From an optimization exercise on the open Yosys and OpenROAD flow, aimed at a short achievable clock period and few clock cycles; shortcuts taken in it are not production practice.
RTL that was checked went through simulation tests only; none was proved equivalent to the original.
Some runs may be left out. An edit can pass the tests and still lose a function that they never use.
The RTL of run 2 was laid out without a check of its function.
Power is estimated from default activity; no workload was simulated.

`flow/config.mk`:
```
export PLATFORM = sky130hd
export DESIGN_NAME = cpu
export DESIGN_NICKNAME = cpu
export VERILOG_FILES = /design/flow/design.v
export SDC_FILE = /design/flow/constraint.sdc
export NUM_CORES = 8
export LEC_CHECK = 0
export CAP_MARGIN = 20
export CORE_MARGIN = 2
export CORE_UTILIZATION = 40
export SETUP_SLACK_MARGIN = 0.3
export SLEW_MARGIN = 20
```
`flow/constraint.sdc`:
```
create_clock -name core_clock -period 6.7 [get_ports {clk}]
set_input_delay 1.3400 -clock core_clock [delete_from_list [all_inputs] [get_ports {clk}]]
set_output_delay 1.3400 -clock core_clock [all_outputs]
set_load 0.01 [all_outputs]
```
`flow/design.v`:
```
module alu_module (
    input [3:0]  alu_input_op,
    input [31:0] alu_input_a,
    input [31:0] alu_input_b,
    output reg [31:0] alu_output_result
);
    always @ (*)
    begin
        alu_output_result = 32'h0;
        case (alu_input_op)
            4'b0000: alu_output_result = (alu_input_a + alu_input_b);
            4'b0001: alu_output_result = (alu_input_a - alu_input_b);
            4'b0010: alu_output_result = (alu_input_a & alu_input_b);
            4'b0011:  alu_output_result = (alu_input_a | alu_input_b);
            4'b0100: alu_output_result = (alu_input_a ^ alu_input_b);
            4'b0101:  alu_output_result = alu_input_a << alu_input_b[4:0];  
            4'b0110:  alu_output_result = alu_input_a >> alu_input_b[4:0];
            4'b0111:  alu_output_result = $signed(alu_input_a) >>> alu_input_b[4:0];
            4'b1000:  alu_output_result = ($signed(alu_input_a) < $signed(alu_input_b) ? 1 : 0);
            4'b1001:  alu_output_result = (alu_input_a < alu_input_b ? 1 : 0);
            default: ;
        endcase
    end
endmodule
module register_file (
    input clk,
    input wire [4:0] read_reg1,  
    input wire [4:0] read_reg2,  
    input wire [4:0] write_reg,  
    input wire write_enable,
    input wire [31:0] write_data,  
    output wire [31:0] read_data1,  
    output wire [31:0] read_data2,  
    output wire [31:0] uart_data
);
    reg [31:0] registers [0:31];
    assign read_data1 = (read_reg1 != 0) ? ((write_enable && read_reg1 == write_reg) ? write_data : registers[read_reg1]) : 0;
    assign read_data2 = (read_reg2 != 0) ? ((write_enable && read_reg2 == write_reg) ? write_data : registers[read_reg2]) : 0;
    assign uart_data = registers[5];
    integer i;
    always @(posedge clk) begin
        if (write_enable) begin
            if (write_reg != 0) begin
                for(i=0; i<32; i=i+1) begin
                    if (i == write_reg) begin
                        registers[i] <= write_data;
                    end
                end
            end
        end
    end
endmodule
module cpu (
    input         clk,
    input         reset_n,
    input         mmu_mem_ready,
    input [31:0]  mmu_data_out,
    output        mmu_write_enable,
    output        mmu_read_enable,
    output        mmu_mem_signed_read,
    output [ 1:0] mmu_mem_data_width,
    output [31:0] mmu_address,
    output [31:0] mmu_data_in,
    output wire [31:0] uart_data,
    output        rf_write_enable,
    output [ 4:0] rf_write_reg,
    output [31:0] rf_write_data
);
    reg [31:0] ifid_pc;
    wire [31:0] ifid_ir;
    reg [31:0] idex_pc;
    reg idex_reset;
    reg [3:0] idex_branch_op;
    reg idex_reg_write;
    reg idex_mem_read;
    reg idex_mem_write;
    reg idex_mem_to_reg;
    reg idex_alu_src;
    reg [ 3:0] idex_alu_op;
    reg [31:0] idex_data_read_1;
    reg [31:0] idex_data_read_2;
    reg [ 4:0] idex_rs1;
	reg [ 4:0] idex_rs2;
	reg [ 4:0] idex_rd;
	reg [31:0] idex_imm;
    reg exmem_reset;
    reg [3:0] exmem_branch_op;
    reg exmem_mem_to_reg;
    reg exmem_reg_write;
    reg exmem_mem_read;
    reg exmem_mem_write;
    reg [31:0] exmem_branch_target;
    reg [ 3:0] exmem_flags;
    reg [31:0] exmem_alu_out;
    reg [31:0] exmem_data_read_2;
    reg [ 4:0] exmem_rd;
    reg [31:0] memwb_mem_data_read;
    reg [31:0] memwb_alu_out;
    reg [ 4:0] memwb_rd;
    reg memwb_reg_write;
    reg memwb_mem_to_reg;
    reg [31:0] wb_data;  
    reg [31:0] pc;
    reg if_stall;
    reg branch_taken;
    reg ifid_kill;  
    assign mmu_write_enable = 0;
    assign mmu_read_enable = 1;
    assign mmu_mem_signed_read = 0;
    assign mmu_mem_data_width = 2'b11;
    assign mmu_address = pc;
    assign mmu_data_in = 0;  
    assign ifid_ir = mmu_data_out;  
    always @(*) begin
        idex_reset = 0;
        exmem_reset = 0;
        branch_taken = 0;
        case (exmem_branch_op)
            4'b0010: begin
                idex_reset = 0;
                exmem_reset = 0;
                branch_taken = 0;
            end
            4'b0000: begin
                if (exmem_alu_out == 32'b0) begin
                    idex_reset = 1;
                    exmem_reset = 1;
                    branch_taken = 1;
                end
            end
            4'b0001: begin
                if (exmem_alu_out != 32'b0) begin
                    idex_reset = 1;
                    exmem_reset = 1;
                    branch_taken = 1;
                end
            end
            4'b0101: begin
                if (exmem_alu_out == 1'b0) begin
                    idex_reset = 1;
                    exmem_reset = 1;
                    branch_taken = 1;
                end
            end
            4'b0111: begin
                if (exmem_alu_out == 1'b0) begin
                    idex_reset = 1;
                    exmem_reset = 1;
                    branch_taken = 1;
                end
            end
            4'b0100: begin
                if (exmem_alu_out == 1'b1) begin
                    idex_reset = 1;
                    exmem_reset = 1;
                    branch_taken = 1;
                end
            end
            4'b0110: begin
                if (exmem_alu_out == 1'b1) begin
                    idex_reset = 1;
                    exmem_reset = 1;
                    branch_taken = 1;
                end
            end
            4'b1000: begin
                idex_reset = 1;
                exmem_reset = 1;
                branch_taken = 1;
            end
            4'b1001: begin
                idex_reset = 1;
                exmem_reset = 1;
                branch_taken = 1;
            end
            default: begin
                idex_reset = 0;
                exmem_reset = 0;
                branch_taken = 0;
            end
        endcase
        if (ifid_kill)
            idex_reset = 1;
    end
    always @(posedge clk, negedge reset_n) begin
        if(!reset_n) begin
            pc <= 0;
            ifid_pc <= 32'b0;
            ifid_kill <= 1;
        end else begin
            ifid_pc <= pc;
            ifid_kill <= branch_taken;
            if (branch_taken) begin
                pc <= exmem_branch_target;
            end else begin
                pc <= pc + 4;
            end
        end
    end
    wire [6:0] id_opcode;
    wire [2:0] id_funct3;
    wire [6:0] id_funct7;
    wire [31:0] id_i_imm;
    wire [12:0] id_b_imm;
    wire [31:0] id_s_imm;
    wire [31:0] id_j_imm;
    wire [31:0] id_shamt;
    wire [ 4:0] id_rs1;
	wire [ 4:0] id_rs2;
    wire [31:0] read_data_1;
    wire [31:0] read_data_2;
    wire [31:0] register_file_uart_data;
    assign uart_data = register_file_uart_data;
    assign rf_write_enable = memwb_reg_write;
    assign rf_write_reg = memwb_rd;
    assign rf_write_data = wb_data;
    register_file regfile(
        .clk(clk),
        .read_reg1(id_rs1),
        .read_reg2(id_rs2),
        .write_reg(memwb_rd),
        .write_enable(memwb_reg_write),
        .write_data(wb_data),
        .read_data1(read_data_1),
        .read_data2(read_data_2),
        .uart_data(register_file_uart_data)
    );
    assign id_opcode = ifid_ir[6:0];
    assign id_funct7 = ifid_ir[31:25];
    assign id_funct3 = ifid_ir[14:12];
    assign id_rs1 = ifid_ir[19:15];
    assign id_rs2 = ifid_ir[24:20];
    assign id_i_imm = { { 20{ ifid_ir[31] } }, ifid_ir[31:20] };
    assign id_shamt = { 27'b0, ifid_ir[24:20] };
    assign id_b_imm = { ifid_ir[31], ifid_ir[7], ifid_ir[30:25], ifid_ir[11:8], 1'b0 };
    assign id_s_imm = { { 20 {ifid_ir[31] } }, ifid_ir[31:25], ifid_ir[11:7] };
    assign id_j_imm = { { 11 {ifid_ir[31] } }, ifid_ir[31], ifid_ir[19:12], ifid_ir[20], ifid_ir[30:21], 1'b0 };
    always @(posedge clk, negedge reset_n) begin
        if (!reset_n) begin
            idex_branch_op <= 4'b0010;
            idex_mem_read <= 0;
            idex_mem_write <= 0;
            idex_mem_to_reg <= 0;
            idex_alu_src <= 0;
            idex_alu_op <= 4'b0;
            idex_data_read_1 <= 32'b0;
            idex_data_read_2 <= 32'b0;
            idex_rs1 <= 5'b0;
            idex_rs2 <= 5'b0;
            idex_rd <= 5'b0;
            idex_imm <= 32'b0;
            idex_reg_write <= 0;
            idex_pc <= 0;
        end else if(idex_reset) begin
            idex_branch_op <= 4'b0010;
            idex_mem_read <= 0;
            idex_mem_write <= 0;
            idex_mem_to_reg <= 0;
            idex_alu_src <= 0;
            idex_alu_op <= 4'b0;
            idex_data_read_1 <= 32'b0;
            idex_data_read_2 <= 32'b0;
            idex_rs1 <= 5'b0;
            idex_rs2 <= 5'b0;
            idex_rd <= 5'b0;
            idex_imm <= 32'b0;
            idex_reg_write <= 0;
            idex_pc <= 0;
        end else begin
        idex_pc <= ifid_pc;
        idex_rs1 <= id_rs1;
        idex_rs2 <= id_rs2;
        idex_rd <= ifid_ir[11:7];
        idex_imm <= { { 20 { id_i_imm[11] } }, id_i_imm[11:0] };
        idex_mem_to_reg <= 0;
        idex_reg_write <= 0;
        idex_mem_read <= 0;
        idex_mem_write <= 0;
        idex_branch_op <= 4'b0010;
        idex_data_read_1 <= read_data_1;
        idex_data_read_2 <= read_data_2;
        case (id_opcode)
            7'b0110011: begin
                idex_reg_write <=  1;  
                idex_alu_src <= 1'b0;
                if (id_funct3 == 3'b000) begin
                    if (id_funct7 == 7'b0000000) begin
                        idex_alu_op <= 4'b0000;
                    end else begin
                        idex_alu_op <= 4'b0001;
                    end
                end else if (id_funct3 == 3'b001) begin
                    idex_alu_op <= 4'b0101;
                end else if (id_funct3 == 3'b010) begin
                    idex_alu_op <= 4'b1000;
                end else if (id_funct3 == 3'b011) begin
                    idex_alu_op <= 4'b1001;
                end else if (id_funct3 == 3'b100) begin
                    idex_alu_op <= 4'b0100;
                end else if (id_funct3 == 3'b101) begin
                    if (id_funct7 == 7'b0000000) begin
                        idex_alu_op <= 4'b0110;
                    end else begin
                        idex_alu_op <= 4'b0111;
                    end
                end else if (id_funct3 == 3'b110) begin
                    idex_alu_op <= 4'b0011;
                end else if (id_funct3 == 3'b111) begin
                    idex_alu_op <= 4'b0010;
                end
            end
            7'b0010011: begin
                idex_reg_write <=  1;  
                idex_alu_src <= 1'b1;
                idex_imm <= id_i_imm;
                if (id_funct3 == 3'b000) begin
                    idex_alu_op <= 4'b0000;
                end else if (id_funct3 == 3'b010) begin
                    idex_alu_op <= 4'b1000;
                end else if (id_funct3 == 3'b011) begin
                    idex_alu_op <= 4'b1001;
                end else if (id_funct3 == 3'b100) begin
                    idex_alu_op <= 4'b0100;
                end else if (id_funct3 == 3'b110) begin
                    idex_alu_op <= 4'b0011;
                end else if (id_funct3 == 3'b111) begin
                    idex_alu_op <= 4'b0010;
                end else if (id_funct3 == 3'b001) begin
                    idex_imm <= id_shamt;
                    idex_alu_op <= 4'b0101;  
                end else if (id_funct3 == 3'b101) begin
                    idex_imm <= id_shamt;
                    if (id_funct7 == 7'b0000000) begin
                        idex_alu_op <= 4'b0110;  
                    end else begin
                        idex_alu_op <= 4'b0111;  
                    end
                end
            end
            7'b0100011: begin
                idex_mem_write <= 1;  
                idex_alu_src <= 1'b1;
                idex_alu_op <= 4'b0000;
                idex_imm <= id_s_imm;
            end
            7'b1100011: begin
                idex_imm <= { { 20 { id_b_imm[12] } }, id_b_imm[11:0] };
                idex_alu_src <= 1'b0;
                if (id_funct3 == 4'b0000) begin  
                    idex_alu_op <= 4'b0001;
                    idex_branch_op <= 4'b0000;
                end else if (id_funct3 == 4'b0101) begin  
                    idex_alu_op <= 4'b1000;
                    idex_branch_op <= 4'b0101;
                end else if (id_funct3 == 4'b0111) begin  
                    idex_alu_op <= 4'b1001;
                    idex_branch_op <= 4'b0111;
                end else if (id_funct3 == 4'b0100) begin  
                    idex_alu_op <= 4'b1000;
                    idex_branch_op <= 4'b0100;
                end else if (id_funct3 == 4'b0110) begin  
                    idex_alu_op <= 4'b1001;
                    idex_branch_op <= 4'b0110;
                end else if (id_funct3 == 4'b0001) begin  
                    idex_alu_op <= 4'b0001;
                    idex_branch_op <= 4'b0001;
                end
            end
            7'b1101111: begin
                idex_reg_write <= 1;
                idex_alu_src <= 1'b0;
                idex_alu_op <= 4'b0000;
                idex_imm <= id_j_imm;
                idex_branch_op <= 4'b1000;
            end
            7'b1100111: begin
                idex_reg_write <= 1;
                idex_alu_src <= 1'b0;
                idex_alu_op <= 4'b0000;
                idex_imm <= id_i_imm;
                idex_branch_op <= 4'b1001;
            end
        endcase
    end
    end
    reg [31:0] ex_jalr_offset;
    reg [31:0] alu_input_a;
    reg [31:0] alu_input_b;
    wire [31:0] alu_out;
    alu_module alu_inst(
        .alu_input_op(idex_alu_op),
        .alu_input_a(alu_input_a),
        .alu_input_b(alu_input_b),
        .alu_output_result(alu_out)  
    );
    reg [31:0] ex_rs1_value;
    always @(*) begin
        if (exmem_rd != 0 && exmem_reg_write && exmem_rd == idex_rs1) begin
            ex_rs1_value = exmem_alu_out;
        end else if (memwb_rd != 0 && memwb_reg_write && memwb_rd == idex_rs1) begin
            ex_rs1_value = wb_data;
        end else begin
            ex_rs1_value = idex_data_read_1;
        end
        ex_jalr_offset = (ex_rs1_value + idex_imm) & 32'hFFFFFFFE;
        if (idex_branch_op == 4'b1000 || idex_branch_op == 4'b1001) begin
            alu_input_a = idex_pc;
        end else begin
            alu_input_a = ex_rs1_value;
        end
        if (idex_branch_op == 4'b1000 || idex_branch_op == 4'b1001) begin
            alu_input_b = 4;
        end else if (idex_alu_src == 1'b1) begin
            alu_input_b = idex_imm;
        end else if (exmem_rd != 0 && exmem_reg_write && exmem_rd == idex_rs2) begin
            alu_input_b = exmem_alu_out;
        end else if (memwb_rd != 0 && memwb_reg_write && memwb_rd == idex_rs2) begin
            alu_input_b = wb_data;
        end else begin
            alu_input_b = idex_data_read_2;
        end
    end
    always @(posedge clk, negedge reset_n) begin
        if (!reset_n) begin
            exmem_branch_op <= 4'b0010;
            exmem_mem_to_reg <= 0;
            exmem_reg_write <= 0;
            exmem_mem_read <= 0;
            exmem_mem_write <= 0;
            exmem_flags <= 4'b0;
            exmem_data_read_2 <= 32'b0;
            exmem_rd <= 5'b0;
            exmem_alu_out <= 0;
            exmem_branch_target <= 0;
        end else if (exmem_reset) begin
            exmem_branch_op <= 4'b0010;
            exmem_mem_to_reg <= 0;
            exmem_reg_write <= 0;
            exmem_mem_read <= 0;
            exmem_mem_write <= 0;
            exmem_flags <= 4'b0;
            exmem_data_read_2 <= 32'b0;
            exmem_rd <= 5'b0;
            exmem_alu_out <= 0;
            exmem_branch_target <= 0;
        end else begin
            if (idex_branch_op == 4'b1001) begin
                exmem_branch_target <= ex_jalr_offset;
            end else begin
                exmem_branch_target <= idex_pc + idex_imm;
            end
            exmem_branch_op <= idex_branch_op;
            exmem_mem_read <= idex_mem_read;
            exmem_mem_to_reg <= idex_mem_to_reg;
            exmem_mem_write <= idex_mem_write;
            exmem_rd <= idex_rd;
            exmem_reg_write <= idex_reg_write;
            exmem_alu_out <= alu_out;
        end
    end
    always @(posedge clk, negedge reset_n) begin
        if(!reset_n) begin
            memwb_mem_data_read <= 32'b0;
            memwb_alu_out <= 32'b0;
            memwb_rd <= 5'b0;
            memwb_reg_write <= 0;
            memwb_mem_to_reg <= 0;
        end else begin
            memwb_alu_out <= exmem_alu_out;
            memwb_rd <= exmem_rd;
            memwb_reg_write <= exmem_reg_write;
            memwb_mem_to_reg <= exmem_mem_to_reg;
        end
    end
    always @(*) begin
        if(memwb_mem_to_reg) begin
            wb_data = memwb_mem_data_read;
        end else begin
            wb_data = memwb_alu_out;
        end
    end
endmodule
```
`flow/run.sh`:
```
#!/bin/bash
# synth_recipe.tcl (not shown) runs the flow's synth.tcl, then flattens the netlist and writes it again
# the make line also repeats each setting of config.mk as NAME=value (left out here)
make -C /OpenROAD-flow-scripts/flow DESIGN_CONFIG=/design/flow/config.mk WORK_HOME=/design/flow/orfs CLKGATE_MAP_FILE= SYNTH_SCRIPT=/design/flow/synth_recipe.tcl finish
```
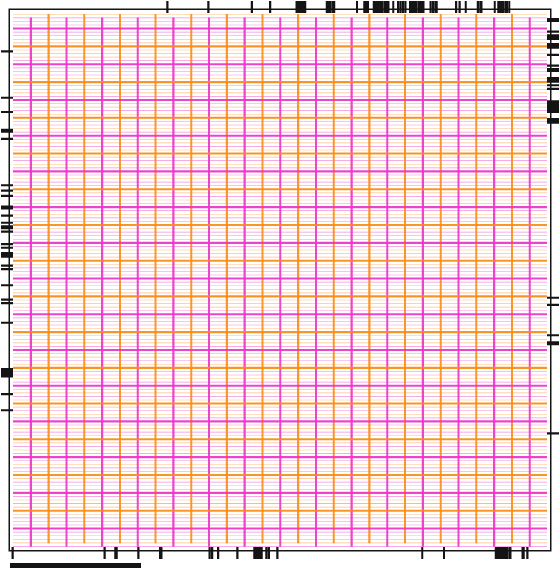
Fig. 1. Supply network (run 1).
The bar under the picture is 100 um long. Pins as bars on the die edge.
net	color
VSS	magenta
VDD	orange
met5 straps	29
met4 straps	29
signal pins	174
rows	149
met1 rails	150

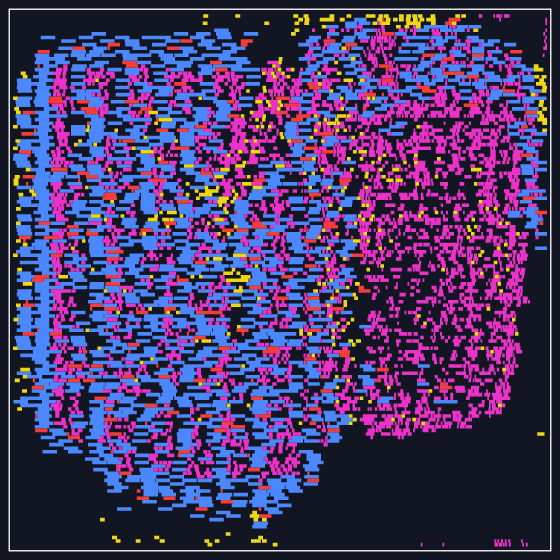
Fig. 2. Cells colored by class (run 1).
class	color	cells
registers	blue	1,311
clock drivers and dummy loads	red	249
remaining buffers and delay cells	yellow	446
remaining logic cells	magenta	3,914
core box area: 165,000 sq um
fraction of area in registers: 0.490
Final Cell Area: 77,100 sq um
Final Util: 0.468
row count: 149

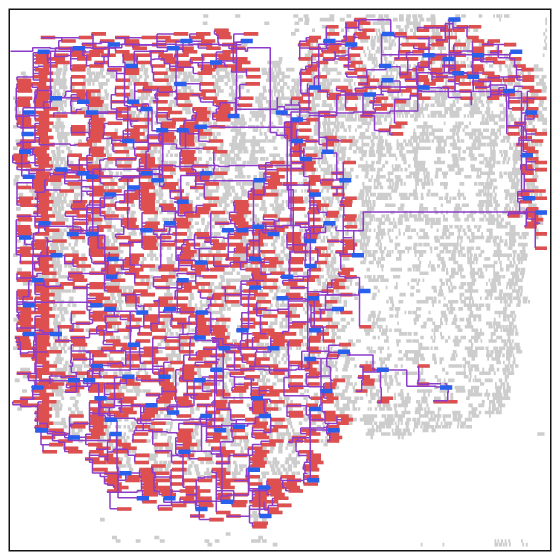
Fig. 3. Routed clock nets over the placement (run 1).
[clock-net drivers] blue | count: 138
[clock wires] purple | length: 16,300 um
[flip-flops] red | count: 1,311
flops lie	widely spread
routed clock nets	139
Clock Latency Late Sink: 0.83 ns
clk_skew: 0.0712 ns
clk pwr: 8.07 mW
clock share of power: 0.337

==> notes.md, run 1 <==
Area growth from synthesis to layout -> 16.3%
Max VDD drop -> 0.000285 V
Area leader, netlist -> edfxtp_1
Simple logic cell fraction of the synthesized area -> 0.104
Total Routing Usage GR -> 0.368
Syn Std Cell Area -> 66,300 sq um
CTS tree -> done
Crit path cell chain -> buf_4, or4_4, o211ai_4, nor2_4, buf_12, buf_4, mux2i_1, a211oi_1, a21oi_1, or2_2, ha_1, nand2_1, a21oi_1, o31ai_1, a211oi_1, o21ai_0, a31o_2, o41ai_2, mux2i_1, nor2_1, a2111oi_0, a21oi_1
Overflow after GRT -> 0
Static Leak -> 27.9 nW
Synth warnings -> 4
Post-synth EDFFs -> 992
Total routed wirelength -> 322 mm
Maxcap violations -> 0
F_max -> 162 MHz
Top delay family on crit path -> compound AO/OA/AOI/OAI gates
Initial antenna violation count -> 10
Largest family of logic cells by synthesized area -> compound AO/OA/AOI/OAI gates
Initial DRC Count -> 12,500
Seq. pwr -> 10.3 mW
First-pass GRT wire length -> 437 mm
Internal power -> 16.2 mW
Least-Margin Pin Slew -> 1.32 ns
Chip Height -> 411 um
Setup bufs post-CTS -> 5
WP buf/inv -> 3
Status -> complete, no violations
CP startpoint kind -> flip-flop
Cell count after synthesis -> 5,634
Final setup TNS -> 0 ns
Vias in the first global route -> 55,300
Sequential-to-total area share from yosys stat -> 0.569
Most used cell, CP -> a21oi_1
Cells after DPL -> 7,849
Worst path slowest cell -> or4_4
Most common cell after layout, fill and taps aside -> edfxtp_1
Boundary Pins -> 174
Post-synthesis adder-cell area fraction -> 0.0316
Tot Pwr -> 23.9 mW
CP Max Fanout -> 14
Finished Layout Cells -> 8,114
TritonCTS buffer count -> 138
Synth top area share -> 0.449
Worst R2R Setup Slack -> 0.54 ns
Hold Slack -> 0.401 ns
Most frequent cell after synthesis -> edfxtp_1
Testbench counts for the RTL of run 1, summed over its fixed seeds: cycles 52,477.
-- run 1: layout make-up --
type | instances | area, sq um
fillers | 14800 | 87700
flip-flops and latches | 1311 | 37800
multi-input cells | 3796 | 27300
repair buffers | 446 | 4120
clock buffers | 171 | 3700
well taps | 2189 | 2740
clock inverters | 78 | 1000
inverters | 118 | 445
diodes | 5 | 12.5
-- run 1: final timing paths --
path / start / to / cells past startpoint
hold reg to reg: pc[1]$_DFFE_PN0P_ / ifid_pc[1]$_DFF_PN0_ / 0
setup reg to reg: memwb_rd[2]$_DFF_PN0_ / exmem_alu_out[29]$_DFF_PN0_ / 22
setup / recovery: memwb_rd[2]$_DFF_PN0_ / exmem_alu_out[29]$_DFF_PN0_ / 22
max in group asynchronous: reset_n / idex_alu_src$_DFFE_PN0P_ / 2
min in group asynchronous: reset_n / exmem_alu_out[24]$_DFF_PN0_ / 1
hold / removal: pc[1]$_DFFE_PN0P_ / ifid_pc[1]$_DFF_PN0_ / 0
-- run 1: metal layers --
metal  vias up  GRT usage  wire length, um
met3      1578      0.149            49200
met5         -     0.0144              454
li1      22900          -                -
met2      5701      0.540           136000
met4        12      0.241            26700
met1     28700      0.443           110000
==> run 2: a larger rewrite; changed files in full <==
removed: flow/run.sh
==> flow/design.v <==
module alu_module (
    input  [9:0]  alu_sel,      
    input         alu_arith,    
    input  [31:0] alu_input_a,
    input  [31:0] alu_input_b,
    input  [31:0] alu_link,     
    input         alu_lt,       
    input         alu_ltu,      
    output [31:0] alu_output_result
);
    wire [31:0] sum = alu_input_a + alu_input_b;
    wire [31:0] dif = alu_input_a - alu_input_b;
    wire [31:0] sll = alu_input_a << alu_input_b[4:0];
    wire [31:0] srl = $signed({alu_arith & alu_input_a[31], alu_input_a}) >>> alu_input_b[4:0];
    assign alu_output_result =
          ({32{alu_sel[0]}} & sum)
        | ({32{alu_sel[1]}} & sll)
        | ({32{alu_sel[2]}} & srl)
        | ({32{alu_sel[3]}} & (alu_input_a ^ alu_input_b))
        | ({32{alu_sel[4]}} & (alu_input_a | alu_input_b))
        | ({32{alu_sel[5]}} & (alu_input_a & alu_input_b))
        | {31'b0, alu_sel[6] & alu_lt}
        | {31'b0, alu_sel[7] & alu_ltu}
        | ({32{alu_sel[8]}} & alu_link)
        | ({32{alu_sel[9]}} & dif);
endmodule
module compare_unit (
    input  [31:0] a,
    input  [31:0] b,
    output        eq,
    output        lt,
    output        ltu
);
    wire [31:0] e0 = {1'b1, ~(a[30:0] ^ b[30:0])};
    wire [31:0] l0 = {1'b0, ~a[30:0] & b[30:0]};
    wire [15:0] e1, l1;
    wire [7:0]  e2, l2;
    wire [3:0]  e3, l3;
    wire [1:0]  e4, l4;
    genvar i;
    generate
        for (i = 0; i < 16; i = i + 1) begin : t1
            assign e1[i] = e0[2*i+1] & e0[2*i];
            assign l1[i] = l0[2*i+1] | (e0[2*i+1] & l0[2*i]);
        end
        for (i = 0; i < 8; i = i + 1) begin : t2
            assign e2[i] = e1[2*i+1] & e1[2*i];
            assign l2[i] = l1[2*i+1] | (e1[2*i+1] & l1[2*i]);
        end
        for (i = 0; i < 4; i = i + 1) begin : t3
            assign e3[i] = e2[2*i+1] & e2[2*i];
            assign l3[i] = l2[2*i+1] | (e2[2*i+1] & l2[2*i]);
        end
        for (i = 0; i < 2; i = i + 1) begin : t4
            assign e4[i] = e3[2*i+1] & e3[2*i];
            assign l4[i] = l3[2*i+1] | (e3[2*i+1] & l3[2*i]);
        end
    endgenerate
    wire e_lo = e4[1] & e4[0];                        
    wire l_lo = l4[1] | (e4[1] & l4[0]);             
    wire e_hi = ~(a[31] ^ b[31]);
    assign eq  = e_hi & e_lo;
    assign ltu = (~a[31] & b[31]) | (e_hi & l_lo);
    assign lt  = (a[31] & ~b[31]) | (e_hi & l_lo);
endmodule
module register_file (
    input clk,
    input wire [4:0] read_reg1,
    input wire [4:0] read_reg2,
    input wire [4:0] write_reg,
    input wire write_enable,
    input wire [31:0] write_data,
    output wire [31:0] read_data1,
    output wire [31:0] read_data2
);
    reg [31:0] registers [1:31];
    wire [31:0] rd [0:31];
    assign rd[0] = 32'b0;
    genvar g;
    generate
        for (g = 1; g < 32; g = g + 1) begin : gr
            assign rd[g] = registers[g];
            always @(posedge clk)
                if (write_enable && write_reg == g)
                    registers[g] <= write_data;
        end
    endgenerate
    assign read_data1 = rd[read_reg1];
    assign read_data2 = rd[read_reg2];
endmodule
module cpu (
    input         clk,
    input         reset_n,
    input         mmu_mem_ready,
    input [31:0]  mmu_data_out,
    output        mmu_write_enable,
    output        mmu_read_enable,
    output        mmu_mem_signed_read,
    output [ 1:0] mmu_mem_data_width,
    output [31:0] mmu_address,
    output [31:0] mmu_data_in,
    output wire [31:0] uart_data,
    output        rf_write_enable,
    output [ 4:0] rf_write_reg,
    output [31:0] rf_write_data
);
    assign mmu_write_enable = 1'b0;
    assign mmu_read_enable = 1'b1;
    assign mmu_mem_signed_read = 1'b0;
    assign mmu_mem_data_width = 2'b11;
    assign mmu_data_in = 32'b0;
    localparam NB = 16;         
    reg  [7:0] f_idx;           
    reg        f_first;         
    reg  [7:0] o_addr;          
    reg        d_valid;
    reg  [7:0] d_idx;
    reg        d_hit;           
    reg  [1:0] d_ctr;
    reg        e_valid;
    reg  [7:0] e_idx;
    reg  [21:0] e_hi;           
    reg  [21:0] e_hi_inc;       
    reg         hq_v;           
    reg  [21:0] hq_jalr, hq_tgt, hq_seq;
    reg         hq_jr, hq_tk;
    reg  [31:0] e_a, e_b, e_imm;
    reg  [4:0] e_rd;
    reg        e_writes;
    reg  [9:0] e_sel;
    reg        e_arith;
    reg        e_is_br, e_is_jal, e_is_jalr, e_ret;
    reg        e_c_eq, e_c_lt, e_c_ltu, e_inv;    
    reg        e_x1, e_x0;      
    reg  [7:0] e_tgt, e_r1, e_r0, e_pn, e_seq;
    reg        e_c10;           
    reg        e_cseq;          
    reg        e_hit;
    reg  [1:0] e_ctr;
    reg        w_we_n;
    reg  [4:0] w_rd_n;
    reg [31:0] w_res_n;
    reg        o_we;
    reg  [4:0] o_rd;
    reg [31:0] o_res;
    reg [31:0] uart_q;
    reg  [7:0] ras;             
    reg        u_v;             
    reg  [7:0] u_idx, u_tgt;
    reg        u_ret, u_br, u_hit, u_tk;
    reg  [1:0] u_ctr;
    reg  [NB-1:0] btb_v;
    reg  [7:0] btb_tag [0:NB-1];
    reg  [NB-1:0] btb_ret;
    reg  [1:0] btb_ctr [0:NB-1];
    reg  [7:0] btb_nxt [0:NB-1];    
    reg  [3:0] btb_ptr;             
    wire       w_we = ~w_we_n;
    wire [4:0] w_rd = ~w_rd_n;
    wire [31:0] w_res = ~w_res_n;
    assign mmu_address = {22'b0, o_addr, 2'b00};
    assign rf_write_enable = o_we;
    assign rf_write_reg = o_rd;
    assign rf_write_data = o_res;
    assign uart_data = uart_q;
    wire [NB-1:0] f_m;
    wire [NB-1:0] u_m;
    reg  [7:0] f_nxt;
    reg  [1:0] f_ctr;
    genvar gi;
    generate
        for (gi = 0; gi < NB; gi = gi + 1) begin : bm
            assign f_m[gi] = btb_v[gi] && btb_tag[gi] == f_idx;
            assign u_m[gi] = btb_v[gi] && btb_tag[gi] == u_idx;
        end
    endgenerate
    integer k;
    always @(*) begin
        f_nxt = 8'd0;
        f_ctr = 2'd0;
        for (k = 0; k < NB; k = k + 1) begin
            f_nxt = f_nxt | ({8{f_m[k]}} & btb_nxt[k]);
            f_ctr = f_ctr | ({2{f_m[k]}} & btb_ctr[k]);
        end
    end
    wire f_hit = |f_m;
    wire f_ret = |(f_m & btb_ret);
    wire [7:0] f_pred = !f_hit ? f_idx + 8'd1 : f_ret ? ras : f_nxt;
    wire [31:0] ir = mmu_data_out;
    wire [6:0] opc = ir[6:0];
    wire [2:0] f3 = ir[14:12];
    wire d_is_op   = opc == 7'b0110011;
    wire d_is_opi  = opc == 7'b0010011;
    wire d_is_br   = opc == 7'b1100011;
    wire d_is_jal  = opc == 7'b1101111;
    wire d_is_jalr = opc == 7'b1100111;
    wire [4:0] d_rd  = ir[11:7];
    wire [4:0] d_rs1 = ir[19:15];
    wire [4:0] d_rs2 = ir[24:20];
    wire d_alu = d_is_op | d_is_opi;
    wire d_writes = (d_alu | d_is_jal | d_is_jalr) && d_rd != 5'd0;
    wire [31:0] imm_i = {{20{ir[31]}}, ir[31:20]};
    wire [31:0] imm_b = {{20{ir[31]}}, ir[7], ir[30:25], ir[11:8], 1'b0};
    wire [31:0] imm_j = {{12{ir[31]}}, ir[19:12], ir[20], ir[30:21], 1'b0};
    wire [31:0] res;
    wire e_wr = e_valid & e_writes;
    wire [31:0] rf1, rf2;
    register_file regfile (
        .clk(clk),
        .read_reg1(d_rs1),
        .read_reg2(d_rs2),
        .write_reg(w_rd),
        .write_enable(w_we),
        .write_data(w_res),
        .read_data1(rf1),
        .read_data2(rf2)
    );
    wire byp1 = e_wr && e_rd == d_rs1;
    wire byp2 = e_wr && e_rd == d_rs2 && !d_is_opi;
    wire byp1_w = w_we && w_rd == d_rs1;
    wire byp2_w = w_we && w_rd == d_rs2;
    wire [31:0] d_a0 = byp1_w ? w_res : rf1;
    wire [31:0] d_b0 = d_is_opi ? imm_i : byp2_w ? w_res : rf2;
    wire [7:0] d_seq = d_idx + 8'd1;
    wire [7:0] delta = f_idx - d_idx;
    wire [8:0] d_tgt_b = {1'b0, d_idx} + {1'b0, imm_b[9:2]};
    wire [8:0] d_tgt_j = {1'b0, d_idx} + {1'b0, imm_j[9:2]};
    wire [7:0] d_tgt = d_is_jal ? d_tgt_j[7:0] : d_tgt_b[7:0];
    wire [7:0] d_off = d_is_jal ? imm_j[9:2] : imm_b[9:2];
    wire d_ret = d_is_jalr && d_rs1 == 5'd1;
    wire d_redir_t = !d_hit && (d_is_jal || (d_is_br && ir[31]));
    wire d_redir_r = !d_hit && d_ret;
    wire d_redir = d_valid && (d_redir_t || d_redir_r);
    wire d_tgt_ok = d_redir_t || (!d_redir_r && delta == d_off);
    wire d_seq_ok = d_redir_t ? (d_off == 8'd1) : d_redir_r ? (ras == d_seq) : (delta == 8'd1);
    wire [7:0] d_pn = d_redir_r ? ras : f_idx;    
    wire d_inv = f3[0];         
    wire [21:0] d_imm_hi = d_is_jal ? imm_j[31:10] : imm_b[31:10];
    wire d_c10 = d_is_jal ? d_tgt_j[8] : d_tgt_b[8];
    wire d_hi_t = !((d_imm_hi == 22'd0 && !d_c10) || (d_imm_hi == 22'h3fffff && d_c10));
    wire d_hi_s = d_idx == 8'hff;
    wire d_bad_t = !d_tgt_ok || d_hi_t;     
    wire d_bad_s = !d_seq_ok || d_hi_s;     
    wire [9:0] d_sel;
    assign d_sel[0] = (d_is_op && f3 == 3'b000 && !ir[30]) || (d_is_opi && f3 == 3'b000);
    assign d_sel[1] = d_alu && f3 == 3'b001;
    assign d_sel[2] = d_alu && f3 == 3'b101;
    assign d_sel[3] = d_alu && f3 == 3'b100;
    assign d_sel[4] = d_alu && f3 == 3'b110;
    assign d_sel[5] = d_alu && f3 == 3'b111;
    assign d_sel[6] = d_alu && f3 == 3'b010;
    assign d_sel[7] = d_alu && f3 == 3'b011;
    assign d_sel[8] = d_is_jal || d_is_jalr;
    assign d_sel[9] = d_is_op && f3 == 3'b000 && ir[30];
    wire eq, lt, ltu;
    compare_unit cmp (.a(e_a), .b(e_b), .eq(eq), .lt(lt), .ltu(ltu));
    wire [21:0] hi_seq = e_cseq ? e_hi_inc : e_hi;
    wire [21:0] hi_tgt = e_hi + e_imm[31:10] + {21'b0, e_c10};
    wire [31:0] link = {hi_seq, e_seq, 2'b00};
    alu_module alu (
        .alu_sel(e_sel),
        .alu_arith(e_arith),
        .alu_input_a(e_a),
        .alu_input_b(e_b),
        .alu_link(link),
        .alu_lt(lt),
        .alu_ltu(ltu),
        .alu_output_result(res)
    );
    wire cond = (e_c_eq & eq) | (e_c_lt & lt) | (e_c_ltu & ltu);
    wire taken = (e_is_br & (cond ^ e_inv)) | e_is_jal;
    wire [31:0] jalr_t = e_a + e_imm;
    wire [7:0] jalr_idx = jalr_t[9:2];
    wire [9:0] ja = e_a[9:0], jb = e_imm[9:0];
    wire [9:0] jk = {e_pn, 2'b00};
    wire jc2 = (ja[1] & jb[1]) | ((ja[1] ^ jb[1]) & ja[0] & jb[0]);
    wire [9:3] jc = (ja[8:2] & jb[8:2]) | ((ja[8:2] ^ jb[8:2]) & ~jk[8:2]);
    wire jalr_ok_lo = ((ja[9:2] ^ jb[9:2] ^ jk[9:2]) == {jc, jc2});
    wire [31:10] ha_ = e_a[31:10], hb_ = e_imm[31:10], hk_ = e_hi;
    wire [31:11] hc = (ha_[30:10] & hb_[30:10]) | ((ha_[30:10] ^ hb_[30:10]) & ~hk_[30:10]);
    wire hi_rest = ((ha_[31:11] ^ hb_[31:11] ^ hk_[31:11]) == hc);
    wire [10:0] lo_sum = {1'b0, ja} + {1'b0, jb};
    wire hi_b10 = ha_[10] ^ hb_[10] ^ hk_[10];
    wire jalr_ok = jalr_ok_lo && hi_rest && (hi_b10 == lo_sum[10]);
    wire e_mis = e_valid && (e_is_jalr ? !jalr_ok : (cond ? e_x1 : e_x0));
    wire [7:0] e_redir = e_is_jalr ? jalr_idx : cond ? e_r1 : e_r0;
    wire d_ok = d_valid && !e_mis;
    wire [1:0] ctr_inc = (u_ctr == 2'd3) ? 2'd3 : u_ctr + 2'd1;
    wire [1:0] ctr_dec = (u_ctr == 2'd0) ? 2'd0 : u_ctr - 2'd1;
    wire [1:0] ctr_new = !u_br ? 2'd3 : !u_hit ? (u_tk ? 2'd3 : 2'd1) : (u_tk ? ctr_inc : ctr_dec);
    wire [7:0] nxt_new = (!u_br || ctr_new[1]) ? u_tgt : u_idx + 8'd1;
    wire [7:0] f_other = (d_valid && d_redir_t) ? d_tgt : (d_valid && d_redir_r) ? ras : f_pred;
    wire [7:0] f_fix = f_first ? 8'd1 : e_redir;
    wire [7:0] f_next = (e_mis || f_first) ? f_fix : f_other;
    always @(posedge clk, negedge reset_n) begin
        if (!reset_n) begin
            f_first <= 1'b1;
            o_addr <= 8'd0;
            d_valid <= 1'b0;
            e_valid <= 1'b0;
            o_we <= 1'b0;
            w_we_n <= 1'b1;
            e_hi <= 22'd0;
            e_hi_inc <= 22'd1;
            hq_v <= 1'b0;
            ras <= 8'd0;
            u_v <= 1'b0;
            btb_v <= {NB{1'b0}};
            btb_ptr <= 4'd0;
        end else begin
            f_first <= 1'b0;
            o_addr <= f_next;
            d_valid <= !e_mis && !d_redir;
            e_valid <= d_ok;
            o_we <= e_wr;
            w_we_n <= ~e_wr;
            hq_v <= e_mis;
            if (hq_v) begin
                e_hi <= hq_jr ? hq_jalr : hq_tk ? hq_tgt : hq_seq;
                e_hi_inc <= (hq_jr ? hq_jalr : hq_tk ? hq_tgt : hq_seq) + 22'd1;
            end
            if (d_valid && (d_is_jal || d_is_jalr) && d_rd == 5'd1)
                ras <= d_seq;
            u_v <= e_valid && (e_is_br || e_is_jal || e_is_jalr);
            if (u_v) begin
                if (u_m == {NB{1'b0}}) begin
                    btb_v[btb_ptr] <= 1'b1;
                    btb_ptr <= btb_ptr + 4'd1;
                end
            end
        end
    end
    always @(posedge clk) begin
        f_idx <= f_next;
        d_idx <= f_first ? 8'd0 : f_idx;
        d_hit <= f_hit;
        d_ctr <= f_ctr;
        e_idx <= d_idx;
        e_a <= byp1 ? res : d_a0;
        e_b <= byp2 ? res : d_b0;
        e_imm <= d_is_jal ? imm_j : d_is_br ? imm_b : imm_i;
        e_rd <= d_rd;
        e_writes <= d_writes;
        e_sel <= d_sel;
        e_arith <= ir[30];
        e_is_br <= d_is_br;
        e_is_jal <= d_is_jal;
        e_is_jalr <= d_is_jalr;
        e_ret <= d_ret;
        e_c_eq <= d_is_br && f3[2:1] == 2'b00;
        e_c_lt <= d_is_br && f3[2:1] == 2'b10;
        e_c_ltu <= d_is_br && f3[2:1] == 2'b11;
        e_inv <= d_inv;
        if (d_is_br) begin
            e_x1 <= d_inv ? d_bad_s : d_bad_t;
            e_x0 <= d_inv ? d_bad_t : d_bad_s;
            e_r1 <= d_inv ? d_seq : d_tgt;
            e_r0 <= d_inv ? d_tgt : d_seq;
        end else begin
            e_x1 <= d_is_jal ? d_bad_t : d_bad_s;
            e_x0 <= d_is_jal ? d_bad_t : d_bad_s;
            e_r1 <= d_is_jal ? d_tgt : d_seq;
            e_r0 <= d_is_jal ? d_tgt : d_seq;
        end
        e_tgt <= d_tgt;
        e_c10 <= d_c10;
        hq_jalr <= jalr_t[31:10];
        hq_tgt <= hi_tgt;
        hq_seq <= hi_seq;
        hq_jr <= e_is_jalr;
        hq_tk <= taken;
        e_seq <= d_seq;
        e_cseq <= d_idx == 8'hff;
        e_pn <= d_pn;
        e_hit <= d_hit;
        e_ctr <= d_ctr;
        w_rd_n <= ~e_rd;
        w_res_n <= ~res;
        o_rd <= e_rd;
        o_res <= res;
        if (o_we && o_rd == 5'd5)
            uart_q <= o_res;
        u_idx <= e_idx;
        u_ret <= e_ret;
        u_ctr <= e_ctr;
        u_hit <= e_hit;
        u_br <= e_is_br;
        u_tk <= taken;
        u_tgt <= e_is_jalr ? jalr_idx : e_tgt;
        for (k = 0; k < NB; k = k + 1) begin
            if (u_v && (u_m == {NB{1'b0}} ? btb_ptr == k : u_m[k])) begin
                btb_tag[k] <= u_idx;
                btb_ret[k] <= u_ret;
                btb_ctr[k] <= ctr_new;
                btb_nxt[k] <= nxt_new;
            end
        end
    end
endmodule
==> flow/flow/run.sh <==
#!/bin/bash
# Layout flow: the standard flow (standard.sh) with one change in
# synthesis: ABC maps the logic with flow/abc_map.script, a delay-oriented
# standard-cell mapping, in place of ORFS's abc_speed.script. Every other
# step of synthesis (register mapping included) and of the layout is
# the standard flow's own. Each tool's output goes to the ORFS logs under orfs/logs;
# make's own output goes to own_flow.log.
set -euo pipefail
W=$(pwd)
F=$W/flow
{
  echo 'proc abc {args} {'
  echo '  set i [lsearch $args -script]'
  echo "  if {\$i >= 0} { lset args [expr {\$i+1}] {$F/abc_map.script} }"
  echo '  yosys abc {*}$args'
  echo '}'
  cat "$W/synth_recipe.tcl"
} > "$W/own_synth.tcl"
sed "s#SYNTH_SCRIPT=[^ ]*#SYNTH_SCRIPT=$W/own_synth.tcl#" "$W/standard.sh" > "$W/own_standard.sh"
grep -q "SYNTH_SCRIPT=$W/own_synth.tcl" "$W/own_standard.sh"
bash "$W/own_standard.sh" > "$W/own_flow.log" 2>&1
==> flow/flow/abc_map.script <==
strash
dch -f
map -B 0.9
buffer -c
topo
stime -c
upsize -c
dnsize -c
==> flow/standard.sh <==
#!/bin/bash
# synth_recipe.tcl (not shown) runs the flow's synth.tcl, then flattens the netlist and writes it again
# the make line also repeats each setting of config.mk as NAME=value (left out here)
make -C /OpenROAD-flow-scripts/flow DESIGN_CONFIG=/design/flow/config.mk WORK_HOME=/design/flow/orfs CLKGATE_MAP_FILE= SYNTH_SCRIPT=/design/flow/synth_recipe.tcl "${@:-finish}"
==> flow/config.mk <==
export PLATFORM = sky130hd
export DESIGN_NAME = cpu
export DESIGN_NICKNAME = cpu
export VERILOG_FILES = /design/flow/design.v
export SDC_FILE = /design/flow/constraint.sdc
export NUM_CORES = 8
export LEC_CHECK = 0
export ABC_CLOCK_PERIOD_IN_PS = 2400
export CAP_MARGIN = 20
export CORE_MARGIN = 2
export CORE_UTILIZATION = 40
export SETUP_SLACK_MARGIN = 4.3
export SLEW_MARGIN = 20
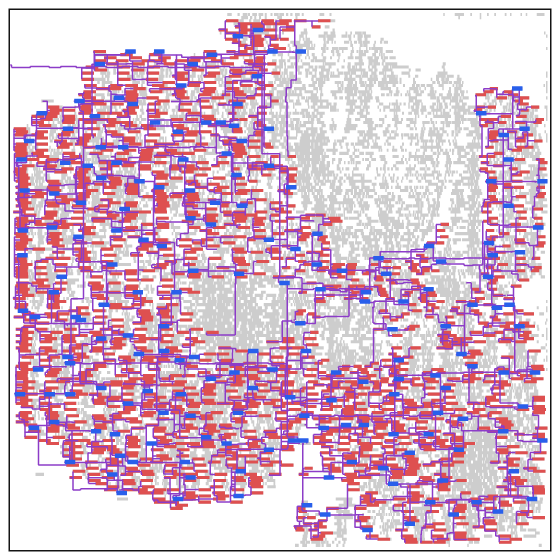
Fig. 4. Routed clock nets over the placement (run 2).
[flip-flops] red | count: 1,761
[clock-net drivers] blue | count: 190
[clock wires] purple | length: 22.5 mm
routed clock nets	191
flops lie	widely spread
clk pwr: 10.9 mW
clk_skew: 0.104 ns
Clock Latency Late Sink: 0.90 ns
clock share of power: 0.333

==> run 2 against run 1 <==
  * Clock skew is 0.033 ns higher
  * Register-to-register slack better by 3.2 ns
  * Still clean
  * Sequential cell count is 450 higher
  * Setup slack better by 2.7 ns
  * Combinational power is 65% higher
  * Via count is 45% higher
==> notes.md, run 2 <==
Status -> complete, no violations
DIE AREA -> 226,000 sq um
Crit path kind -> in2reg
Area growth from synthesis to layout -> 37.0%
Synth top area share -> 0.448
Worst path slowest cell -> nand4_1
Synth warnings -> 6
Grt met1 use -> 0.458
Most common cell after layout, fill and taps aside -> nand2_1
Top delay family on crit path -> compound AO/OA/AOI/OAI gates
Die width -> 476 um
M1 WL -> 155 mm
Post-synth EDFFs -> 1,328
Seq. pwr -> 12.7 mW
Largest class -> registers
Final Cell Area -> 122,000 sq um
Chip Height -> 476 um
Initial antenna violation count -> 35
Worst Setup SP -> mmu_data_out[23]
Register Area -> 49,200 sq um
CP Max Fanout -> 4
Internal power -> 21.8 mW
Buffering overhead -> 0.118
Fraction of area in registers -> 0.404
Synth Area in XOR/XNOR -> 0.0192
HP Start -> e_idx[0]$_DFF_P_
Layout clock buffer count -> 253
Maxcap violations -> 0
Multi-input gate share of total cell area -> 0.351
# diodes -> 12
Tot Pwr -> 32.7 mW
Inverters -> 1,156
Worst flop-to-flop path startpoint -> e_a[24]$_DFF_P_
Comb_multi_in -> 6,426
Count of plain and timing-repair buffers -> 1,282
Hold Slack -> 0.325 ns
Depth of the worst register-to-register path -> 18
Worst Hold End -> u_idx[0]$_DFF_P_
CP Depth -> 14
Worst R2R Setup Slack -> 3.70 ns
Sequential-to-total area share from yosys stat -> 0.550
Core box area -> 222,000 sq um
Final Util -> 0.550
Crit path cell chain -> buf_6, buf_12, buf_12, nor2_4, nand3_4, clkinvlp_4, buf_6, a22o_1, a21oi_2, nand4_1, o21ai_2, o21ai_2, a21oi_2, a21oi_1
Final setup TNS -> 0 ns
Simple logic cell fraction of the synthesized area -> 0.191
CP endpoint -> e_b[13]$_DFF_P_
CP startpoint kind -> primary input
Met3 Usage GRT -> 0.107
Most frequent cell after synthesis -> nand2_1
Syn Std Cell Area -> 89,100 sq um
CTS tree -> done
TAP cells -> 2,975
WP buf/inv -> 5
Clock Network Area Fraction -> 0.0531
WHS Path Cells -> 0
Vias in the first global route -> 79,800
Post-synthesis adder-cell area fraction -> 0.0369
Largest family of logic cells by synthesized area -> simple AND/OR/NAND/NOR gates
Static Leak -> 48.8 nW
Cells after DPL -> 12,600
Top cells by area, synth -> edfxtp_1 (45%), nand2_1 (10%), dfxtp_1 (7.8%), inv_1 (4.6%), o21ai_0 (3.3%)
Row count -> 173
Total routed wirelength -> 437 mm
Overflow after GRT -> 0
Gr busiest metal -> met2
First-pass GRT wire length -> 593 mm
Max Used Layer -> met5
# fillers -> 19,100
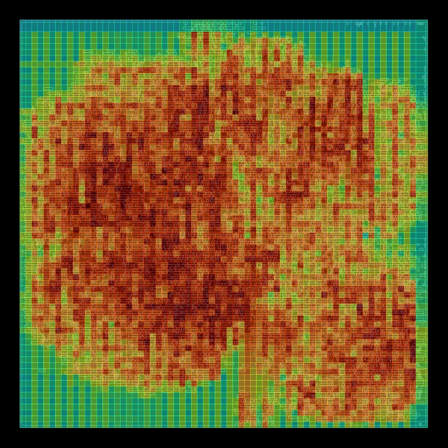
Fig. 5. Congestion heat map (run 2).
Total Routing Usage GR: 0.372
met2 Use GR: 0.545
WL/cell: 31.3 um

-- run 2: changes by cell type in the layout (fill, tap and decap cells not counted), moves of 231 or more --
| cell | before | now |
|---|---|---|
| a221oi_1 | 339 | 59 |
| o22ai_1 | 26 | 307 |
| buf_6 | 0 | 238 |
| nand2_1 | 240 | 2239 |
| a22oi_1 | 274 | 30 |
| inv_1 | 114 | 912 |
| buf_4 | 278 | 680 |
| dfxtp_1 | 0 | 246 |
| a22o_1 | 320 | 61 |
| edfxtp_1 | 992 | 1328 |
| dfrtp_1 | 314 | 83 |
-- run 2: cells by family (layout without fill, tap and decap cells) --
kind of cell,count (synthesis),after routing
compound gates,1849,1849
xor+xnor,195,195
fa+ha+maj,242,242
buf+inv,1580,2797
flops,1761,1761
mux,18,18
other cells,2,74
simple gates,4042,4060
-- run 2: what timing repair did --
item,in CTS,in global routing
gates resized for setup,2333,652
buffers inserted,702,208
setup endpoints to repair,787,716
hold endpoints to repair,0,0
cloned,68,12
pin swaps,475,374
## Run 3: files that changed since run 2, shown whole
==> flow/design.v <==
module alu_module (
    input  [9:0]  alu_sel,      
    input         alu_arith,    
    input  [31:0] alu_input_a,  
    input  [31:0] alu_input_b,
    input  [31:0] alu_other_a,  
    input  [31:0] alu_other_b,
    input  [31:0] alu_link,     
    input         alu_lt,       
    input         alu_ltu,      
    input         alu_gate_a,   
    input         alu_gate_b,   
    output [31:0] alu_output_result,
    output [31:0] alu_result_a,
    output [31:0] alu_result_b
);
    wire [31:0] sum = alu_input_a + alu_input_b;
    wire [31:0] dif = alu_input_a - alu_input_b;
    wire [31:0] sll = alu_other_a << alu_other_b[4:0];
    wire [31:0] srl = $signed({alu_arith & alu_other_a[31], alu_other_a}) >>> alu_other_b[4:0];
    wire [9:0] sel_a = alu_sel & {10{alu_gate_a}};
    wire [9:0] sel_b = alu_sel & {10{alu_gate_b}};
    assign alu_result_a =
          ({32{sel_a[0]}} & sum)
        | ({32{sel_a[1]}} & sll)
        | ({32{sel_a[2]}} & srl)
        | ({32{sel_a[3]}} & (alu_other_a ^ alu_other_b))
        | ({32{sel_a[4]}} & (alu_other_a | alu_other_b))
        | ({32{sel_a[5]}} & (alu_other_a & alu_other_b))
        | {31'b0, sel_a[6] & alu_lt}
        | {31'b0, sel_a[7] & alu_ltu}
        | ({32{sel_a[8]}} & alu_link)
        | ({32{sel_a[9]}} & dif);
    assign alu_result_b =
          ({32{sel_b[0]}} & sum)
        | ({32{sel_b[1]}} & sll)
        | ({32{sel_b[2]}} & srl)
        | ({32{sel_b[3]}} & (alu_other_a ^ alu_other_b))
        | ({32{sel_b[4]}} & (alu_other_a | alu_other_b))
        | ({32{sel_b[5]}} & (alu_other_a & alu_other_b))
        | {31'b0, sel_b[6] & alu_lt}
        | {31'b0, sel_b[7] & alu_ltu}
        | ({32{sel_b[8]}} & alu_link)
        | ({32{sel_b[9]}} & dif);
    assign alu_output_result =
          ({32{alu_sel[0]}} & sum)
        | ({32{alu_sel[1]}} & sll)
        | ({32{alu_sel[2]}} & srl)
        | ({32{alu_sel[3]}} & (alu_other_a ^ alu_other_b))
        | ({32{alu_sel[4]}} & (alu_other_a | alu_other_b))
        | ({32{alu_sel[5]}} & (alu_other_a & alu_other_b))
        | {31'b0, alu_sel[6] & alu_lt}
        | {31'b0, alu_sel[7] & alu_ltu}
        | ({32{alu_sel[8]}} & alu_link)
        | ({32{alu_sel[9]}} & dif);
endmodule
module compare_unit (
    input  [31:0] a,
    input  [31:0] b,
    output        eq,
    output        lt,
    output        ltu
);
    wire [31:0] e0 = {1'b1, ~(a[30:0] ^ b[30:0])};
    wire [31:0] l0 = {1'b0, ~a[30:0] & b[30:0]};
    wire [15:0] e1, l1;
    wire [7:0]  e2, l2;
    wire [3:0]  e3, l3;
    wire [1:0]  e4, l4;
    genvar i;
    generate
        for (i = 0; i < 16; i = i + 1) begin : t1
            assign e1[i] = e0[2*i+1] & e0[2*i];
            assign l1[i] = l0[2*i+1] | (e0[2*i+1] & l0[2*i]);
        end
        for (i = 0; i < 8; i = i + 1) begin : t2
            assign e2[i] = e1[2*i+1] & e1[2*i];
            assign l2[i] = l1[2*i+1] | (e1[2*i+1] & l1[2*i]);
        end
        for (i = 0; i < 4; i = i + 1) begin : t3
            assign e3[i] = e2[2*i+1] & e2[2*i];
            assign l3[i] = l2[2*i+1] | (e2[2*i+1] & l2[2*i]);
        end
        for (i = 0; i < 2; i = i + 1) begin : t4
            assign e4[i] = e3[2*i+1] & e3[2*i];
            assign l4[i] = l3[2*i+1] | (e3[2*i+1] & l3[2*i]);
        end
    endgenerate
    wire e_lo = e4[1] & e4[0];                        
    wire l_lo = l4[1] | (e4[1] & l4[0]);             
    wire e_hi = ~(a[31] ^ b[31]);
    assign eq  = e_hi & e_lo;
    assign ltu = (~a[31] & b[31]) | (e_hi & l_lo);
    assign lt  = (a[31] & ~b[31]) | (e_hi & l_lo);
endmodule
module register_file (
    input clk,
    input wire [4:0] read_reg1,
    input wire [4:0] read_reg2,
    input wire [4:0] write_reg,
    input wire write_enable,
    input wire [31:0] write_data,
    output reg [31:0] read_data1,
    output reg [31:0] read_data2
);
    reg [31:0] registers [1:31];
    genvar g;
    generate
        for (g = 1; g < 32; g = g + 1) begin : gr
            always @(posedge clk)
                if (write_enable && write_reg == g)
                    registers[g] <= write_data;
        end
    endgenerate
    integer i;
    always @(*) begin
        read_data1 = 32'b0;
        read_data2 = 32'b0;
        for (i = 1; i < 32; i = i + 1) begin
            read_data1 = read_data1 | ({32{read_reg1 == i}} & registers[i]);
            read_data2 = read_data2 | ({32{read_reg2 == i}} & registers[i]);
        end
    end
endmodule
module cpu (
    input         clk,
    input         reset_n,
    input         mmu_mem_ready,
    input [31:0]  mmu_data_out,
    output        mmu_write_enable,
    output        mmu_read_enable,
    output        mmu_mem_signed_read,
    output [ 1:0] mmu_mem_data_width,
    output [31:0] mmu_address,
    output [31:0] mmu_data_in,
    output wire [31:0] uart_data,
    output        rf_write_enable,
    output [ 4:0] rf_write_reg,
    output [31:0] rf_write_data
);
    assign mmu_write_enable = 1'b0;
    assign mmu_read_enable = 1'b1;
    assign mmu_mem_signed_read = 1'b0;
    assign mmu_mem_data_width = 2'b11;
    assign mmu_data_in = 32'b0;
    localparam NB = 16;         
    reg  [7:0] f_idx;           
    reg        f_first;         
    reg  [7:0] o_addr;          
    reg        d_valid;
    reg  [7:0] d_idx;
    reg        d_hit;           
    reg  [1:0] d_ctr;
    reg        e_valid;
    reg        j_mis;           
    reg  [7:0] j_tgt;           
    reg  [7:0] e_idx;
    reg  [21:0] e_hi;           
    reg  [21:0] e_hi_inc;       
    reg         hq_v;           
    reg  [21:0] hq_jalr, hq_tgt, hq_seq;
    reg         hq_jr, hq_tk;
    reg  [31:0] e_a, e_b, e_imm;
    reg  [31:0] e_an, e_bn;     
    reg  [4:0] e_rd;
    reg        e_writes;
    reg  [9:0] e_sel;
    reg        e_arith;
    reg        e_is_br, e_is_jal, e_is_jalr, e_ret;
    reg        e_c_eq, e_c_lt, e_c_ltu, e_inv;    
    reg        e_x1, e_x0;      
    reg  [7:0] e_tgt, e_r1, e_r0, e_pn, e_seq;
    reg        e_c10;           
    reg        e_cseq;          
    reg        e_hit;
    reg  [1:0] e_ctr;
    reg        w_we_n;
    reg  [4:0] w_rd_n;
    reg [31:0] w_res_n;
    reg        o_we;
    reg  [4:0] o_rd;
    reg [31:0] o_res;
    reg [31:0] uart_q;
    reg  [7:0] ras;             
    reg        u_v;             
    reg  [7:0] u_idx, u_tgt;
    reg        u_ret, u_br, u_hit, u_tk, u_back;
    reg  [1:0] u_ctr;
    reg  [NB-1:0] btb_v;
    reg  [7:0] btb_tag [0:NB-1];
    reg  [NB-1:0] btb_ret;
    reg  [1:0] btb_ctr [0:NB-1];
    reg  [3:0] btb_iter [0:NB-1];   
    reg  [3:0] btb_trip [0:NB-1];   
    reg  [7:0] btb_nxt [0:NB-1];    
    reg  [3:0] btb_ptr;             
    wire       w_we = ~w_we_n;
    wire [4:0] w_rd = ~w_rd_n;
    wire [31:0] w_res = ~w_res_n;
    assign mmu_address = {22'b0, o_addr, 2'b00};
    assign rf_write_enable = o_we;
    assign rf_write_reg = o_rd;
    assign rf_write_data = o_res;
    assign uart_data = uart_q;
    wire [NB-1:0] f_m;
    wire [NB-1:0] e_m;
    reg  [NB-1:0] u_en;         
    reg        u_alloc;         
    reg  [7:0] f_nxt;
    reg  [1:0] f_ctr;
    genvar gi;
    generate
        for (gi = 0; gi < NB; gi = gi + 1) begin : bm
            assign f_m[gi] = btb_v[gi] && btb_tag[gi] == f_idx;
            assign e_m[gi] = btb_v[gi] && btb_tag[gi] == e_idx;
        end
    endgenerate
    integer k;
    always @(*) begin
        f_nxt = 8'd0;
        f_ctr = 2'd0;
        for (k = 0; k < NB; k = k + 1) begin
            f_nxt = f_nxt | ({8{f_m[k]}} & btb_nxt[k]);
            f_ctr = f_ctr | ({2{f_m[k]}} & btb_ctr[k]);
        end
    end
    wire f_hit = |f_m;
    wire f_ret = |(f_m & btb_ret);
    wire [7:0] f_pred = !f_hit ? f_idx + 8'd1 : f_ret ? ras : f_nxt;
    wire [31:0] ir = mmu_data_out;
    wire [6:0] opc = ir[6:0];
    wire [2:0] f3 = ir[14:12];
    wire d_is_op   = opc == 7'b0110011;
    wire d_is_opi  = opc == 7'b0010011;
    wire d_is_br   = opc == 7'b1100011;
    wire d_is_jal  = opc == 7'b1101111;
    wire d_is_jalr = opc == 7'b1100111;
    wire [4:0] d_rd  = ir[11:7];
    wire [4:0] d_rs1 = ir[19:15];
    wire [4:0] d_rs2 = ir[24:20];
    wire d_alu = d_is_op | d_is_opi;
    wire d_writes = (d_alu | d_is_jal | d_is_jalr) && d_rd != 5'd0;
    wire [31:0] imm_i = {{20{ir[31]}}, ir[31:20]};
    wire [31:0] imm_b = {{20{ir[31]}}, ir[7], ir[30:25], ir[11:8], 1'b0};
    wire [31:0] imm_j = {{12{ir[31]}}, ir[19:12], ir[20], ir[30:21], 1'b0};
    wire [31:0] res, res_a, res_b;
    wire ev = e_valid & !j_mis;     
    wire e_wr = ev & e_writes;
    wire [31:0] rf1, rf2;
    register_file regfile (
        .clk(clk),
        .read_reg1(d_rs1),
        .read_reg2(d_rs2),
        .write_reg(w_rd),
        .write_enable(w_we),
        .write_data(w_res),
        .read_data1(rf1),
        .read_data2(rf2)
    );
    wire byp1 = e_wr && e_rd == d_rs1;
    wire byp2 = e_wr && e_rd == d_rs2 && !d_is_opi;
    wire byp1_w = w_we && w_rd == d_rs1;
    wire byp2_w = w_we && w_rd == d_rs2;
    wire [31:0] rf1w = byp1_w ? w_res : rf1;
    wire [31:0] rf2w = byp2_w ? w_res : rf2;
    wire [31:0] d_a = res_a | ({32{!byp1}} & rf1w);
    wire [31:0] d_b = res_b | ({32{!byp2 && !d_is_opi}} & rf2w) | ({32{d_is_opi}} & imm_i);
    wire [7:0] d_seq = d_idx + 8'd1;
    wire [7:0] delta = f_idx - d_idx;
    wire [8:0] d_tgt_b = {1'b0, d_idx} + {1'b0, imm_b[9:2]};
    wire [8:0] d_tgt_j = {1'b0, d_idx} + {1'b0, imm_j[9:2]};
    wire [7:0] d_tgt = d_is_jal ? d_tgt_j[7:0] : d_tgt_b[7:0];
    wire [7:0] d_off = d_is_jal ? imm_j[9:2] : imm_b[9:2];
    wire d_ret = d_is_jalr && d_rs1 == 5'd1;
    wire d_redir_t = !d_hit && (d_is_jal || (d_is_br && ir[31]));
    wire d_redir_r = !d_hit && d_ret;
    wire d_redir = d_valid && (d_redir_t || d_redir_r);
    wire d_tgt_ok = d_redir_t || (!d_redir_r && delta == d_off);
    wire d_seq_ok = d_redir_t ? (d_off == 8'd1) : d_redir_r ? (ras == d_seq) : (delta == 8'd1);
    wire [7:0] d_pn = d_redir_r ? ras : f_idx;    
    wire d_inv = f3[0];         
    wire [21:0] d_imm_hi = d_is_jal ? imm_j[31:10] : imm_b[31:10];
    wire d_c10 = d_is_jal ? d_tgt_j[8] : d_tgt_b[8];
    wire d_hi_t = !((d_imm_hi == 22'd0 && !d_c10) || (d_imm_hi == 22'h3fffff && d_c10));
    wire d_hi_s = d_idx == 8'hff;
    wire d_bad_t = !d_tgt_ok || d_hi_t;     
    wire d_bad_s = !d_seq_ok || d_hi_s;     
    wire [9:0] d_sel;
    assign d_sel[0] = (d_is_op && f3 == 3'b000 && !ir[30]) || (d_is_opi && f3 == 3'b000);
    assign d_sel[1] = d_alu && f3 == 3'b001;
    assign d_sel[2] = d_alu && f3 == 3'b101;
    assign d_sel[3] = d_alu && f3 == 3'b100;
    assign d_sel[4] = d_alu && f3 == 3'b110;
    assign d_sel[5] = d_alu && f3 == 3'b111;
    assign d_sel[6] = d_alu && f3 == 3'b010;
    assign d_sel[7] = d_alu && f3 == 3'b011;
    assign d_sel[8] = d_is_jal || d_is_jalr;
    assign d_sel[9] = d_is_op && f3 == 3'b000 && ir[30];
    wire eq, lt, ltu;
    compare_unit cmp (.a(e_a), .b(e_b), .eq(eq), .lt(lt), .ltu(ltu));
    wire [21:0] hi_seq = e_cseq ? e_hi_inc : e_hi;
    wire [21:0] hi_tgt = e_hi + e_imm[31:10] + {21'b0, e_c10};
    wire [31:0] link = {hi_seq, e_seq, 2'b00};
    alu_module alu (
        .alu_sel(e_sel),
        .alu_arith(e_arith),
        .alu_input_a(e_a),
        .alu_input_b(e_b),
        .alu_other_a(~e_an),
        .alu_other_b(~e_bn),
        .alu_link(link),
        .alu_lt(lt),
        .alu_ltu(ltu),
        .alu_gate_a(byp1),
        .alu_gate_b(byp2),
        .alu_output_result(res),
        .alu_result_a(res_a),
        .alu_result_b(res_b)
    );
    wire cond = (e_c_eq & eq) | (e_c_lt & lt) | (e_c_ltu & ltu);
    wire taken = (e_is_br & (cond ^ e_inv)) | e_is_jal;
    wire [31:0] jalr_t = e_a + e_imm;
    wire [7:0] jalr_idx = jalr_t[9:2];
    wire [9:0] ja = e_a[9:0], jb = e_imm[9:0];
    wire [9:0] jk = {e_pn, 2'b00};
    wire jc2 = (ja[1] & jb[1]) | ((ja[1] ^ jb[1]) & ja[0] & jb[0]);
    wire [9:3] jc = (ja[8:2] & jb[8:2]) | ((ja[8:2] ^ jb[8:2]) & ~jk[8:2]);
    wire jalr_ok_lo = ((ja[9:2] ^ jb[9:2] ^ jk[9:2]) == {jc, jc2});
    wire [31:10] ha_ = e_a[31:10], hb_ = e_imm[31:10], hk_ = e_hi;
    wire [31:11] hc = (ha_[30:10] & hb_[30:10]) | ((ha_[30:10] ^ hb_[30:10]) & ~hk_[30:10]);
    wire hi_rest = ((ha_[31:11] ^ hb_[31:11] ^ hk_[31:11]) == hc);
    wire [10:0] lo_sum = {1'b0, ja} + {1'b0, jb};
    wire hi_b10 = ha_[10] ^ hb_[10] ^ hk_[10];
    wire jalr_ok = jalr_ok_lo && hi_rest && (hi_b10 == lo_sum[10]);
    wire jm = ev && e_is_jalr && !jalr_ok;
    wire e_mis = ev && (cond ? e_x1 : e_x0);
    wire d_ok = d_valid && !e_mis && !j_mis;
    wire e_ctl = ev && (e_is_br || e_is_jal || e_is_jalr);    
    wire [1:0] ctr_inc = (u_ctr == 2'd3) ? 2'd3 : u_ctr + 2'd1;
    wire [1:0] ctr_dec = (u_ctr == 2'd0) ? 2'd0 : u_ctr - 2'd1;
    wire [1:0] ctr_new = !u_br ? 2'd3 : !u_hit ? (u_tk ? 2'd3 : 2'd1) : (u_tk ? ctr_inc : ctr_dec);
    reg  [3:0] e_iter_cur, e_trip_cur;      
    reg  [3:0] u_iter_cur, u_trip_cur;
    always @(*) begin
        e_iter_cur = 4'd0;
        e_trip_cur = 4'd0;
        for (k = 0; k < NB; k = k + 1) begin
            e_iter_cur = e_iter_cur | ({4{e_m[k]}} & btb_iter[k]);
            e_trip_cur = e_trip_cur | ({4{e_m[k]}} & btb_trip[k]);
        end
    end
    wire [3:0] iter_inc = (u_iter_cur == 4'hf) ? 4'hf : u_iter_cur + 4'd1;
    wire [3:0] iter_new = !u_tk ? 4'd0 : u_alloc ? 4'd1 : iter_inc;
    wire [3:0] trip_new = u_alloc ? (u_tk ? 4'd0 : 4'd1)
                        : u_tk ? u_trip_cur : (u_iter_cur == 4'hf) ? 4'd0 : iter_inc;
    wire loop_tk = ({1'b0, iter_new} + 5'd1) < {1'b0, trip_new};
    wire pred_tk = !u_br || ((u_back && trip_new != 4'd0) ? loop_tk : ctr_new[1]);
    wire [7:0] nxt_new = pred_tk ? u_tgt : u_idx + 8'd1;
    wire [7:0] f_other = (d_valid && d_redir_t) ? d_tgt : (d_valid && d_redir_r) ? ras : f_pred;
    wire mis1 = ev && e_x1, mis0 = ev && e_x0;
    wire m1 = mis1 || f_first || j_mis;
    wire m0 = mis0 || f_first || j_mis;
    wire [7:0] r1 = j_mis ? j_tgt : f_first ? 8'd1 : e_r1;
    wire [7:0] r0 = j_mis ? j_tgt : f_first ? 8'd1 : e_r0;
    wire [7:0] f1 = m1 ? r1 : f_other;
    wire [7:0] f0 = m0 ? r0 : f_other;
    wire [7:0] f_next = cond ? f1 : f0;
    wire dv1 = !mis1 && !d_redir && !j_mis, dv0 = !mis0 && !d_redir && !j_mis;
    wire d_valid_next = cond ? dv1 : dv0;
    wire e_valid_next = cond ? (!mis1 && !j_mis && d_valid) : (!mis0 && !j_mis && d_valid);
    always @(posedge clk, negedge reset_n) begin
        if (!reset_n) begin
            f_first <= 1'b1;
            o_addr <= 8'd0;
            d_valid <= 1'b0;
            e_valid <= 1'b0;
            j_mis <= 1'b0;
            o_we <= 1'b0;
            w_we_n <= 1'b1;
            e_hi <= 22'd0;
            e_hi_inc <= 22'd1;
            hq_v <= 1'b0;
            ras <= 8'd0;
            u_v <= 1'b0;
            btb_v <= {NB{1'b0}};
            btb_ptr <= 4'd0;
            u_en <= {NB{1'b0}};
        end else begin
            f_first <= 1'b0;
            o_addr <= f_next;
            d_valid <= d_valid_next;
            e_valid <= e_valid_next;
            j_mis <= jm;
            o_we <= e_wr;
            w_we_n <= ~e_wr;
            hq_v <= e_mis || jm;
            if (hq_v) begin
                e_hi <= hq_jr ? hq_jalr : hq_tk ? hq_tgt : hq_seq;
                e_hi_inc <= (hq_jr ? hq_jalr : hq_tk ? hq_tgt : hq_seq) + 22'd1;
            end
            if (d_valid && (d_is_jal || d_is_jalr) && d_rd == 5'd1)
                ras <= d_seq;
            u_v <= e_ctl;
            if (e_ctl && e_m == {NB{1'b0}})
                btb_ptr <= btb_ptr + 4'd1;
            for (k = 0; k < NB; k = k + 1)
                if (u_en[k])
                    btb_v[k] <= 1'b1;
            u_en <= {NB{e_ctl}} & ((e_m == {NB{1'b0}}) ? ({{(NB-1){1'b0}}, 1'b1} << btb_ptr) : e_m);
        end
    end
    always @(posedge clk) begin
        f_idx <= f_next;
        d_idx <= f_first ? 8'd0 : f_idx;
        d_hit <= f_hit;
        d_ctr <= f_ctr;
        e_idx <= d_idx;
        e_a <= d_a;
        e_b <= d_b;
        e_an <= ~d_a;
        e_bn <= ~d_b;
        e_imm <= d_is_jal ? imm_j : d_is_br ? imm_b : imm_i;
        e_rd <= d_rd;
        e_writes <= d_writes;
        e_sel <= d_sel;
        e_arith <= ir[30];
        e_is_br <= d_is_br;
        e_is_jal <= d_is_jal;
        e_is_jalr <= d_is_jalr;
        e_ret <= d_ret;
        e_c_eq <= d_is_br && f3[2:1] == 2'b00;
        e_c_lt <= d_is_br && f3[2:1] == 2'b10;
        e_c_ltu <= d_is_br && f3[2:1] == 2'b11;
        e_inv <= d_inv;
        if (d_is_br) begin
            e_x1 <= d_inv ? d_bad_s : d_bad_t;
            e_x0 <= d_inv ? d_bad_t : d_bad_s;
            e_r1 <= d_inv ? d_seq : d_tgt;
            e_r0 <= d_inv ? d_tgt : d_seq;
        end else begin
            e_x1 <= d_is_jal ? d_bad_t : !d_is_jalr && d_bad_s;
            e_x0 <= d_is_jal ? d_bad_t : !d_is_jalr && d_bad_s;
            e_r1 <= d_is_jal ? d_tgt : d_seq;
            e_r0 <= d_is_jal ? d_tgt : d_seq;
        end
        e_tgt <= d_tgt;
        e_c10 <= d_c10;
        hq_jalr <= jalr_t[31:10];
        hq_tgt <= hi_tgt;
        hq_seq <= hi_seq;
        hq_jr <= e_is_jalr;
        hq_tk <= taken;
        e_seq <= d_seq;
        e_cseq <= d_idx == 8'hff;
        e_pn <= d_pn;
        e_hit <= d_hit;
        e_ctr <= d_ctr;
        w_rd_n <= ~e_rd;
        w_res_n <= ~res;
        o_rd <= e_rd;
        o_res <= res;
        if (o_we && o_rd == 5'd5)
            uart_q <= o_res;
        u_idx <= e_idx;
        u_alloc <= e_m == {NB{1'b0}};
        u_iter_cur <= e_iter_cur;
        u_trip_cur <= e_trip_cur;
        u_ret <= e_ret;
        u_ctr <= e_ctr;
        u_hit <= e_hit;
        u_br <= e_is_br;
        u_tk <= taken;
        u_back <= e_imm[31];
        u_tgt <= e_is_jalr ? jalr_idx : e_tgt;
        j_tgt <= jalr_idx;
        for (k = 0; k < NB; k = k + 1) begin
            if (u_en[k]) begin
                btb_tag[k] <= u_idx;
                btb_ret[k] <= u_ret;
                btb_ctr[k] <= ctr_new;
                btb_nxt[k] <= nxt_new;
                btb_iter[k] <= iter_new;
                btb_trip[k] <= trip_new;
            end
        end
    end
endmodule
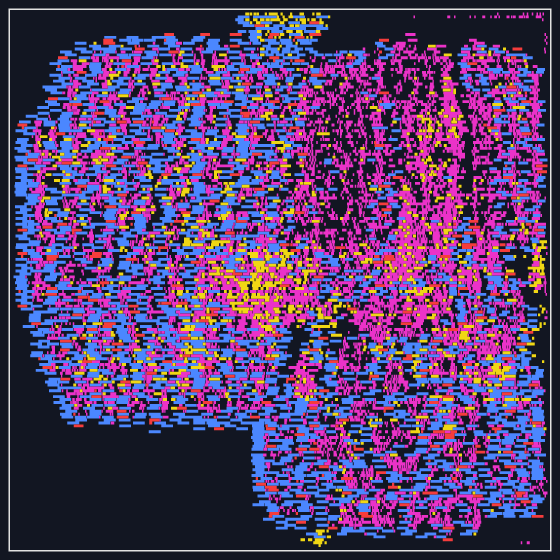
Fig. 6. Cells colored by class (run 3).
class	color	cells
remaining logic cells	magenta	8,326
clock drivers and dummy loads	red	388
remaining buffers and delay cells	yellow	1,238
registers	blue	1,987

==> run 3 against run 2 <==
  * Via count increased by 9.2%
  * Sequential share of layout area increased by 0.87 points
  * Synthesized cell count increased by 10%
  * Synthesized area increased by 12%
  * Die area increased by 12%
  * Non-clock buffer count decreased by 44
  * Clock skew increased by 0.017 ns
  * Global-route usage decreased by 0.96 points
  * First-iteration DRC count increased by 17%
  * Critical path type unchanged
  * Largest cell class unchanged
  * Highest routed layer unchanged
==> notes.md, run 3 <==
Status -> complete, no violations
Grt met1 use -> 0.442
Met2 Use GR -> 0.527
Top delay family on crit path -> simple AND/OR/NAND/NOR gates
Tot Pwr -> 38.0 mW
Total routed wirelength -> 479 mm
Maxcap violations -> 0
Post-synth EDFFs -> 1,456
Clock Latency Late Sink -> 0.94 ns
Boundary Pins -> 174
# fillers -> 21,100
Final Cell Area -> 134,000 sq um
Multi-input gate share of total cell area -> 0.352
Finished Layout Cells -> 15,300
Sequential-to-total area share from yosys stat -> 0.551
Area leader, netlist -> edfxtp_1
Initial DRC Count -> 15,000
Simple logic cell fraction of the synthesized area -> 0.181
Total Routing Usage GR -> 0.362
Crit path kind -> in2reg
Area growth from synthesis to layout -> 34.5%
Cells after DPL -> 14,000
Max Used Layer -> met5
CP startpoint kind -> primary input
Gr busiest metal -> met2
Synth top area share -> 0.439
Static Leak -> 54.2 nW
Synth warnings -> 8
Layout clock buffer count -> 273
Met3 Usage GRT -> 0.128
Register Area -> 55,200 sq um
TAP cells -> 3,330
Seq cells -> 1,987
Cell count after synthesis -> 10,700
Buffering overhead -> 0.101
DIE AREA -> 253,000 sq um
Comb_multi_in -> 6,849
Clk_skew -> 0.121 ns
Overflow after GRT -> 0
CP Max Fanout -> 4
Hold Slack -> 0.327 ns
F_max -> 291 MHz
Total length of routed met3 wires -> 67.0 mm
Fraction of area in registers -> 0.412
Final Util -> 0.540
Most frequent cell after synthesis -> nand2_1
TritonCTS buffer count -> 213
Initial antenna violation count -> 32
Largest class -> registers
First-pass GRT wire length -> 647 mm
Testbench counts for the RTL of run 3, summed over its fixed seeds: cycles 33,940.
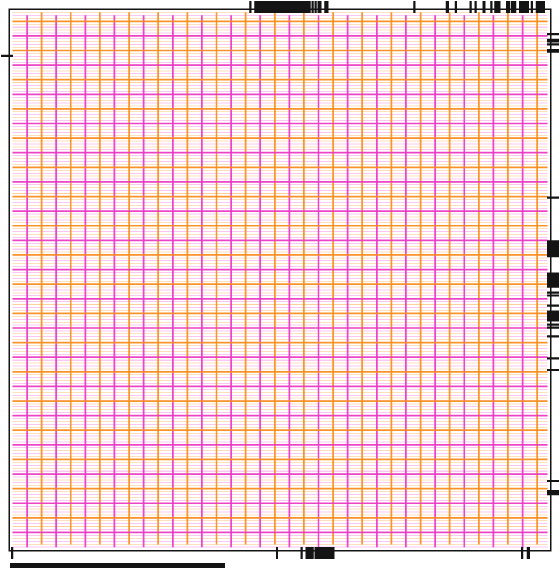
Fig. 7. Supply network (run 3).
The bar under the picture is 200 um long. Pins as bars on the die edge.
net	color
VSS	magenta
VDD	orange
met4 straps	36
rows	183
signal pins	174
met1 rails	184
met5 straps	36
Max VDD drop: 0.000275 V
core box area: 248,000 sq um
die width: 503 um
Chip Height: 503 um

[run 3: timing repair]
item,CTS,global route
endpoints found under the setup margin,556,509
buffers inserted,590,263
pin swaps,461,502
gates resized for setup,2409,917
cloned,39,15
[run 3: final timing paths]
kind,from,endpoint,slack (ns),cells after the start
min reg2reg,e_ctr[1]$_DFF_P_,u_ctr[1]$_DFF_P_,0.33,0
max reg2reg,w_rd_n[1]$_DFF_P_,e_a[2]$_DFF_P_,3.55,12
max in group asynchronous,reset_n,e_hi[14]$_DFFE_PN0P_,5.01,2
max,mmu_data_out[18],e_a[12]$_DFF_P_,3.26,14
min,e_ctr[1]$_DFF_P_,u_ctr[1]$_DFF_P_,0.33,0
min in group asynchronous,reset_n,btb_v[7]$_DFFE_PN0P_,0.46,1
[run 3: power by group through the flow]
stage	registers [mW]	clock network (mW)	logic [mW]
6_report	14.6	12.2	11.2
5_1_grt	14.7	12.7	11.8
4_1_cts	14.6	12.2	9.66
3_3_place_gp	14.8	0	7.57
2_1_floorplan	14.5	0	5.10
3_5_place_dp	14.8	0	7.66
==> run 4: changes to the inputs <==
--- a/flow/config.mk
+++ b/flow/config.mk
@@ -9,5 +9,6 @@
 export CAP_MARGIN = 20
 export CORE_MARGIN = 2
 export CORE_UTILIZATION = 40
+export PLACE_DENSITY = 0.5
 export SETUP_SLACK_MARGIN = 4.3
 export SLEW_MARGIN = 20
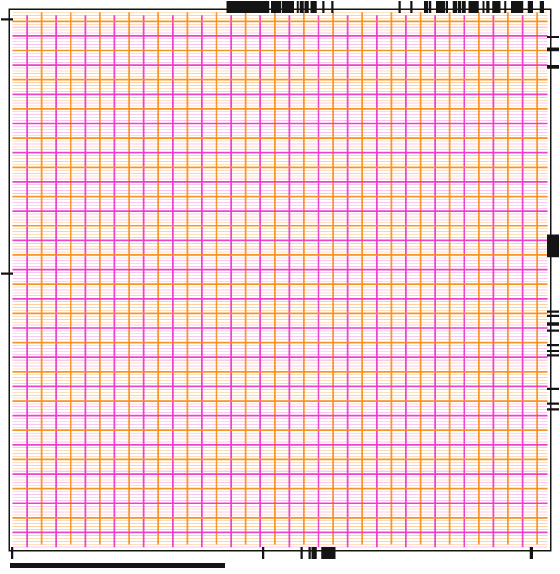
Fig. 8. Supply network (run 4).
The bar under the picture is 200 um long. Pins as bars on the die edge.
net	color
VDD	orange
VSS	magenta
met4 straps	36
met1 rails	184
met5 straps	36
rows	183
Max VDD drop: 0.000300 V

==> run 4 against run 3 <==
  * Still clean
  * Register-to-register slack improved by 0.24 ns
  * Sequential share of layout area decreased by 1.7 points
  * Sequential power is essentially flat
==> notes.md, run 4 <==
Largest class -> registers
CP startpoint kind -> primary input
Initial antenna violation count -> 33
Area leader, netlist -> edfxtp_1
Most used cell, CP -> buf_12
Cells after DPL -> 14,000
CP Max Fanout -> 7
Status -> complete, no violations
DIE AREA -> 253,000 sq um
Layout clock buffer count -> 281
Area growth from synthesis to layout -> 40.6%
Fraction of area in registers -> 0.395
Cell count after synthesis -> 10,700
Synth top area share -> 0.439
Overflow after GRT -> 0
Combinational power -> 12.4 mW
First-pass GRT wire length -> 686 mm
Post-synth EDFFs -> 1,456
Most frequent cell after synthesis -> nand2_1
Final Cell Area -> 140,000 sq um
Initial DRC Count -> 12,600
Count of plain and timing-repair buffers -> 1,503
CTS tree -> done
CP endpoint -> e_an[2]$_DFF_P_
TAP cells -> 3,330
Finished Layout Cells -> 15,600
Clk pwr -> 13.0 mW
# fillers -> 21,200
Final Util -> 0.564
Static Leak -> 56.8 nW
Chip Height -> 503 um
Final setup TNS -> 0 ns
Most common cell after layout, fill and taps aside -> nand2_1
Vias in the first global route -> 87,400
Total Routing Usage GR -> 0.390
Comb_multi_in -> 6,843
Crit path kind -> in2reg
Synth warnings -> 8
Multi-input gate share of total cell area -> 0.351
Row count -> 183
Buffering overhead -> 0.120
Largest Pwr Group -> sequential cells
Register Area -> 55,200 sq um
TritonCTS buffer count -> 222
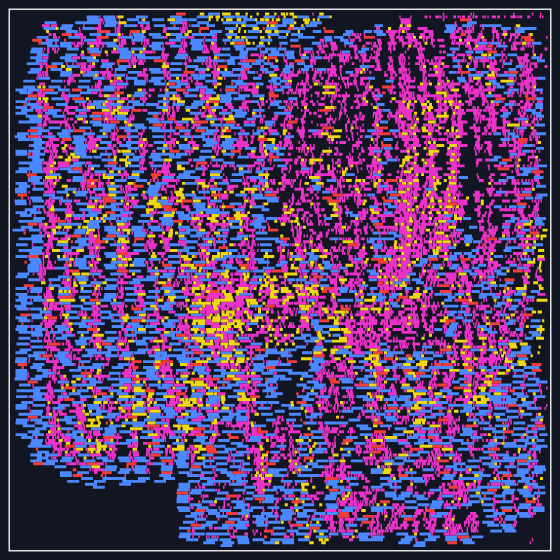
Fig. 9. Cells colored by class (run 4).
class	color	cells
registers	blue	1,987
remaining buffers and delay cells	yellow	1,503
clock drivers and dummy loads	red	426
remaining logic cells	magenta	8,323

==> run 4: cell counts after synthesis <==
Identical to the previous run, type by type.
==> run 4: what timing repair did <==
| action | CTS | global route |
|---|---|---|
| resized for setup | 2991 | 1064 |
| pin swaps | 709 | 677 |
| hold endpoints to repair | 0 | 0 |
| setup buffers | 761 | 306 |
| endpoints found under the setup margin | 553 | 498 |
| gates cloned | 48 | 10 |
==> run 4: kinds of logic (layout without fill, tap and decap cells) <==
group                      Yosys count  after routing  synth area share
buffers and inverters             1923           3409            0.0803
AOI/OAI and AO/OA                 2033           2034             0.127
DFF                               1987           1987             0.551
xor gates and xnor gates           233            233            0.0205
and+or+nand+nor                   4217           4219             0.181
other                                2             87         0.0000755
muxes                               17             17           0.00172
adders and majority gates          278            278            0.0376
==> run 4: layer usage <==
layer  GRT usage  wire length (um)  vias up
met3       0.108             58600     1740
met5     0.00514               262        -
li1            -                 -    39500
met1       0.490            189000    46000
met2       0.581            217000     6288
met4       0.269             45600       14
==> run 5: changes to the inputs <==
--- a/flow/design.v
+++ b/flow/design.v
@@ -203,7 +203,8 @@
     assign rf_write_data = o_res;
     assign uart_data = uart_q;
     wire [NB-1:0] f_m;
-    wire [NB-1:0] e_m;
+    wire [NB-1:0] d_m;          
+    reg  [NB-1:0] e_m;          
     reg  [NB-1:0] u_en;         
     reg        u_alloc;         
     reg  [7:0] f_nxt;
@@ -212,7 +213,7 @@
     generate
         for (gi = 0; gi < NB; gi = gi + 1) begin : bm
             assign f_m[gi] = btb_v[gi] && btb_tag[gi] == f_idx;
-            assign e_m[gi] = btb_v[gi] && btb_tag[gi] == e_idx;
+            assign d_m[gi] = btb_v[gi] && btb_tag[gi] == d_idx;
         end
     endgenerate
     integer k;
@@ -339,23 +340,34 @@
     wire [1:0] ctr_inc = (u_ctr == 2'd3) ? 2'd3 : u_ctr + 2'd1;
     wire [1:0] ctr_dec = (u_ctr == 2'd0) ? 2'd0 : u_ctr - 2'd1;
     wire [1:0] ctr_new = !u_br ? 2'd3 : !u_hit ? (u_tk ? 2'd3 : 2'd1) : (u_tk ? ctr_inc : ctr_dec);
-    reg  [3:0] e_iter_cur, e_trip_cur;      
-    reg  [3:0] u_iter_cur, u_trip_cur;
+    reg  [3:0] d_iter_cur, d_trip_cur;      
+    reg  [3:0] e_iter_cur, e_trip_cur;
     always @(*) begin
-        e_iter_cur = 4'd0;
-        e_trip_cur = 4'd0;
+        d_iter_cur = 4'd0;
+        d_trip_cur = 4'd0;
         for (k = 0; k < NB; k = k + 1) begin
-            e_iter_cur = e_iter_cur | ({4{e_m[k]}} & btb_iter[k]);
-            e_trip_cur = e_trip_cur | ({4{e_m[k]}} & btb_trip[k]);
+            d_iter_cur = d_iter_cur | ({4{d_m[k]}} & btb_iter[k]);
+            d_trip_cur = d_trip_cur | ({4{d_m[k]}} & btb_trip[k]);
         end
     end
-    wire [3:0] iter_inc = (u_iter_cur == 4'hf) ? 4'hf : u_iter_cur + 4'd1;
-    wire [3:0] iter_new = !u_tk ? 4'd0 : u_alloc ? 4'd1 : iter_inc;
-    wire [3:0] trip_new = u_alloc ? (u_tk ? 4'd0 : 4'd1)
-                        : u_tk ? u_trip_cur : (u_iter_cur == 4'hf) ? 4'd0 : iter_inc;
-    wire loop_tk = ({1'b0, iter_new} + 5'd1) < {1'b0, trip_new};
-    wire pred_tk = !u_br || ((u_back && trip_new != 4'd0) ? loop_tk : ctr_new[1]);
-    wire [7:0] nxt_new = pred_tk ? u_tgt : u_idx + 8'd1;
+    wire e_alloc = e_m == {NB{1'b0}};
+    wire [3:0] e_iter_inc = (e_iter_cur == 4'hf) ? 4'hf : e_iter_cur + 4'd1;
+    wire [3:0] e_iter_t = e_alloc ? 4'd1 : e_iter_inc;
+    wire [3:0] e_trip_t = e_alloc ? 4'd0 : e_trip_cur;
+    wire [3:0] e_trip_n = e_alloc ? 4'd1 : (e_iter_cur == 4'hf) ? 4'd0 : e_iter_inc;
+    wire e_lv_t = e_imm[31] && e_trip_t != 4'd0;            
+    wire e_lv_n = e_imm[31] && e_trip_n != 4'd0;
+    wire e_lt_t = ({1'b0, e_iter_t} + 5'd1) < {1'b0, e_trip_t};    
+    wire e_lt_n = 4'd1 < e_trip_n;
+    reg  [3:0] u_iter_t, u_trip_t, u_trip_n;
+    reg        u_lv_t, u_lv_n, u_lt_t, u_lt_n;
+    reg  [7:0] u_seq;
+    wire [3:0] iter_new = u_tk ? u_iter_t : 4'd0;
+    wire [3:0] trip_new = u_tk ? u_trip_t : u_trip_n;
+    wire lv = u_tk ? u_lv_t : u_lv_n;
+    wire lt_ = u_tk ? u_lt_t : u_lt_n;
+    wire pred_tk = !u_br || (lv ? lt_ : ctr_new[1]);
+    wire [7:0] nxt_new = pred_tk ? u_tgt : u_seq;
     wire [7:0] f_other = (d_valid && d_redir_t) ? d_tgt : (d_valid && d_redir_r) ? ras : f_pred;
     wire mis1 = ev && e_x1, mis0 = ev && e_x0;
     wire m1 = mis1 || f_first || j_mis;
@@ -463,8 +475,17 @@
             uart_q <= o_res;
         u_idx <= e_idx;
         u_alloc <= e_m == {NB{1'b0}};
-        u_iter_cur <= e_iter_cur;
-        u_trip_cur <= e_trip_cur;
+        e_m <= d_m;
+        e_iter_cur <= d_iter_cur;
+        e_trip_cur <= d_trip_cur;
+        u_iter_t <= e_iter_t;
+        u_trip_t <= e_trip_t;
+        u_trip_n <= e_trip_n;
+        u_lv_t <= e_lv_t;
+        u_lv_n <= e_lv_n;
+        u_lt_t <= e_lt_t;
+        u_lt_n <= e_lt_n;
+        u_seq <= e_seq;
         u_ret <= e_ret;
         u_ctr <= e_ctr;
         u_hit <= e_hit;
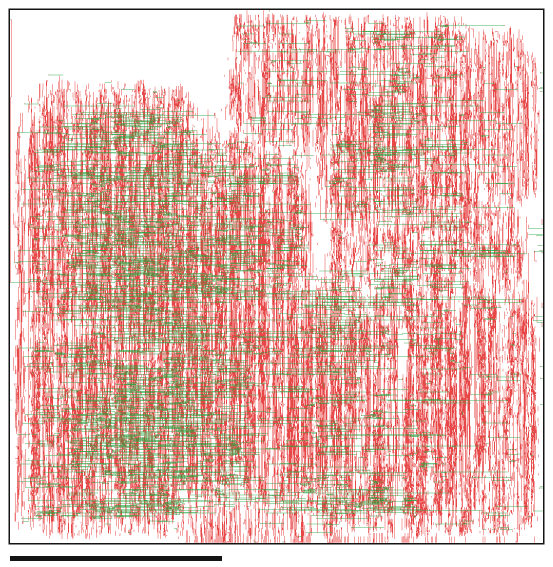
Fig. 10. Routed metal, one color a layer (run 5).
The bar under the picture is 200 um long. Two of the layers only.
layer	color	wire length
M3	green	54.5 mm
M2	red	210 mm

==> run 5 against run 4 <==
  * Clock skew rose by 0.0092 ns
  * Largest cell class unchanged
  * Maximum frequency shrank 7.5%
  * Sequential power barely moved
  * Synthesized cell count fell by 2.0%
  * Via count down 3.3%
  * Still clean on timing, DRC and antenna
  * Design area is 2.0% lower
  * Largest power group unchanged
==> notes.md, run 5 <==
Clk_skew -> 0.103 ns
M1 WL -> 188 mm
Clock Latency Late Sink -> 0.95 ns
Crit path kind -> in2reg
WHS Path Cells -> 0
R2r endpoint -> e_b[6]$_DFF_P_
CP startpoint kind -> primary input
Worst R2R Setup Slack -> 3.91 ns
Status -> complete, no violations
Finished Layout Cells -> 15,300
Register Area -> 55,900 sq um
Worst flop-to-flop path startpoint -> regfile.registers[21][6]$_DFFE_PP_
Seq cells -> 2,025
Buffering overhead -> 0.113
Final Util -> 0.552
HP Start -> e_idx[6]$_DFF_P_
First-pass GRT wire length -> 658 mm
Least-Margin Pin Slew -> 1.24 ns
Hold Slack -> 0.314 ns
# diodes -> 9
Chip Height -> 503 um
Worst path slowest cell -> nand4_1
WL/cell -> 32.1 um
Most frequent cell after synthesis -> nand2_1
TritonCTS buffer count -> 223
Area occupied by multi-input gates -> 47,100 sq um
Synth top area share -> 0.439
Area growth from synthesis to layout -> 37.6%
Vias in the first global route -> 84,200
Maxcap violations -> 0
Max VDD drop -> 0.000268 V
Setup bufs post-CTS -> 683
Count of plain and timing-repair buffers -> 1,449
Clk pwr -> 12.9 mW
Post-synth EDFFs -> 1,456
Die width -> 503 um
Total length of routed met3 wires -> 54.5 mm
CP Max Fanout -> 6
Total routed wirelength -> 492 mm
Boundary Pins -> 174
Top cells by area, synth -> edfxtp_1 (44%), dfxtp_1 (9.4%), nand2_1 (9.0%), inv_1 (4.9%), ha_1 (3.0%)
WP buf/inv -> 5
Comb_multi_in -> 6,670
Cell count after synthesis -> 10,500
Core box area -> 248,000 sq um
Met2 Use GR -> 0.553
Cells after DPL -> 13,800
Worst Hold End -> u_idx[6]$_DFF_P_
WL met2 -> 210 mm
Max Used Layer -> met5
Multi-input gate share of total cell area -> 0.343
Top delay family on crit path -> simple AND/OR/NAND/NOR gates
Final setup TNS -> 0 ns
Inverters -> 1,418
Area leader, netlist -> edfxtp_1
Fraction of area in registers -> 0.408
Gr busiest metal -> met2
Initial antenna violation count -> 24
Depth of the worst register-to-register path -> 7
Seq. pwr -> 14.9 mW
# fillers -> 21,500
Layout clock buffer count -> 286
Syn Std Cell Area -> 99,600 sq um
DIE AREA -> 253,000 sq um
Overflow after GRT -> 0
TAP cells -> 3,330
Met3 Usage GRT -> 0.0862
Testbench counts for the RTL of run 5, summed over its fixed seeds: cycles 33,940.
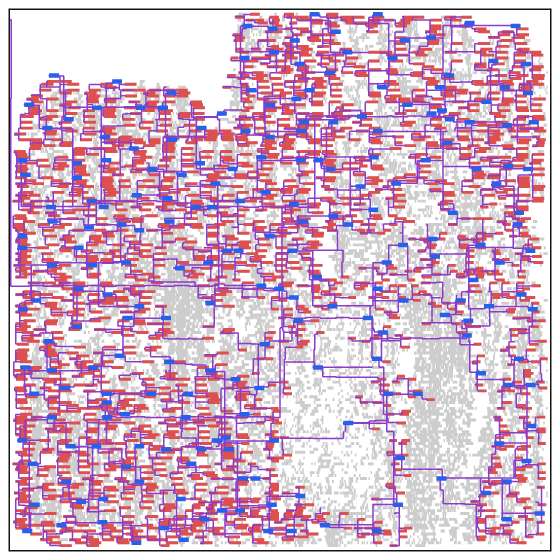
Fig. 11. Routed clock nets over the placement (run 5).
[flip-flops] red | count: 2,025
[clock wires] purple | length: 27.2 mm
[clock-net drivers] blue | count: 223
routed clock nets	224

[run 5: changes by cell type after synthesis, sizes merged, moves of 33 or more]
| cell | previous run | this run |
|---|---|---|
| nor2 | 780 | 738 |
| nand4 | 244 | 194 |
| a221oi | 155 | 191 |
| inv | 1460 | 1376 |
| o21ai | 669 | 636 |
| dfxtp | 428 | 466 |
[run 5: worst max path at each step]
stage | from | endpoint
5_1_grt | mmu_data_out[23] | e_b[6]$_DFF_P_
3_5_place_dp | mmu_data_out[18] | e_a[16]$_DFF_P_
3_3_place_gp | mmu_data_out[22] | e_b[12]$_DFF_P_
6_report | mmu_data_out[23] | e_b[6]$_DFF_P_
2_1_floorplan | mmu_data_out[17] | o_addr[6]$_DFF_PN0_
4_1_cts | mmu_data_out[23] | e_b[21]$_DFF_P_
[run 5: cell families after synthesis]
group           count (synthesis)  synth area share
buf+inv                      1846            0.0792
fa+ha+maj                     278            0.0375
xor+xnor                      204            0.0180
simple gates                 4049             0.173
compound gates               2039             0.130
other cells                     2         0.0000754
flops                        2025             0.558
mux                            34           0.00359
==> run 6: changes to the inputs <==
--- a/flow/design.v
+++ b/flow/design.v
@@ -203,8 +203,7 @@
     assign rf_write_data = o_res;
     assign uart_data = uart_q;
     wire [NB-1:0] f_m;
-    wire [NB-1:0] d_m;          
-    reg  [NB-1:0] e_m;          
+    wire [NB-1:0] e_m;
     reg  [NB-1:0] u_en;         
     reg        u_alloc;         
     reg  [7:0] f_nxt;
@@ -213,7 +212,7 @@
     generate
         for (gi = 0; gi < NB; gi = gi + 1) begin : bm
             assign f_m[gi] = btb_v[gi] && btb_tag[gi] == f_idx;
-            assign d_m[gi] = btb_v[gi] && btb_tag[gi] == d_idx;
+            assign e_m[gi] = btb_v[gi] && btb_tag[gi] == e_idx;
         end
     endgenerate
     integer k;
@@ -340,14 +339,13 @@
     wire [1:0] ctr_inc = (u_ctr == 2'd3) ? 2'd3 : u_ctr + 2'd1;
     wire [1:0] ctr_dec = (u_ctr == 2'd0) ? 2'd0 : u_ctr - 2'd1;
     wire [1:0] ctr_new = !u_br ? 2'd3 : !u_hit ? (u_tk ? 2'd3 : 2'd1) : (u_tk ? ctr_inc : ctr_dec);
-    reg  [3:0] d_iter_cur, d_trip_cur;      
-    reg  [3:0] e_iter_cur, e_trip_cur;
+    reg  [3:0] e_iter_cur, e_trip_cur;      
     always @(*) begin
-        d_iter_cur = 4'd0;
-        d_trip_cur = 4'd0;
+        e_iter_cur = 4'd0;
+        e_trip_cur = 4'd0;
         for (k = 0; k < NB; k = k + 1) begin
-            d_iter_cur = d_iter_cur | ({4{d_m[k]}} & btb_iter[k]);
-            d_trip_cur = d_trip_cur | ({4{d_m[k]}} & btb_trip[k]);
+            e_iter_cur = e_iter_cur | ({4{e_m[k]}} & btb_iter[k]);
+            e_trip_cur = e_trip_cur | ({4{e_m[k]}} & btb_trip[k]);
         end
     end
     wire e_alloc = e_m == {NB{1'b0}};
@@ -475,9 +473,6 @@
             uart_q <= o_res;
         u_idx <= e_idx;
         u_alloc <= e_m == {NB{1'b0}};
-        e_m <= d_m;
-        e_iter_cur <= d_iter_cur;
-        e_trip_cur <= d_trip_cur;
         u_iter_t <= e_iter_t;
         u_trip_t <= e_trip_t;
         u_trip_n <= e_trip_n;
==> flow/flow/run.sh (replaced) <==
#!/bin/bash
# Layout flow: the standard flow (standard.sh) with two changes in
# synthesis, both after the register mapping, which stays the standard flow's own:
#  - ABC maps the logic with flow/abc_map.script (delay-oriented standard-cell
#    mapping) in place of ORFS's abc_speed.script;
#  - flow/upsize.tcl sets the combinational cells of drive strength 0 and 1
#    to drive strength 2 (same function and pins), so that the weakest cells
#    do not drive the longer wires.
# Every later step of the layout is the standard flow's own. Each tool's output goes to
# the ORFS logs under orfs/logs; make's own output goes to own_flow.log.
set -euo pipefail
W=$(pwd)
F=$W/flow
tail -n 1 "$W/synth_recipe.tcl" | grep -q '^write_verilog'
{
  echo 'proc abc {args} {'
  echo '  set i [lsearch $args -script]'
  echo "  if {\$i >= 0} { lset args [expr {\$i+1}] {$F/abc_map.script} }"
  echo '  yosys abc {*}$args'
  echo '}'
  head -n -1 "$W/synth_recipe.tcl"
  echo "source {$F/upsize.tcl}"
  tail -n 1 "$W/synth_recipe.tcl"
} > "$W/own_synth.tcl"
sed "s#SYNTH_SCRIPT=[^ ]*#SYNTH_SCRIPT=$W/own_synth.tcl#" "$W/standard.sh" > "$W/own_standard.sh"
grep -q "SYNTH_SCRIPT=$W/own_synth.tcl" "$W/own_standard.sh"
bash "$W/own_standard.sh" > "$W/own_flow.log" 2>&1
==> flow/flow/abc_map.script (replaced) <==
strash
dch -f
map -B 0.9
topo
==> flow/flow/upsize.tcl (new file) <==
chtype -set sky130_fd_sc_hd__a2111o_2 t:sky130_fd_sc_hd__a2111o_1
chtype -set sky130_fd_sc_hd__a2111oi_2 t:sky130_fd_sc_hd__a2111oi_0
chtype -set sky130_fd_sc_hd__a2111oi_2 t:sky130_fd_sc_hd__a2111oi_1
chtype -set sky130_fd_sc_hd__a211o_2 t:sky130_fd_sc_hd__a211o_1
chtype -set sky130_fd_sc_hd__a211oi_2 t:sky130_fd_sc_hd__a211oi_1
chtype -set sky130_fd_sc_hd__a21bo_2 t:sky130_fd_sc_hd__a21bo_1
chtype -set sky130_fd_sc_hd__a21boi_2 t:sky130_fd_sc_hd__a21boi_0
chtype -set sky130_fd_sc_hd__a21boi_2 t:sky130_fd_sc_hd__a21boi_1
chtype -set sky130_fd_sc_hd__a21o_2 t:sky130_fd_sc_hd__a21o_1
chtype -set sky130_fd_sc_hd__a21oi_2 t:sky130_fd_sc_hd__a21oi_1
chtype -set sky130_fd_sc_hd__a221o_2 t:sky130_fd_sc_hd__a221o_1
chtype -set sky130_fd_sc_hd__a221oi_2 t:sky130_fd_sc_hd__a221oi_1
chtype -set sky130_fd_sc_hd__a22o_2 t:sky130_fd_sc_hd__a22o_1
chtype -set sky130_fd_sc_hd__a22oi_2 t:sky130_fd_sc_hd__a22oi_1
chtype -set sky130_fd_sc_hd__a2bb2o_2 t:sky130_fd_sc_hd__a2bb2o_1
chtype -set sky130_fd_sc_hd__a2bb2oi_2 t:sky130_fd_sc_hd__a2bb2oi_1
chtype -set sky130_fd_sc_hd__a311o_2 t:sky130_fd_sc_hd__a311o_1
chtype -set sky130_fd_sc_hd__a311oi_2 t:sky130_fd_sc_hd__a311oi_1
chtype -set sky130_fd_sc_hd__a31o_2 t:sky130_fd_sc_hd__a31o_1
chtype -set sky130_fd_sc_hd__a31oi_2 t:sky130_fd_sc_hd__a31oi_1
chtype -set sky130_fd_sc_hd__a32o_2 t:sky130_fd_sc_hd__a32o_1
chtype -set sky130_fd_sc_hd__a32oi_2 t:sky130_fd_sc_hd__a32oi_1
chtype -set sky130_fd_sc_hd__a41o_2 t:sky130_fd_sc_hd__a41o_1
chtype -set sky130_fd_sc_hd__a41oi_2 t:sky130_fd_sc_hd__a41oi_1
chtype -set sky130_fd_sc_hd__and2_2 t:sky130_fd_sc_hd__and2_0
chtype -set sky130_fd_sc_hd__and2_2 t:sky130_fd_sc_hd__and2_1
chtype -set sky130_fd_sc_hd__and2b_2 t:sky130_fd_sc_hd__and2b_1
chtype -set sky130_fd_sc_hd__and3_2 t:sky130_fd_sc_hd__and3_1
chtype -set sky130_fd_sc_hd__and3b_2 t:sky130_fd_sc_hd__and3b_1
chtype -set sky130_fd_sc_hd__and4_2 t:sky130_fd_sc_hd__and4_1
chtype -set sky130_fd_sc_hd__and4b_2 t:sky130_fd_sc_hd__and4b_1
chtype -set sky130_fd_sc_hd__and4bb_2 t:sky130_fd_sc_hd__and4bb_1
chtype -set sky130_fd_sc_hd__fa_2 t:sky130_fd_sc_hd__fa_1
chtype -set sky130_fd_sc_hd__ha_2 t:sky130_fd_sc_hd__ha_1
chtype -set sky130_fd_sc_hd__maj3_2 t:sky130_fd_sc_hd__maj3_1
chtype -set sky130_fd_sc_hd__mux2_2 t:sky130_fd_sc_hd__mux2_1
chtype -set sky130_fd_sc_hd__mux4_2 t:sky130_fd_sc_hd__mux4_1
chtype -set sky130_fd_sc_hd__nand2_2 t:sky130_fd_sc_hd__nand2_1
chtype -set sky130_fd_sc_hd__nand2b_2 t:sky130_fd_sc_hd__nand2b_1
chtype -set sky130_fd_sc_hd__nand3_2 t:sky130_fd_sc_hd__nand3_1
chtype -set sky130_fd_sc_hd__nand3b_2 t:sky130_fd_sc_hd__nand3b_1
chtype -set sky130_fd_sc_hd__nand4_2 t:sky130_fd_sc_hd__nand4_1
chtype -set sky130_fd_sc_hd__nand4b_2 t:sky130_fd_sc_hd__nand4b_1
chtype -set sky130_fd_sc_hd__nand4bb_2 t:sky130_fd_sc_hd__nand4bb_1
chtype -set sky130_fd_sc_hd__nor2_2 t:sky130_fd_sc_hd__nor2_1
chtype -set sky130_fd_sc_hd__nor2b_2 t:sky130_fd_sc_hd__nor2b_1
chtype -set sky130_fd_sc_hd__nor3_2 t:sky130_fd_sc_hd__nor3_1
chtype -set sky130_fd_sc_hd__nor3b_2 t:sky130_fd_sc_hd__nor3b_1
chtype -set sky130_fd_sc_hd__nor4_2 t:sky130_fd_sc_hd__nor4_1
chtype -set sky130_fd_sc_hd__nor4b_2 t:sky130_fd_sc_hd__nor4b_1
chtype -set sky130_fd_sc_hd__nor4bb_2 t:sky130_fd_sc_hd__nor4bb_1
chtype -set sky130_fd_sc_hd__o2111a_2 t:sky130_fd_sc_hd__o2111a_1
chtype -set sky130_fd_sc_hd__o2111ai_2 t:sky130_fd_sc_hd__o2111ai_1
chtype -set sky130_fd_sc_hd__o211a_2 t:sky130_fd_sc_hd__o211a_1
chtype -set sky130_fd_sc_hd__o211ai_2 t:sky130_fd_sc_hd__o211ai_1
chtype -set sky130_fd_sc_hd__o21a_2 t:sky130_fd_sc_hd__o21a_1
chtype -set sky130_fd_sc_hd__o21ai_2 t:sky130_fd_sc_hd__o21ai_0
chtype -set sky130_fd_sc_hd__o21ai_2 t:sky130_fd_sc_hd__o21ai_1
chtype -set sky130_fd_sc_hd__o21ba_2 t:sky130_fd_sc_hd__o21ba_1
chtype -set sky130_fd_sc_hd__o21bai_2 t:sky130_fd_sc_hd__o21bai_1
chtype -set sky130_fd_sc_hd__o221a_2 t:sky130_fd_sc_hd__o221a_1
chtype -set sky130_fd_sc_hd__o221ai_2 t:sky130_fd_sc_hd__o221ai_1
chtype -set sky130_fd_sc_hd__o22a_2 t:sky130_fd_sc_hd__o22a_1
chtype -set sky130_fd_sc_hd__o22ai_2 t:sky130_fd_sc_hd__o22ai_1
chtype -set sky130_fd_sc_hd__o2bb2a_2 t:sky130_fd_sc_hd__o2bb2a_1
chtype -set sky130_fd_sc_hd__o2bb2ai_2 t:sky130_fd_sc_hd__o2bb2ai_1
chtype -set sky130_fd_sc_hd__o311a_2 t:sky130_fd_sc_hd__o311a_1
chtype -set sky130_fd_sc_hd__o311ai_2 t:sky130_fd_sc_hd__o311ai_0
chtype -set sky130_fd_sc_hd__o311ai_2 t:sky130_fd_sc_hd__o311ai_1
chtype -set sky130_fd_sc_hd__o31a_2 t:sky130_fd_sc_hd__o31a_1
chtype -set sky130_fd_sc_hd__o31ai_2 t:sky130_fd_sc_hd__o31ai_1
chtype -set sky130_fd_sc_hd__o32a_2 t:sky130_fd_sc_hd__o32a_1
chtype -set sky130_fd_sc_hd__o32ai_2 t:sky130_fd_sc_hd__o32ai_1
chtype -set sky130_fd_sc_hd__o41a_2 t:sky130_fd_sc_hd__o41a_1
chtype -set sky130_fd_sc_hd__o41ai_2 t:sky130_fd_sc_hd__o41ai_1
chtype -set sky130_fd_sc_hd__or2_2 t:sky130_fd_sc_hd__or2_0
chtype -set sky130_fd_sc_hd__or2_2 t:sky130_fd_sc_hd__or2_1
chtype -set sky130_fd_sc_hd__or2b_2 t:sky130_fd_sc_hd__or2b_1
chtype -set sky130_fd_sc_hd__or3_2 t:sky130_fd_sc_hd__or3_1
chtype -set sky130_fd_sc_hd__or3b_2 t:sky130_fd_sc_hd__or3b_1
chtype -set sky130_fd_sc_hd__or4_2 t:sky130_fd_sc_hd__or4_1
chtype -set sky130_fd_sc_hd__or4b_2 t:sky130_fd_sc_hd__or4b_1
chtype -set sky130_fd_sc_hd__or4bb_2 t:sky130_fd_sc_hd__or4bb_1
chtype -set sky130_fd_sc_hd__sedfxbp_2 t:sky130_fd_sc_hd__sedfxbp_1
chtype -set sky130_fd_sc_hd__sedfxtp_2 t:sky130_fd_sc_hd__sedfxtp_1
chtype -set sky130_fd_sc_hd__xnor2_2 t:sky130_fd_sc_hd__xnor2_1
chtype -set sky130_fd_sc_hd__xnor3_2 t:sky130_fd_sc_hd__xnor3_1
chtype -set sky130_fd_sc_hd__xor2_2 t:sky130_fd_sc_hd__xor2_1
chtype -set sky130_fd_sc_hd__xor3_2 t:sky130_fd_sc_hd__xor3_1
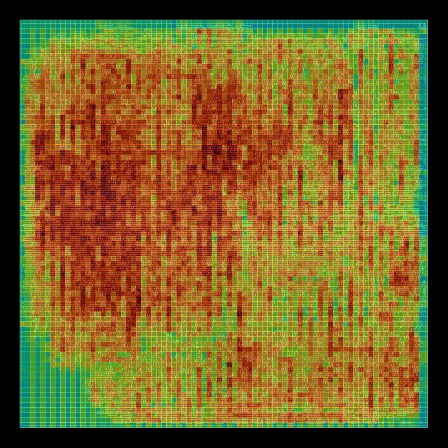
Fig. 12. Congestion heat map (run 6).
Final Util: 0.546
grt met1 use: 0.465
met3 Usage GRT: 0.0584

==> run 6 against run 5 <==
  * Sequential cell count shrank 24
  * Maximum frequency is 5.6% higher
  * Sequential power about the same
  * Total power increased by 15%
  * Die area rose by 22%
==> notes.md, run 6 <==
Status -> complete, no violations
Initial DRC Count -> 9,667
Vias in the first global route -> 90,700
Number of remaining DRC errors -> 0
Worst R2R Setup Slack -> 3.41 ns
Buffering overhead -> 0.109
Layout clock buffer count -> 313
TritonCTS buffer count -> 236
Syn Std Cell Area -> 122,000 sq um
Finished Layout Cells -> 16,500
Hold Slack -> 0.326 ns
Max Used Layer -> met5
Final Cell Area -> 166,000 sq um
Overflow after GRT -> 0
WP buf/inv -> 7
Seq cells -> 2,001
Top delay family on crit path -> simple AND/OR/NAND/NOR gates
Area occupied by multi-input gates -> 70,400 sq um
WL/cell -> 33.8 um
# fillers -> 25,600
Core box area -> 303,000 sq um
Total Routing Usage GR -> 0.350
Final setup TNS -> 0 ns
Synth warnings -> 8
Inverters -> 1,470
Row count -> 202
Register Area -> 55,500 sq um
Comb_multi_in -> 6,961
M1 WL -> 230 mm
Worst path slowest cell -> dfxtp_4
Fraction of area in registers -> 0.335
Area growth from synthesis to layout -> 35.5%
Static Leak -> 60.7 nW
Least-Margin Pin Slew -> 1.23 ns
Most common cell after layout, fill and taps aside -> nand2_2
First-pass GRT wire length -> 750 mm
Clock Latency Late Sink -> 1.00 ns
Cells after DPL -> 14,700
Initial antenna violation count -> 15
Met2 Use GR -> 0.547
Tot Pwr -> 44.4 mW
Total routed wirelength -> 558 mm
CP startpoint kind -> flip-flop
Clock Network Area Fraction -> 0.0486
Gr busiest metal -> met2
Largest class -> multi-input gates
Count of plain and timing-repair buffers -> 1,621
CP Max Fanout -> 7
Cell count after synthesis -> 10,400
TAP cells -> 3,978
Max VDD drop -> 0.000248 V
Total length of routed met3 wires -> 40.5 mm
Boundary Pins -> 174
# diodes -> 8
Testbench counts for the RTL of run 6, summed over its fixed seeds: cycles 33,940.
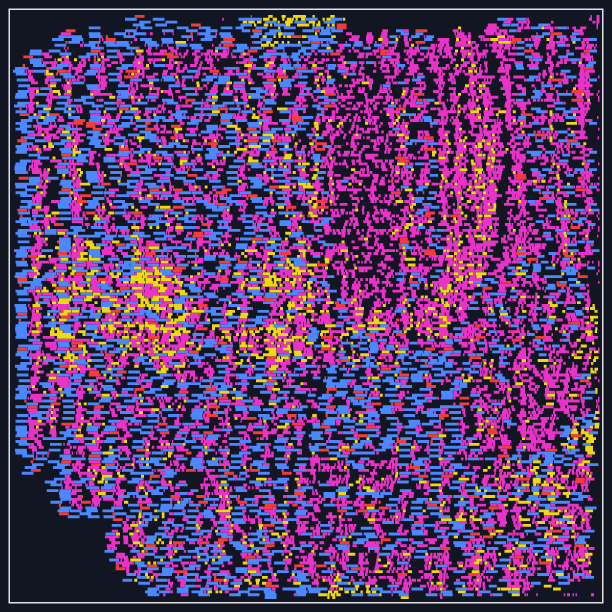
Fig. 13. Cells colored by class (run 6).
class	color	cells
remaining logic cells	magenta	8,431
clock drivers and dummy loads	red	438
remaining buffers and delay cells	yellow	1,621
registers	blue	2,001

-- run 6: timing repair --
item                       in CTS  in global routing
hold endpoints to repair        0                  0
pin swaps                     592                531
gates resized for setup      2225                552
cloned                         59                 11
setup buffers                 945                352
hold buffers                    0                  0
setup endpoints to repair    1303                653
-- run 6: power breakdown --
part / leakage [nW] / switching [mW] / total, mW / internal, mW
sequential: 18.2 / 0.825 / 14.9 / 14.1
clock: 3.95 / 5.70 / 13.6 / 7.88
combinational: 38.6 / 9.72 / 15.9 / 6.15
total: 60.7 / 16.2 / 44.4 / 28.1
-- run 6: path summary, 6_finish.rpt --
| kind | start | endpoint | cells after the start |
|---|---|---|---|
| setup / recovery | e_idx[6]$_DFF_P_ | u_lt_t$_DFF_P_ | 23 |
| hold / removal | reset_n | u_en[14]$_DFF_PN0_ | 1 |
| setup reg to reg | e_idx[6]$_DFF_P_ | u_lt_t$_DFF_P_ | 23 |
| hold reg to reg | e_ctr[0]$_DFF_P_ | u_ctr[0]$_DFF_P_ | 0 |
| max in group asynchronous | reset_n | e_hi[15]$_DFFE_PN0P_ | 2 |
| min in group core_clock | e_ctr[0]$_DFF_P_ | u_ctr[0]$_DFF_P_ | 0 |
==> run 7: changes to the inputs <==
--- a/flow/design.v
+++ b/flow/design.v
@@ -203,7 +203,8 @@
     assign rf_write_data = o_res;
     assign uart_data = uart_q;
     wire [NB-1:0] f_m;
-    wire [NB-1:0] e_m;
+    wire [NB-1:0] d_m;          
+    reg  [NB-1:0] e_m;          
     reg  [NB-1:0] u_en;         
     reg        u_alloc;         
     reg  [7:0] f_nxt;
@@ -212,7 +213,7 @@
     generate
         for (gi = 0; gi < NB; gi = gi + 1) begin : bm
             assign f_m[gi] = btb_v[gi] && btb_tag[gi] == f_idx;
-            assign e_m[gi] = btb_v[gi] && btb_tag[gi] == e_idx;
+            assign d_m[gi] = btb_v[gi] && btb_tag[gi] == d_idx;
         end
     endgenerate
     integer k;
@@ -339,13 +340,14 @@
     wire [1:0] ctr_inc = (u_ctr == 2'd3) ? 2'd3 : u_ctr + 2'd1;
     wire [1:0] ctr_dec = (u_ctr == 2'd0) ? 2'd0 : u_ctr - 2'd1;
     wire [1:0] ctr_new = !u_br ? 2'd3 : !u_hit ? (u_tk ? 2'd3 : 2'd1) : (u_tk ? ctr_inc : ctr_dec);
-    reg  [3:0] e_iter_cur, e_trip_cur;      
+    reg  [3:0] d_iter_cur, d_trip_cur;      
+    reg  [3:0] e_iter_cur, e_trip_cur;
     always @(*) begin
-        e_iter_cur = 4'd0;
-        e_trip_cur = 4'd0;
+        d_iter_cur = 4'd0;
+        d_trip_cur = 4'd0;
         for (k = 0; k < NB; k = k + 1) begin
-            e_iter_cur = e_iter_cur | ({4{e_m[k]}} & btb_iter[k]);
-            e_trip_cur = e_trip_cur | ({4{e_m[k]}} & btb_trip[k]);
+            d_iter_cur = d_iter_cur | ({4{d_m[k]}} & btb_iter[k]);
+            d_trip_cur = d_trip_cur | ({4{d_m[k]}} & btb_trip[k]);
         end
     end
     wire e_alloc = e_m == {NB{1'b0}};
@@ -473,6 +475,9 @@
             uart_q <= o_res;
         u_idx <= e_idx;
         u_alloc <= e_m == {NB{1'b0}};
+        e_m <= d_m;
+        e_iter_cur <= d_iter_cur;
+        e_trip_cur <= d_trip_cur;
         u_iter_t <= e_iter_t;
         u_trip_t <= e_trip_t;
         u_trip_n <= e_trip_n;
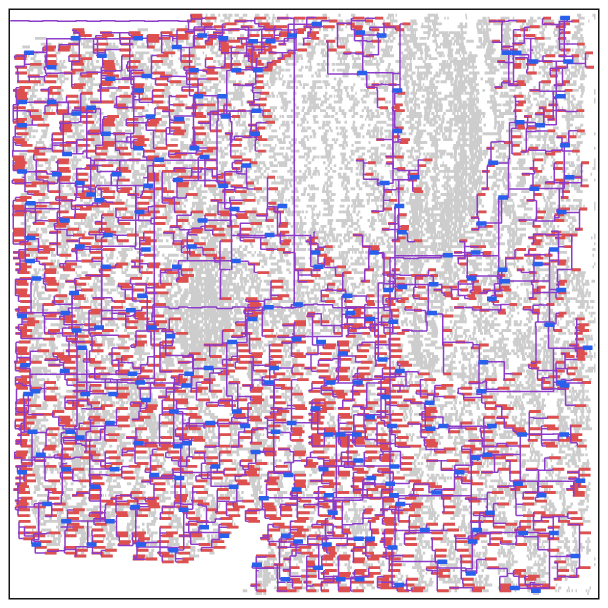
Fig. 14. Routed clock nets over the placement (run 7).
[clock wires] purple | length: 29.6 mm
[flip-flops] red | count: 2,025
[clock-net drivers] blue | count: 237
routed clock nets	238
flops lie	widely spread
clk_skew: 0.107 ns
clock share of power: 0.305
clk pwr: 13.3 mW
Clock Latency Late Sink: 0.96 ns

==> run 7 against run 6 <==
  * Still clean
  * Sequential share of layout area rose by 1.2 points
  * Total power fell by 2.1%
  * Clock power barely moved
  * Die area fell by 1.3%
  * Critical path type is now in2reg
==> notes.md, run 7 <==
Final Util -> 0.537
Final net count -> 12,200
DP Wirelength -> 343 mm
Largest register FFs -> 992
Min Tclk post-route -> 3.11 ns
Crit path cell chain -> buf_12, buf_12, nand2_8, buf_12, clkinv_8, nand3_4, buf_12, clkinv_16, nand2_8, o21ai_4, nor4_4, nand4_2, nand3_2, nand2_4
Status -> complete, no violations
Placer Congestion -> 0.948
Crit path kind -> in2reg
Depth of the worst register-to-register path -> 15
Initial antenna violation count -> 10
CP Max Fanout -> 5
Static Leak -> 58.6 nW
Total routed wirelength -> 541 mm
CP arrival -> 3.84 ns
Max VDD drop -> 0.000268 V
CP startpoint kind -> primary input
First-pass GRT wire length -> 735 mm
Chip Height -> 553 um
F_max -> 321 MHz
Overflow after GRT -> 0
Final WS setup -> 3.59 ns
Synth warnings -> 8
CTS tree -> done
Boundary Pins -> 174
CTS root buf -> clkbuf_16
Least-Margin Pin Slew -> 1.16 ns
Number of remaining DRC errors -> 0
Worst R2R Setup Slack -> 3.80 ns
First-pass DRT Iterations -> 5
R2r endpoint -> e_a[24]$_DFF_P_
Worst Setup SP -> mmu_data_out[18]
Vias in the first global route -> 88,600
Maxcap violations -> 0
Tot Pwr -> 43.4 mW
Slew margin rel. -> 0.229
Post-CTS Resized -> 2,254
Row count -> 201
Most used cell, CP -> buf_12
Total Routing Usage GR -> 0.346
Core box area -> 300,000 sq um
WHS Path Cells -> 0
Area growth from synthesis to layout -> 33.6%
Initial DRC Count -> 8,188
Worst Hold End -> u_idx[7]$_DFF_P_
Syn Std Cell Area -> 121,000 sq um
Cell count after synthesis -> 10,100
HP Start -> e_idx[7]$_DFF_P_
CTS Hold Buffers Added -> 0
Most common cell after layout, fill and taps aside -> nand2_2
Worst path slowest cell -> nor4_4
TritonCTS buffer count -> 237
Worst flop-to-flop path startpoint -> e_b[0]$_DFF_P_
DIE AREA -> 306,000 sq um
CP endpoint -> e_a[20]$_DFF_P_
WL/cell -> 33.8 um
Vias -> 89,700
Setup bufs post-CTS -> 834
Final setup TNS -> 0 ns
Die width -> 553 um
Testbench counts for the RTL of run 7, summed over its fixed seeds: cycles 33,940.
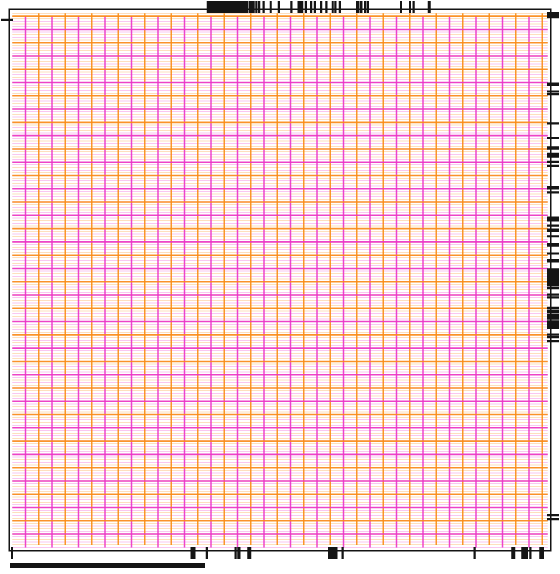
Fig. 15. Supply network (run 7).
The bar under the picture is 200 um long. Pins as bars on the die edge.
net	color
VDD	orange
VSS	magenta
met1 rails	202
met4 straps	40

run 7: stage by stage:
stage	cell area, sq um	hold WS [ns]	cells
after floorplan	123000	0.310	10100
after global placement	130000	0.310	14400
after detailed placement	130000	0.312	14400
after CTS	156000	0.324	15700
after global routing	161000	0.329	16000
final	161000	0.325	16000
run 7: final cells by class:
class	instances	area (sq um)
antenna	8	20.0
clock buffer	319	6490
clock inverter	122	1310
fill	25600	139000
inverter	1395	7500
multi-input combinational	6673	67700
sequential	2025	56000
tap	3958	4950
timing repair buffer	1488	16400
timing repair inverter	35	681
run 7: where the power goes:
group | total [mW] | leakage [nW] | internal (mW) | switching (mW)
clock network | 13.3 | 3.77 | 7.64 | 5.61
logic | 15.2 | 36.1 | 5.88 | 9.29
registers | 15.0 | 18.7 | 14.3 | 0.763
total | 43.4 | 58.6 | 27.8 | 15.7
run 7: routing by layer:
layer	wire length, um	global-route usage	up-vias
li1	-	-	38900
met1	223000	0.453	46000
met2	241000	0.537	3611
met3	35700	0.0534	1130
met4	41100	0.210	2
met5	151	0	-
run 7: worst max-delay path: cells and delay by family:
kind	cells	cell delay, ns
buffers and inverters	6	0.65
AOI/OAI and AO/OA	1	0.06
and+or+nand+nor	7	1.75
==> run 8: changes to the inputs <==
--- a/flow/design.v
+++ b/flow/design.v
@@ -100,6 +100,7 @@
     input wire [4:0] write_reg,
     input wire write_enable,
     input wire [31:0] write_data,
+    input wire [31:1] read_mask,    
     output reg [31:0] read_data1,
     output reg [31:0] read_data2
 );
@@ -117,8 +118,8 @@
         read_data1 = 32'b0;
         read_data2 = 32'b0;
         for (i = 1; i < 32; i = i + 1) begin
-            read_data1 = read_data1 | ({32{read_reg1 == i}} & registers[i]);
-            read_data2 = read_data2 | ({32{read_reg2 == i}} & registers[i]);
+            read_data1 = read_data1 | ({32{read_reg1 == i && !read_mask[i]}} & registers[i]);
+            read_data2 = read_data2 | ({32{read_reg2 == i && !read_mask[i]}} & registers[i]);
         end
     end
 endmodule
@@ -255,17 +256,23 @@
         .write_reg(w_rd),
         .write_enable(w_we),
         .write_data(w_res),
+        .read_mask(rmask),
         .read_data1(rf1),
         .read_data2(rf2)
     );
     wire byp1 = e_wr && e_rd == d_rs1;
     wire byp2 = e_wr && e_rd == d_rs2 && !d_is_opi;
-    wire byp1_w = w_we && w_rd == d_rs1;
-    wire byp2_w = w_we && w_rd == d_rs2;
-    wire [31:0] rf1w = byp1_w ? w_res : rf1;
-    wire [31:0] rf2w = byp2_w ? w_res : rf2;
-    wire [31:0] d_a = res_a | ({32{!byp1}} & rf1w);
-    wire [31:0] d_b = res_b | ({32{!byp2 && !d_is_opi}} & rf2w) | ({32{d_is_opi}} & imm_i);
+    wire byp1_w = w_we && w_rd == d_rs1 && !(e_wr && e_rd == d_rs1);
+    wire byp2_w = w_we && w_rd == d_rs2 && !(e_wr && e_rd == d_rs2);
+    wire [31:1] rmask;
+    genvar gm;
+    generate
+        for (gm = 1; gm < 32; gm = gm + 1) begin : rm
+            assign rmask[gm] = (e_wr && e_rd == gm) || (w_we && w_rd == gm);
+        end
+    endgenerate
+    wire [31:0] d_a = res_a | rf1 | ({32{byp1_w}} & w_res);
+    wire [31:0] d_b = res_b | ({32{!d_is_opi}} & (rf2 | ({32{byp2_w}} & w_res))) | ({32{d_is_opi}} & imm_i);
     wire [7:0] d_seq = d_idx + 8'd1;
     wire [7:0] delta = f_idx - d_idx;
     wire [8:0] d_tgt_b = {1'b0, d_idx} + {1'b0, imm_b[9:2]};
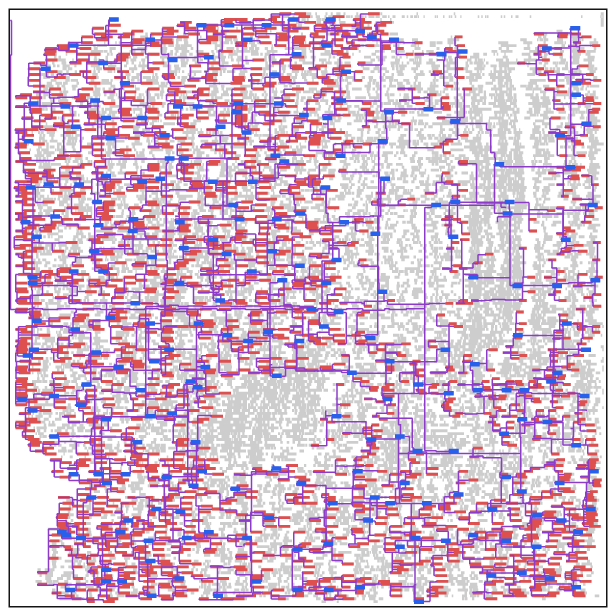
Fig. 16. Routed clock nets over the placement (run 8).
[clock-net drivers] blue | count: 238
[flip-flops] red | count: 2,025
[clock wires] purple | length: 30.7 mm
flops lie	widely spread
routed clock nets	239
clk_skew: 0.132 ns
clock share of power: 0.310
Clock Latency Late Sink: 1.00 ns
clk pwr: 13.2 mW

==> run 8 against run 7 <==
  * Critical path type is now reg2reg
  * Largest cell class unchanged
  * Critical path depth rose by 3
  * Count of clock-buffer cells in the layout increased by 16
  * Highest routed layer unchanged
  * Critical endpoint is now e_a[21]$_DFF_P_
  * Total power decreased by 2.2%
  * Design area rose by 1.5%
  * Cell count is 4.6% higher
  * Register-to-register slack worse by 0.38 ns
  * Setup slack worse by 0.17 ns
  * Global-route usage is 3.4 points higher
  * Hold slack gained 0.00078 ns
==> notes.md, run 8 <==
Status -> complete, no violations
Largest register FFs -> 992
F_max -> 304 MHz
Total Routing Usage GR -> 0.380
Number of remaining DRC errors -> 0
Finished Layout Cells -> 16,800
CTS Hold Buffers Added -> 0
Final WS setup -> 3.42 ns
CP Max Fanout -> 7
TritonCTS buffer count -> 238
Final setup TNS -> 0 ns
R2r endpoint -> e_a[21]$_DFF_P_
Worst Hold End -> u_idx[1]$_DFF_P_
Most common cell after layout, fill and taps aside -> nand2_2
Cells after DPL -> 15,100
First-pass GRT wire length -> 813 mm
Top delay family on crit path -> simple AND/OR/NAND/NOR gates
DIE AREA -> 313,000 sq um
Boundary Pins -> 174
Static Leak -> 59.9 nW
Vias -> 96,200
Post-CTS Resized -> 2,036
Final Cell Area -> 163,000 sq um
CP startpoint kind -> flip-flop
Depth of the worst register-to-register path -> 17
Chip Height -> 560 um
Final Util -> 0.530
Most used cell, CP -> nor2_4
Worst path slowest cell -> dfrtp_4
Least-Margin Pin Slew -> 1.20 ns
Core box area -> 308,000 sq um
Setup bufs post-CTS -> 760
Total routed wirelength -> 617 mm
Cell count after synthesis -> 10,600
Final net count -> 12,700
Initial DRC Count -> 11,100
Vias in the first global route -> 92,800
First-pass DRT Iterations -> 6
CTS tree -> done
Placer Congestion -> 0.935
Crit path cell chain -> nor2_4, nand2_8, nor2_4, buf_12, buf_12, nand2_4, nand3_4, clkinv_16, buf_4, nand2_2, o2111ai_2, nor3_2, nand2_2, nor2_4, nand3_2, nor2_4, clkinv_1
Area after DPL -> 133,000 sq um
Worst flop-to-flop path startpoint -> j_mis$_DFF_PN0_
WL/cell -> 36.8 um
Area growth from synthesis to layout -> 32.3%
Min Tclk post-route -> 3.28 ns
DP Wirelength -> 388 mm
Hold Slack -> 0.326 ns
Worst R2R Setup Slack -> 3.42 ns
Synth warnings -> 8
Crit path kind -> reg2reg
Row count -> 204
Slew margin rel. -> 0.202
Testbench counts for the RTL of run 8, summed over its fixed seeds: cycles 33,940.
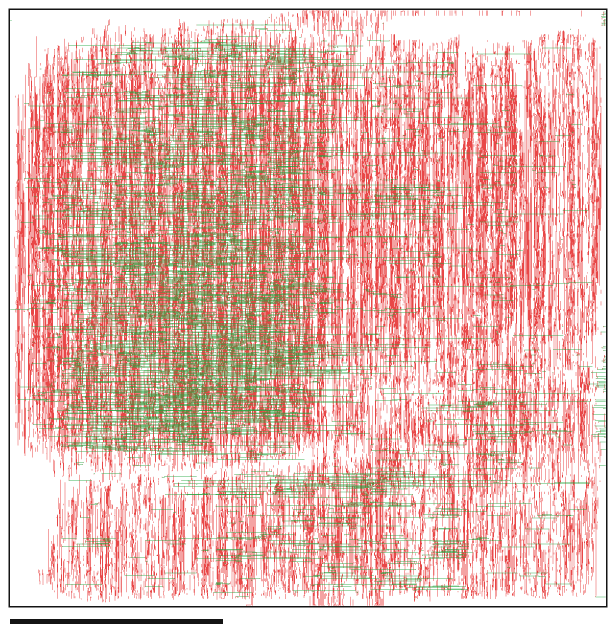
Fig. 17. Routed metal, one color a layer (run 8).
The bar under the picture is 200 um long. Two of the layers only.
layer	color	wire length
M2	red	259 mm
M3	green	66.1 mm

run 8: cell types whose count changed in the layout (fill, tap and decap cells not counted), moves of 33 or more:
cell      previous run  this run
nand2_8             62        29
nand2_2           2168      2451
a21oi_2            363       244
a22o_2              29        69
a221oi_2           139        65
o22ai_2            247       355
nand3_2            327       363
nand4_2            131       217
buf_12             234       301
o221ai_2            50         9
clkinv_1          1104      1210
nor2_2             554       727
run 8: power by group:
| group | internal, mW | leakage [nW] | total (mW) | switching, mW |
|---|---|---|---|---|
| Clock | 7.48 | 3.79 | 13.2 | 5.71 |
| Combinational | 5.47 | 38.0 | 14.4 | 8.91 |
| Sequential | 14.2 | 18.1 | 14.9 | 0.699 |
run 8: layer usage:
layer,wire [um],vias up,global-route usage
met4,48900,14,0.231
met1,243000,48700,0.493
met3,66100,1686,0.108
met5,189,-,0.00564
li1,-,40300,-
met2,259000,5471,0.559
run 8: final cells by class:
type / instances / area (sq um)
repair inverters: 21 / 382
clock buffers: 335 / 6780
inverters: 1513 / 7760
diodes: 25 / 62.6
repair buffers: 1522 / 17500
well taps: 4120 / 5150
clock inverters: 106 / 900
flip-flops and latches: 2025 / 56000
multi-input cells: 7093 / 68900
fillers: 26800 / 145000
==> run 9: changes to the inputs <==
--- a/flow/design.v
+++ b/flow/design.v
@@ -165,6 +165,8 @@
     reg  [31:0] e_an, e_bn;     
     reg  [4:0] e_rd;
     reg        e_writes;
+    reg        e_const;         
+    reg  [9:0] e_cimm;          
     reg  [9:0] e_sel;
     reg        e_arith;
     reg        e_is_br, e_is_jal, e_is_jalr, e_ret;
@@ -281,11 +283,14 @@
     wire [7:0] d_off = d_is_jal ? imm_j[9:2] : imm_b[9:2];
     wire d_ret = d_is_jalr && d_rs1 == 5'd1;
     wire d_redir_t = !d_hit && (d_is_jal || (d_is_br && ir[31]));
-    wire d_redir_r = !d_hit && d_ret;
+    wire [9:0] d_csum = e_cimm + imm_i[9:0];
+    wire d_cj = !d_hit && d_is_jalr && !d_ret && ev && e_const && e_rd == d_rs1;
+    wire [7:0] d_rtgt = d_ret ? ras : d_csum[9:2];
+    wire d_redir_r = !d_hit && d_ret || d_cj;
     wire d_redir = d_valid && (d_redir_t || d_redir_r);
     wire d_tgt_ok = d_redir_t || (!d_redir_r && delta == d_off);
-    wire d_seq_ok = d_redir_t ? (d_off == 8'd1) : d_redir_r ? (ras == d_seq) : (delta == 8'd1);
-    wire [7:0] d_pn = d_redir_r ? ras : f_idx;    
+    wire d_seq_ok = d_redir_t ? (d_off == 8'd1) : d_redir_r ? (d_rtgt == d_seq) : (delta == 8'd1);
+    wire [7:0] d_pn = d_redir_r ? d_rtgt : f_idx;    
     wire d_inv = f3[0];         
     wire [21:0] d_imm_hi = d_is_jal ? imm_j[31:10] : imm_b[31:10];
     wire d_c10 = d_is_jal ? d_tgt_j[8] : d_tgt_b[8];
@@ -375,7 +380,7 @@
     wire lt_ = u_tk ? u_lt_t : u_lt_n;
     wire pred_tk = !u_br || (lv ? lt_ : ctr_new[1]);
     wire [7:0] nxt_new = pred_tk ? u_tgt : u_seq;
-    wire [7:0] f_other = (d_valid && d_redir_t) ? d_tgt : (d_valid && d_redir_r) ? ras : f_pred;
+    wire [7:0] f_other = (d_valid && d_redir_t) ? d_tgt : (d_valid && d_redir_r) ? d_rtgt : f_pred;
     wire mis1 = ev && e_x1, mis0 = ev && e_x0;
     wire m1 = mis1 || f_first || j_mis;
     wire m0 = mis0 || f_first || j_mis;
@@ -441,6 +446,8 @@
         e_imm <= d_is_jal ? imm_j : d_is_br ? imm_b : imm_i;
         e_rd <= d_rd;
         e_writes <= d_writes;
+        e_const <= d_is_opi && f3 == 3'b000 && d_rs1 == 5'd0;
+        e_cimm <= imm_i[9:0];
         e_sel <= d_sel;
         e_arith <= ir[30];
         e_is_br <= d_is_br;
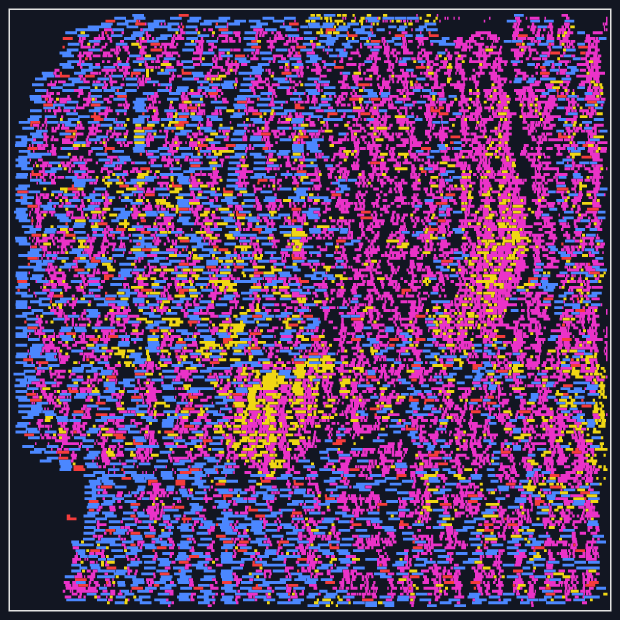
Fig. 18. Cells colored by class (run 9).
class	color	cells
clock drivers and dummy loads	red	450
remaining logic cells	magenta	8,954
remaining buffers and delay cells	yellow	1,673
registers	blue	2,031

==> run 9 against run 8 <==
  * Cell count increased by 3.0%
  * Non-clock buffer count increased by 151
  * Sequential share of layout area decreased by 1.0 points
  * Setup slack got worse by 0.028 ns
  * Sequential cell count increased by 6
  * Critical path type unchanged
==> notes.md, run 9 <==
WP buf/inv -> 7
Slew margin rel. -> 0.180
DP Wirelength -> 403 mm
Boundary Pins -> 174
Max VDD drop -> 0.000227 V
Cells after DPL -> 15,600
First-pass DRT Iterations -> 6
Row count -> 205
Total routed wirelength -> 637 mm
F_max -> 302 MHz
M1 WL -> 254 mm
Chip Height -> 564 um
Number of remaining DRC errors -> 0
Worst Hold End -> u_ctr[1]$_DFF_P_
Most common cell after layout, fill and taps aside -> nand2_2
CTS Hold Buffers Added -> 0
Vias in the first global route -> 95,600
Placer Congestion -> 0.955
Total Routing Usage GR -> 0.389
Worst R2R Setup Slack -> 3.39 ns
Worst Setup SP -> e_rd[4]$_DFF_P_
Maxcap violations -> 0
Final net count -> 13,200
Worst flop-to-flop path startpoint -> e_rd[4]$_DFF_P_
Area growth from synthesis to layout -> 34.7%
Max Used Layer -> met5
CP Max Fanout -> 7
Overflow after GRT -> 0
Area after DPL -> 136,000 sq um
WL/cell -> 36.9 um
Static Leak -> 62.2 nW
CTS root buf -> clkbuf_16
DIE AREA -> 318,000 sq um
Least-Margin Pin Slew -> 1.23 ns
Status -> complete, no violations
R2r endpoint -> e_b[20]$_DFF_P_
Initial antenna violation count -> 27
CP Depth -> 17
Min Tclk post-route -> 3.31 ns
Core box area -> 312,000 sq um
Worst path slowest cell -> dfxtp_2
Testbench counts for the RTL of run 9, summed over its fixed seeds: cycles 33,670.
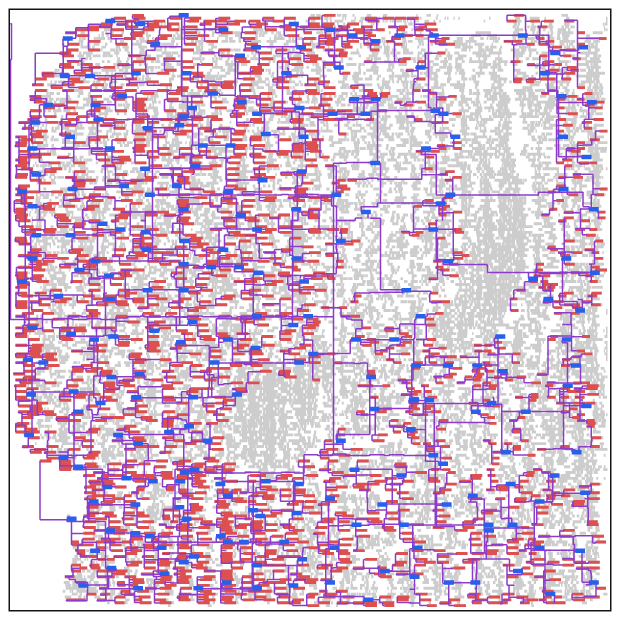
Fig. 19. Routed clock nets over the placement (run 9).
[flip-flops] red | count: 2,031
[clock wires] purple | length: 30.4 mm
[clock-net drivers] blue | count: 239
flops lie	widely spread
clk_skew: 0.0852 ns
clk pwr: 13.3 mW
Clock Latency Late Sink: 0.98 ns
clock share of power: 0.309

run 9: power breakdown:
group | total [mW] | switching [mW] | internal [mW]
Clock | 13.3 | 5.74 | 7.58
Combinational | 14.8 | 9.12 | 5.68
Sequential | 14.9 | 0.699 | 14.2
run 9: area by class of cell:
class	instances	area (sq um)	share of cell area
multi-input combinational	7428	72500	0.429
tap	4140	5180	0.0307
timing repair inverter	7	144	0.000852
inverter	1519	7550	0.0447
antenna	14	35.0	0.000207
clock inverter	101	895	0.00530
timing repair buffer	1673	19600	0.116
sequential	2031	56100	0.332
clock buffer	349	6930	0.0410
run 9: metrics by stage:
step | power (mW) | setup slack [ns]
floorplan | 22.7 | 2.37
global placement | 26.2 | 0.969
detailed placement | 26.3 | 0.954
CTS | 42.3 | 3.54
global route | 44.4 | 3.43
finish | 43.1 | 3.39
run 9: repair_timing:
action | 4_1_cts | 5_1_grt
cloned | 50 | 6
setup buffers | 824 | 358
setup endpoints to repair | 1104 | 443
pin swaps | 556 | 486
resized for setup | 2529 | 600
run 9: layer usage:
metal,GRT usage,up-vias
li1,-,41700
met1,0.509,50600
met2,0.574,5649
met3,0.112,1682
met4,0.220,8
met5,0.00283,-

-- static timing again, ports no longer ideal --
How much do the figures lean on ideal ports? The routed layouts below were timed once more, with nothing changed but the port constraints. Step 1, drivers: a clkbuf_16 drives clk and a buf_2 each remaining input, both assumed. Step 2 times the ports against the registers' clock, not the clock port: input delays grow and output delays shrink by t, the midpoint of the rising clock arrivals with the driver on. Slacks: ideal ports / drivers / drivers and shift; pairs: ideal ports / drivers.
run	t, ns	setup slack, ns	clock arrival spread, ns	worst register clock-pin slew, ns	worst data-port slew with drivers (ns)
run 1	0.881	0.544 / 0.544 / 0.544	0.077 / 0.077	0.07 / 0.07	0.26
run 2	0.947	3.200 / 3.131 / 2.184	0.105 / 0.104	0.08 / 0.08	0.30
run 3	0.983	3.263 / 3.177 / 2.194	0.122 / 0.122	0.07 / 0.07	0.29
run 4	1.027	3.492 / 3.368 / 2.340	0.095 / 0.095	0.07 / 0.07	0.31
run 5	0.990	3.230 / 3.189 / 2.199	0.108 / 0.108	0.07 / 0.07	0.30
run 6	1.043	3.414 / 3.414 / 2.480	0.131 / 0.131	0.07 / 0.07	0.51
run 7	1.010	3.587 / 3.478 / 2.468	0.111 / 0.111	0.07 / 0.07	0.31
run 8	1.044	3.416 / 3.416 / 2.498	0.135 / 0.136	0.07 / 0.07	0.17
run 9	1.042	3.387 / 3.387 / 2.551	0.087 / 0.087	0.07 / 0.07	0.14
After both steps every run listed still meets setup and hold. For run 4, which loses most, drivers alone change the setup slack by -0.124 ns; drivers and shift together by -1.152 ns.
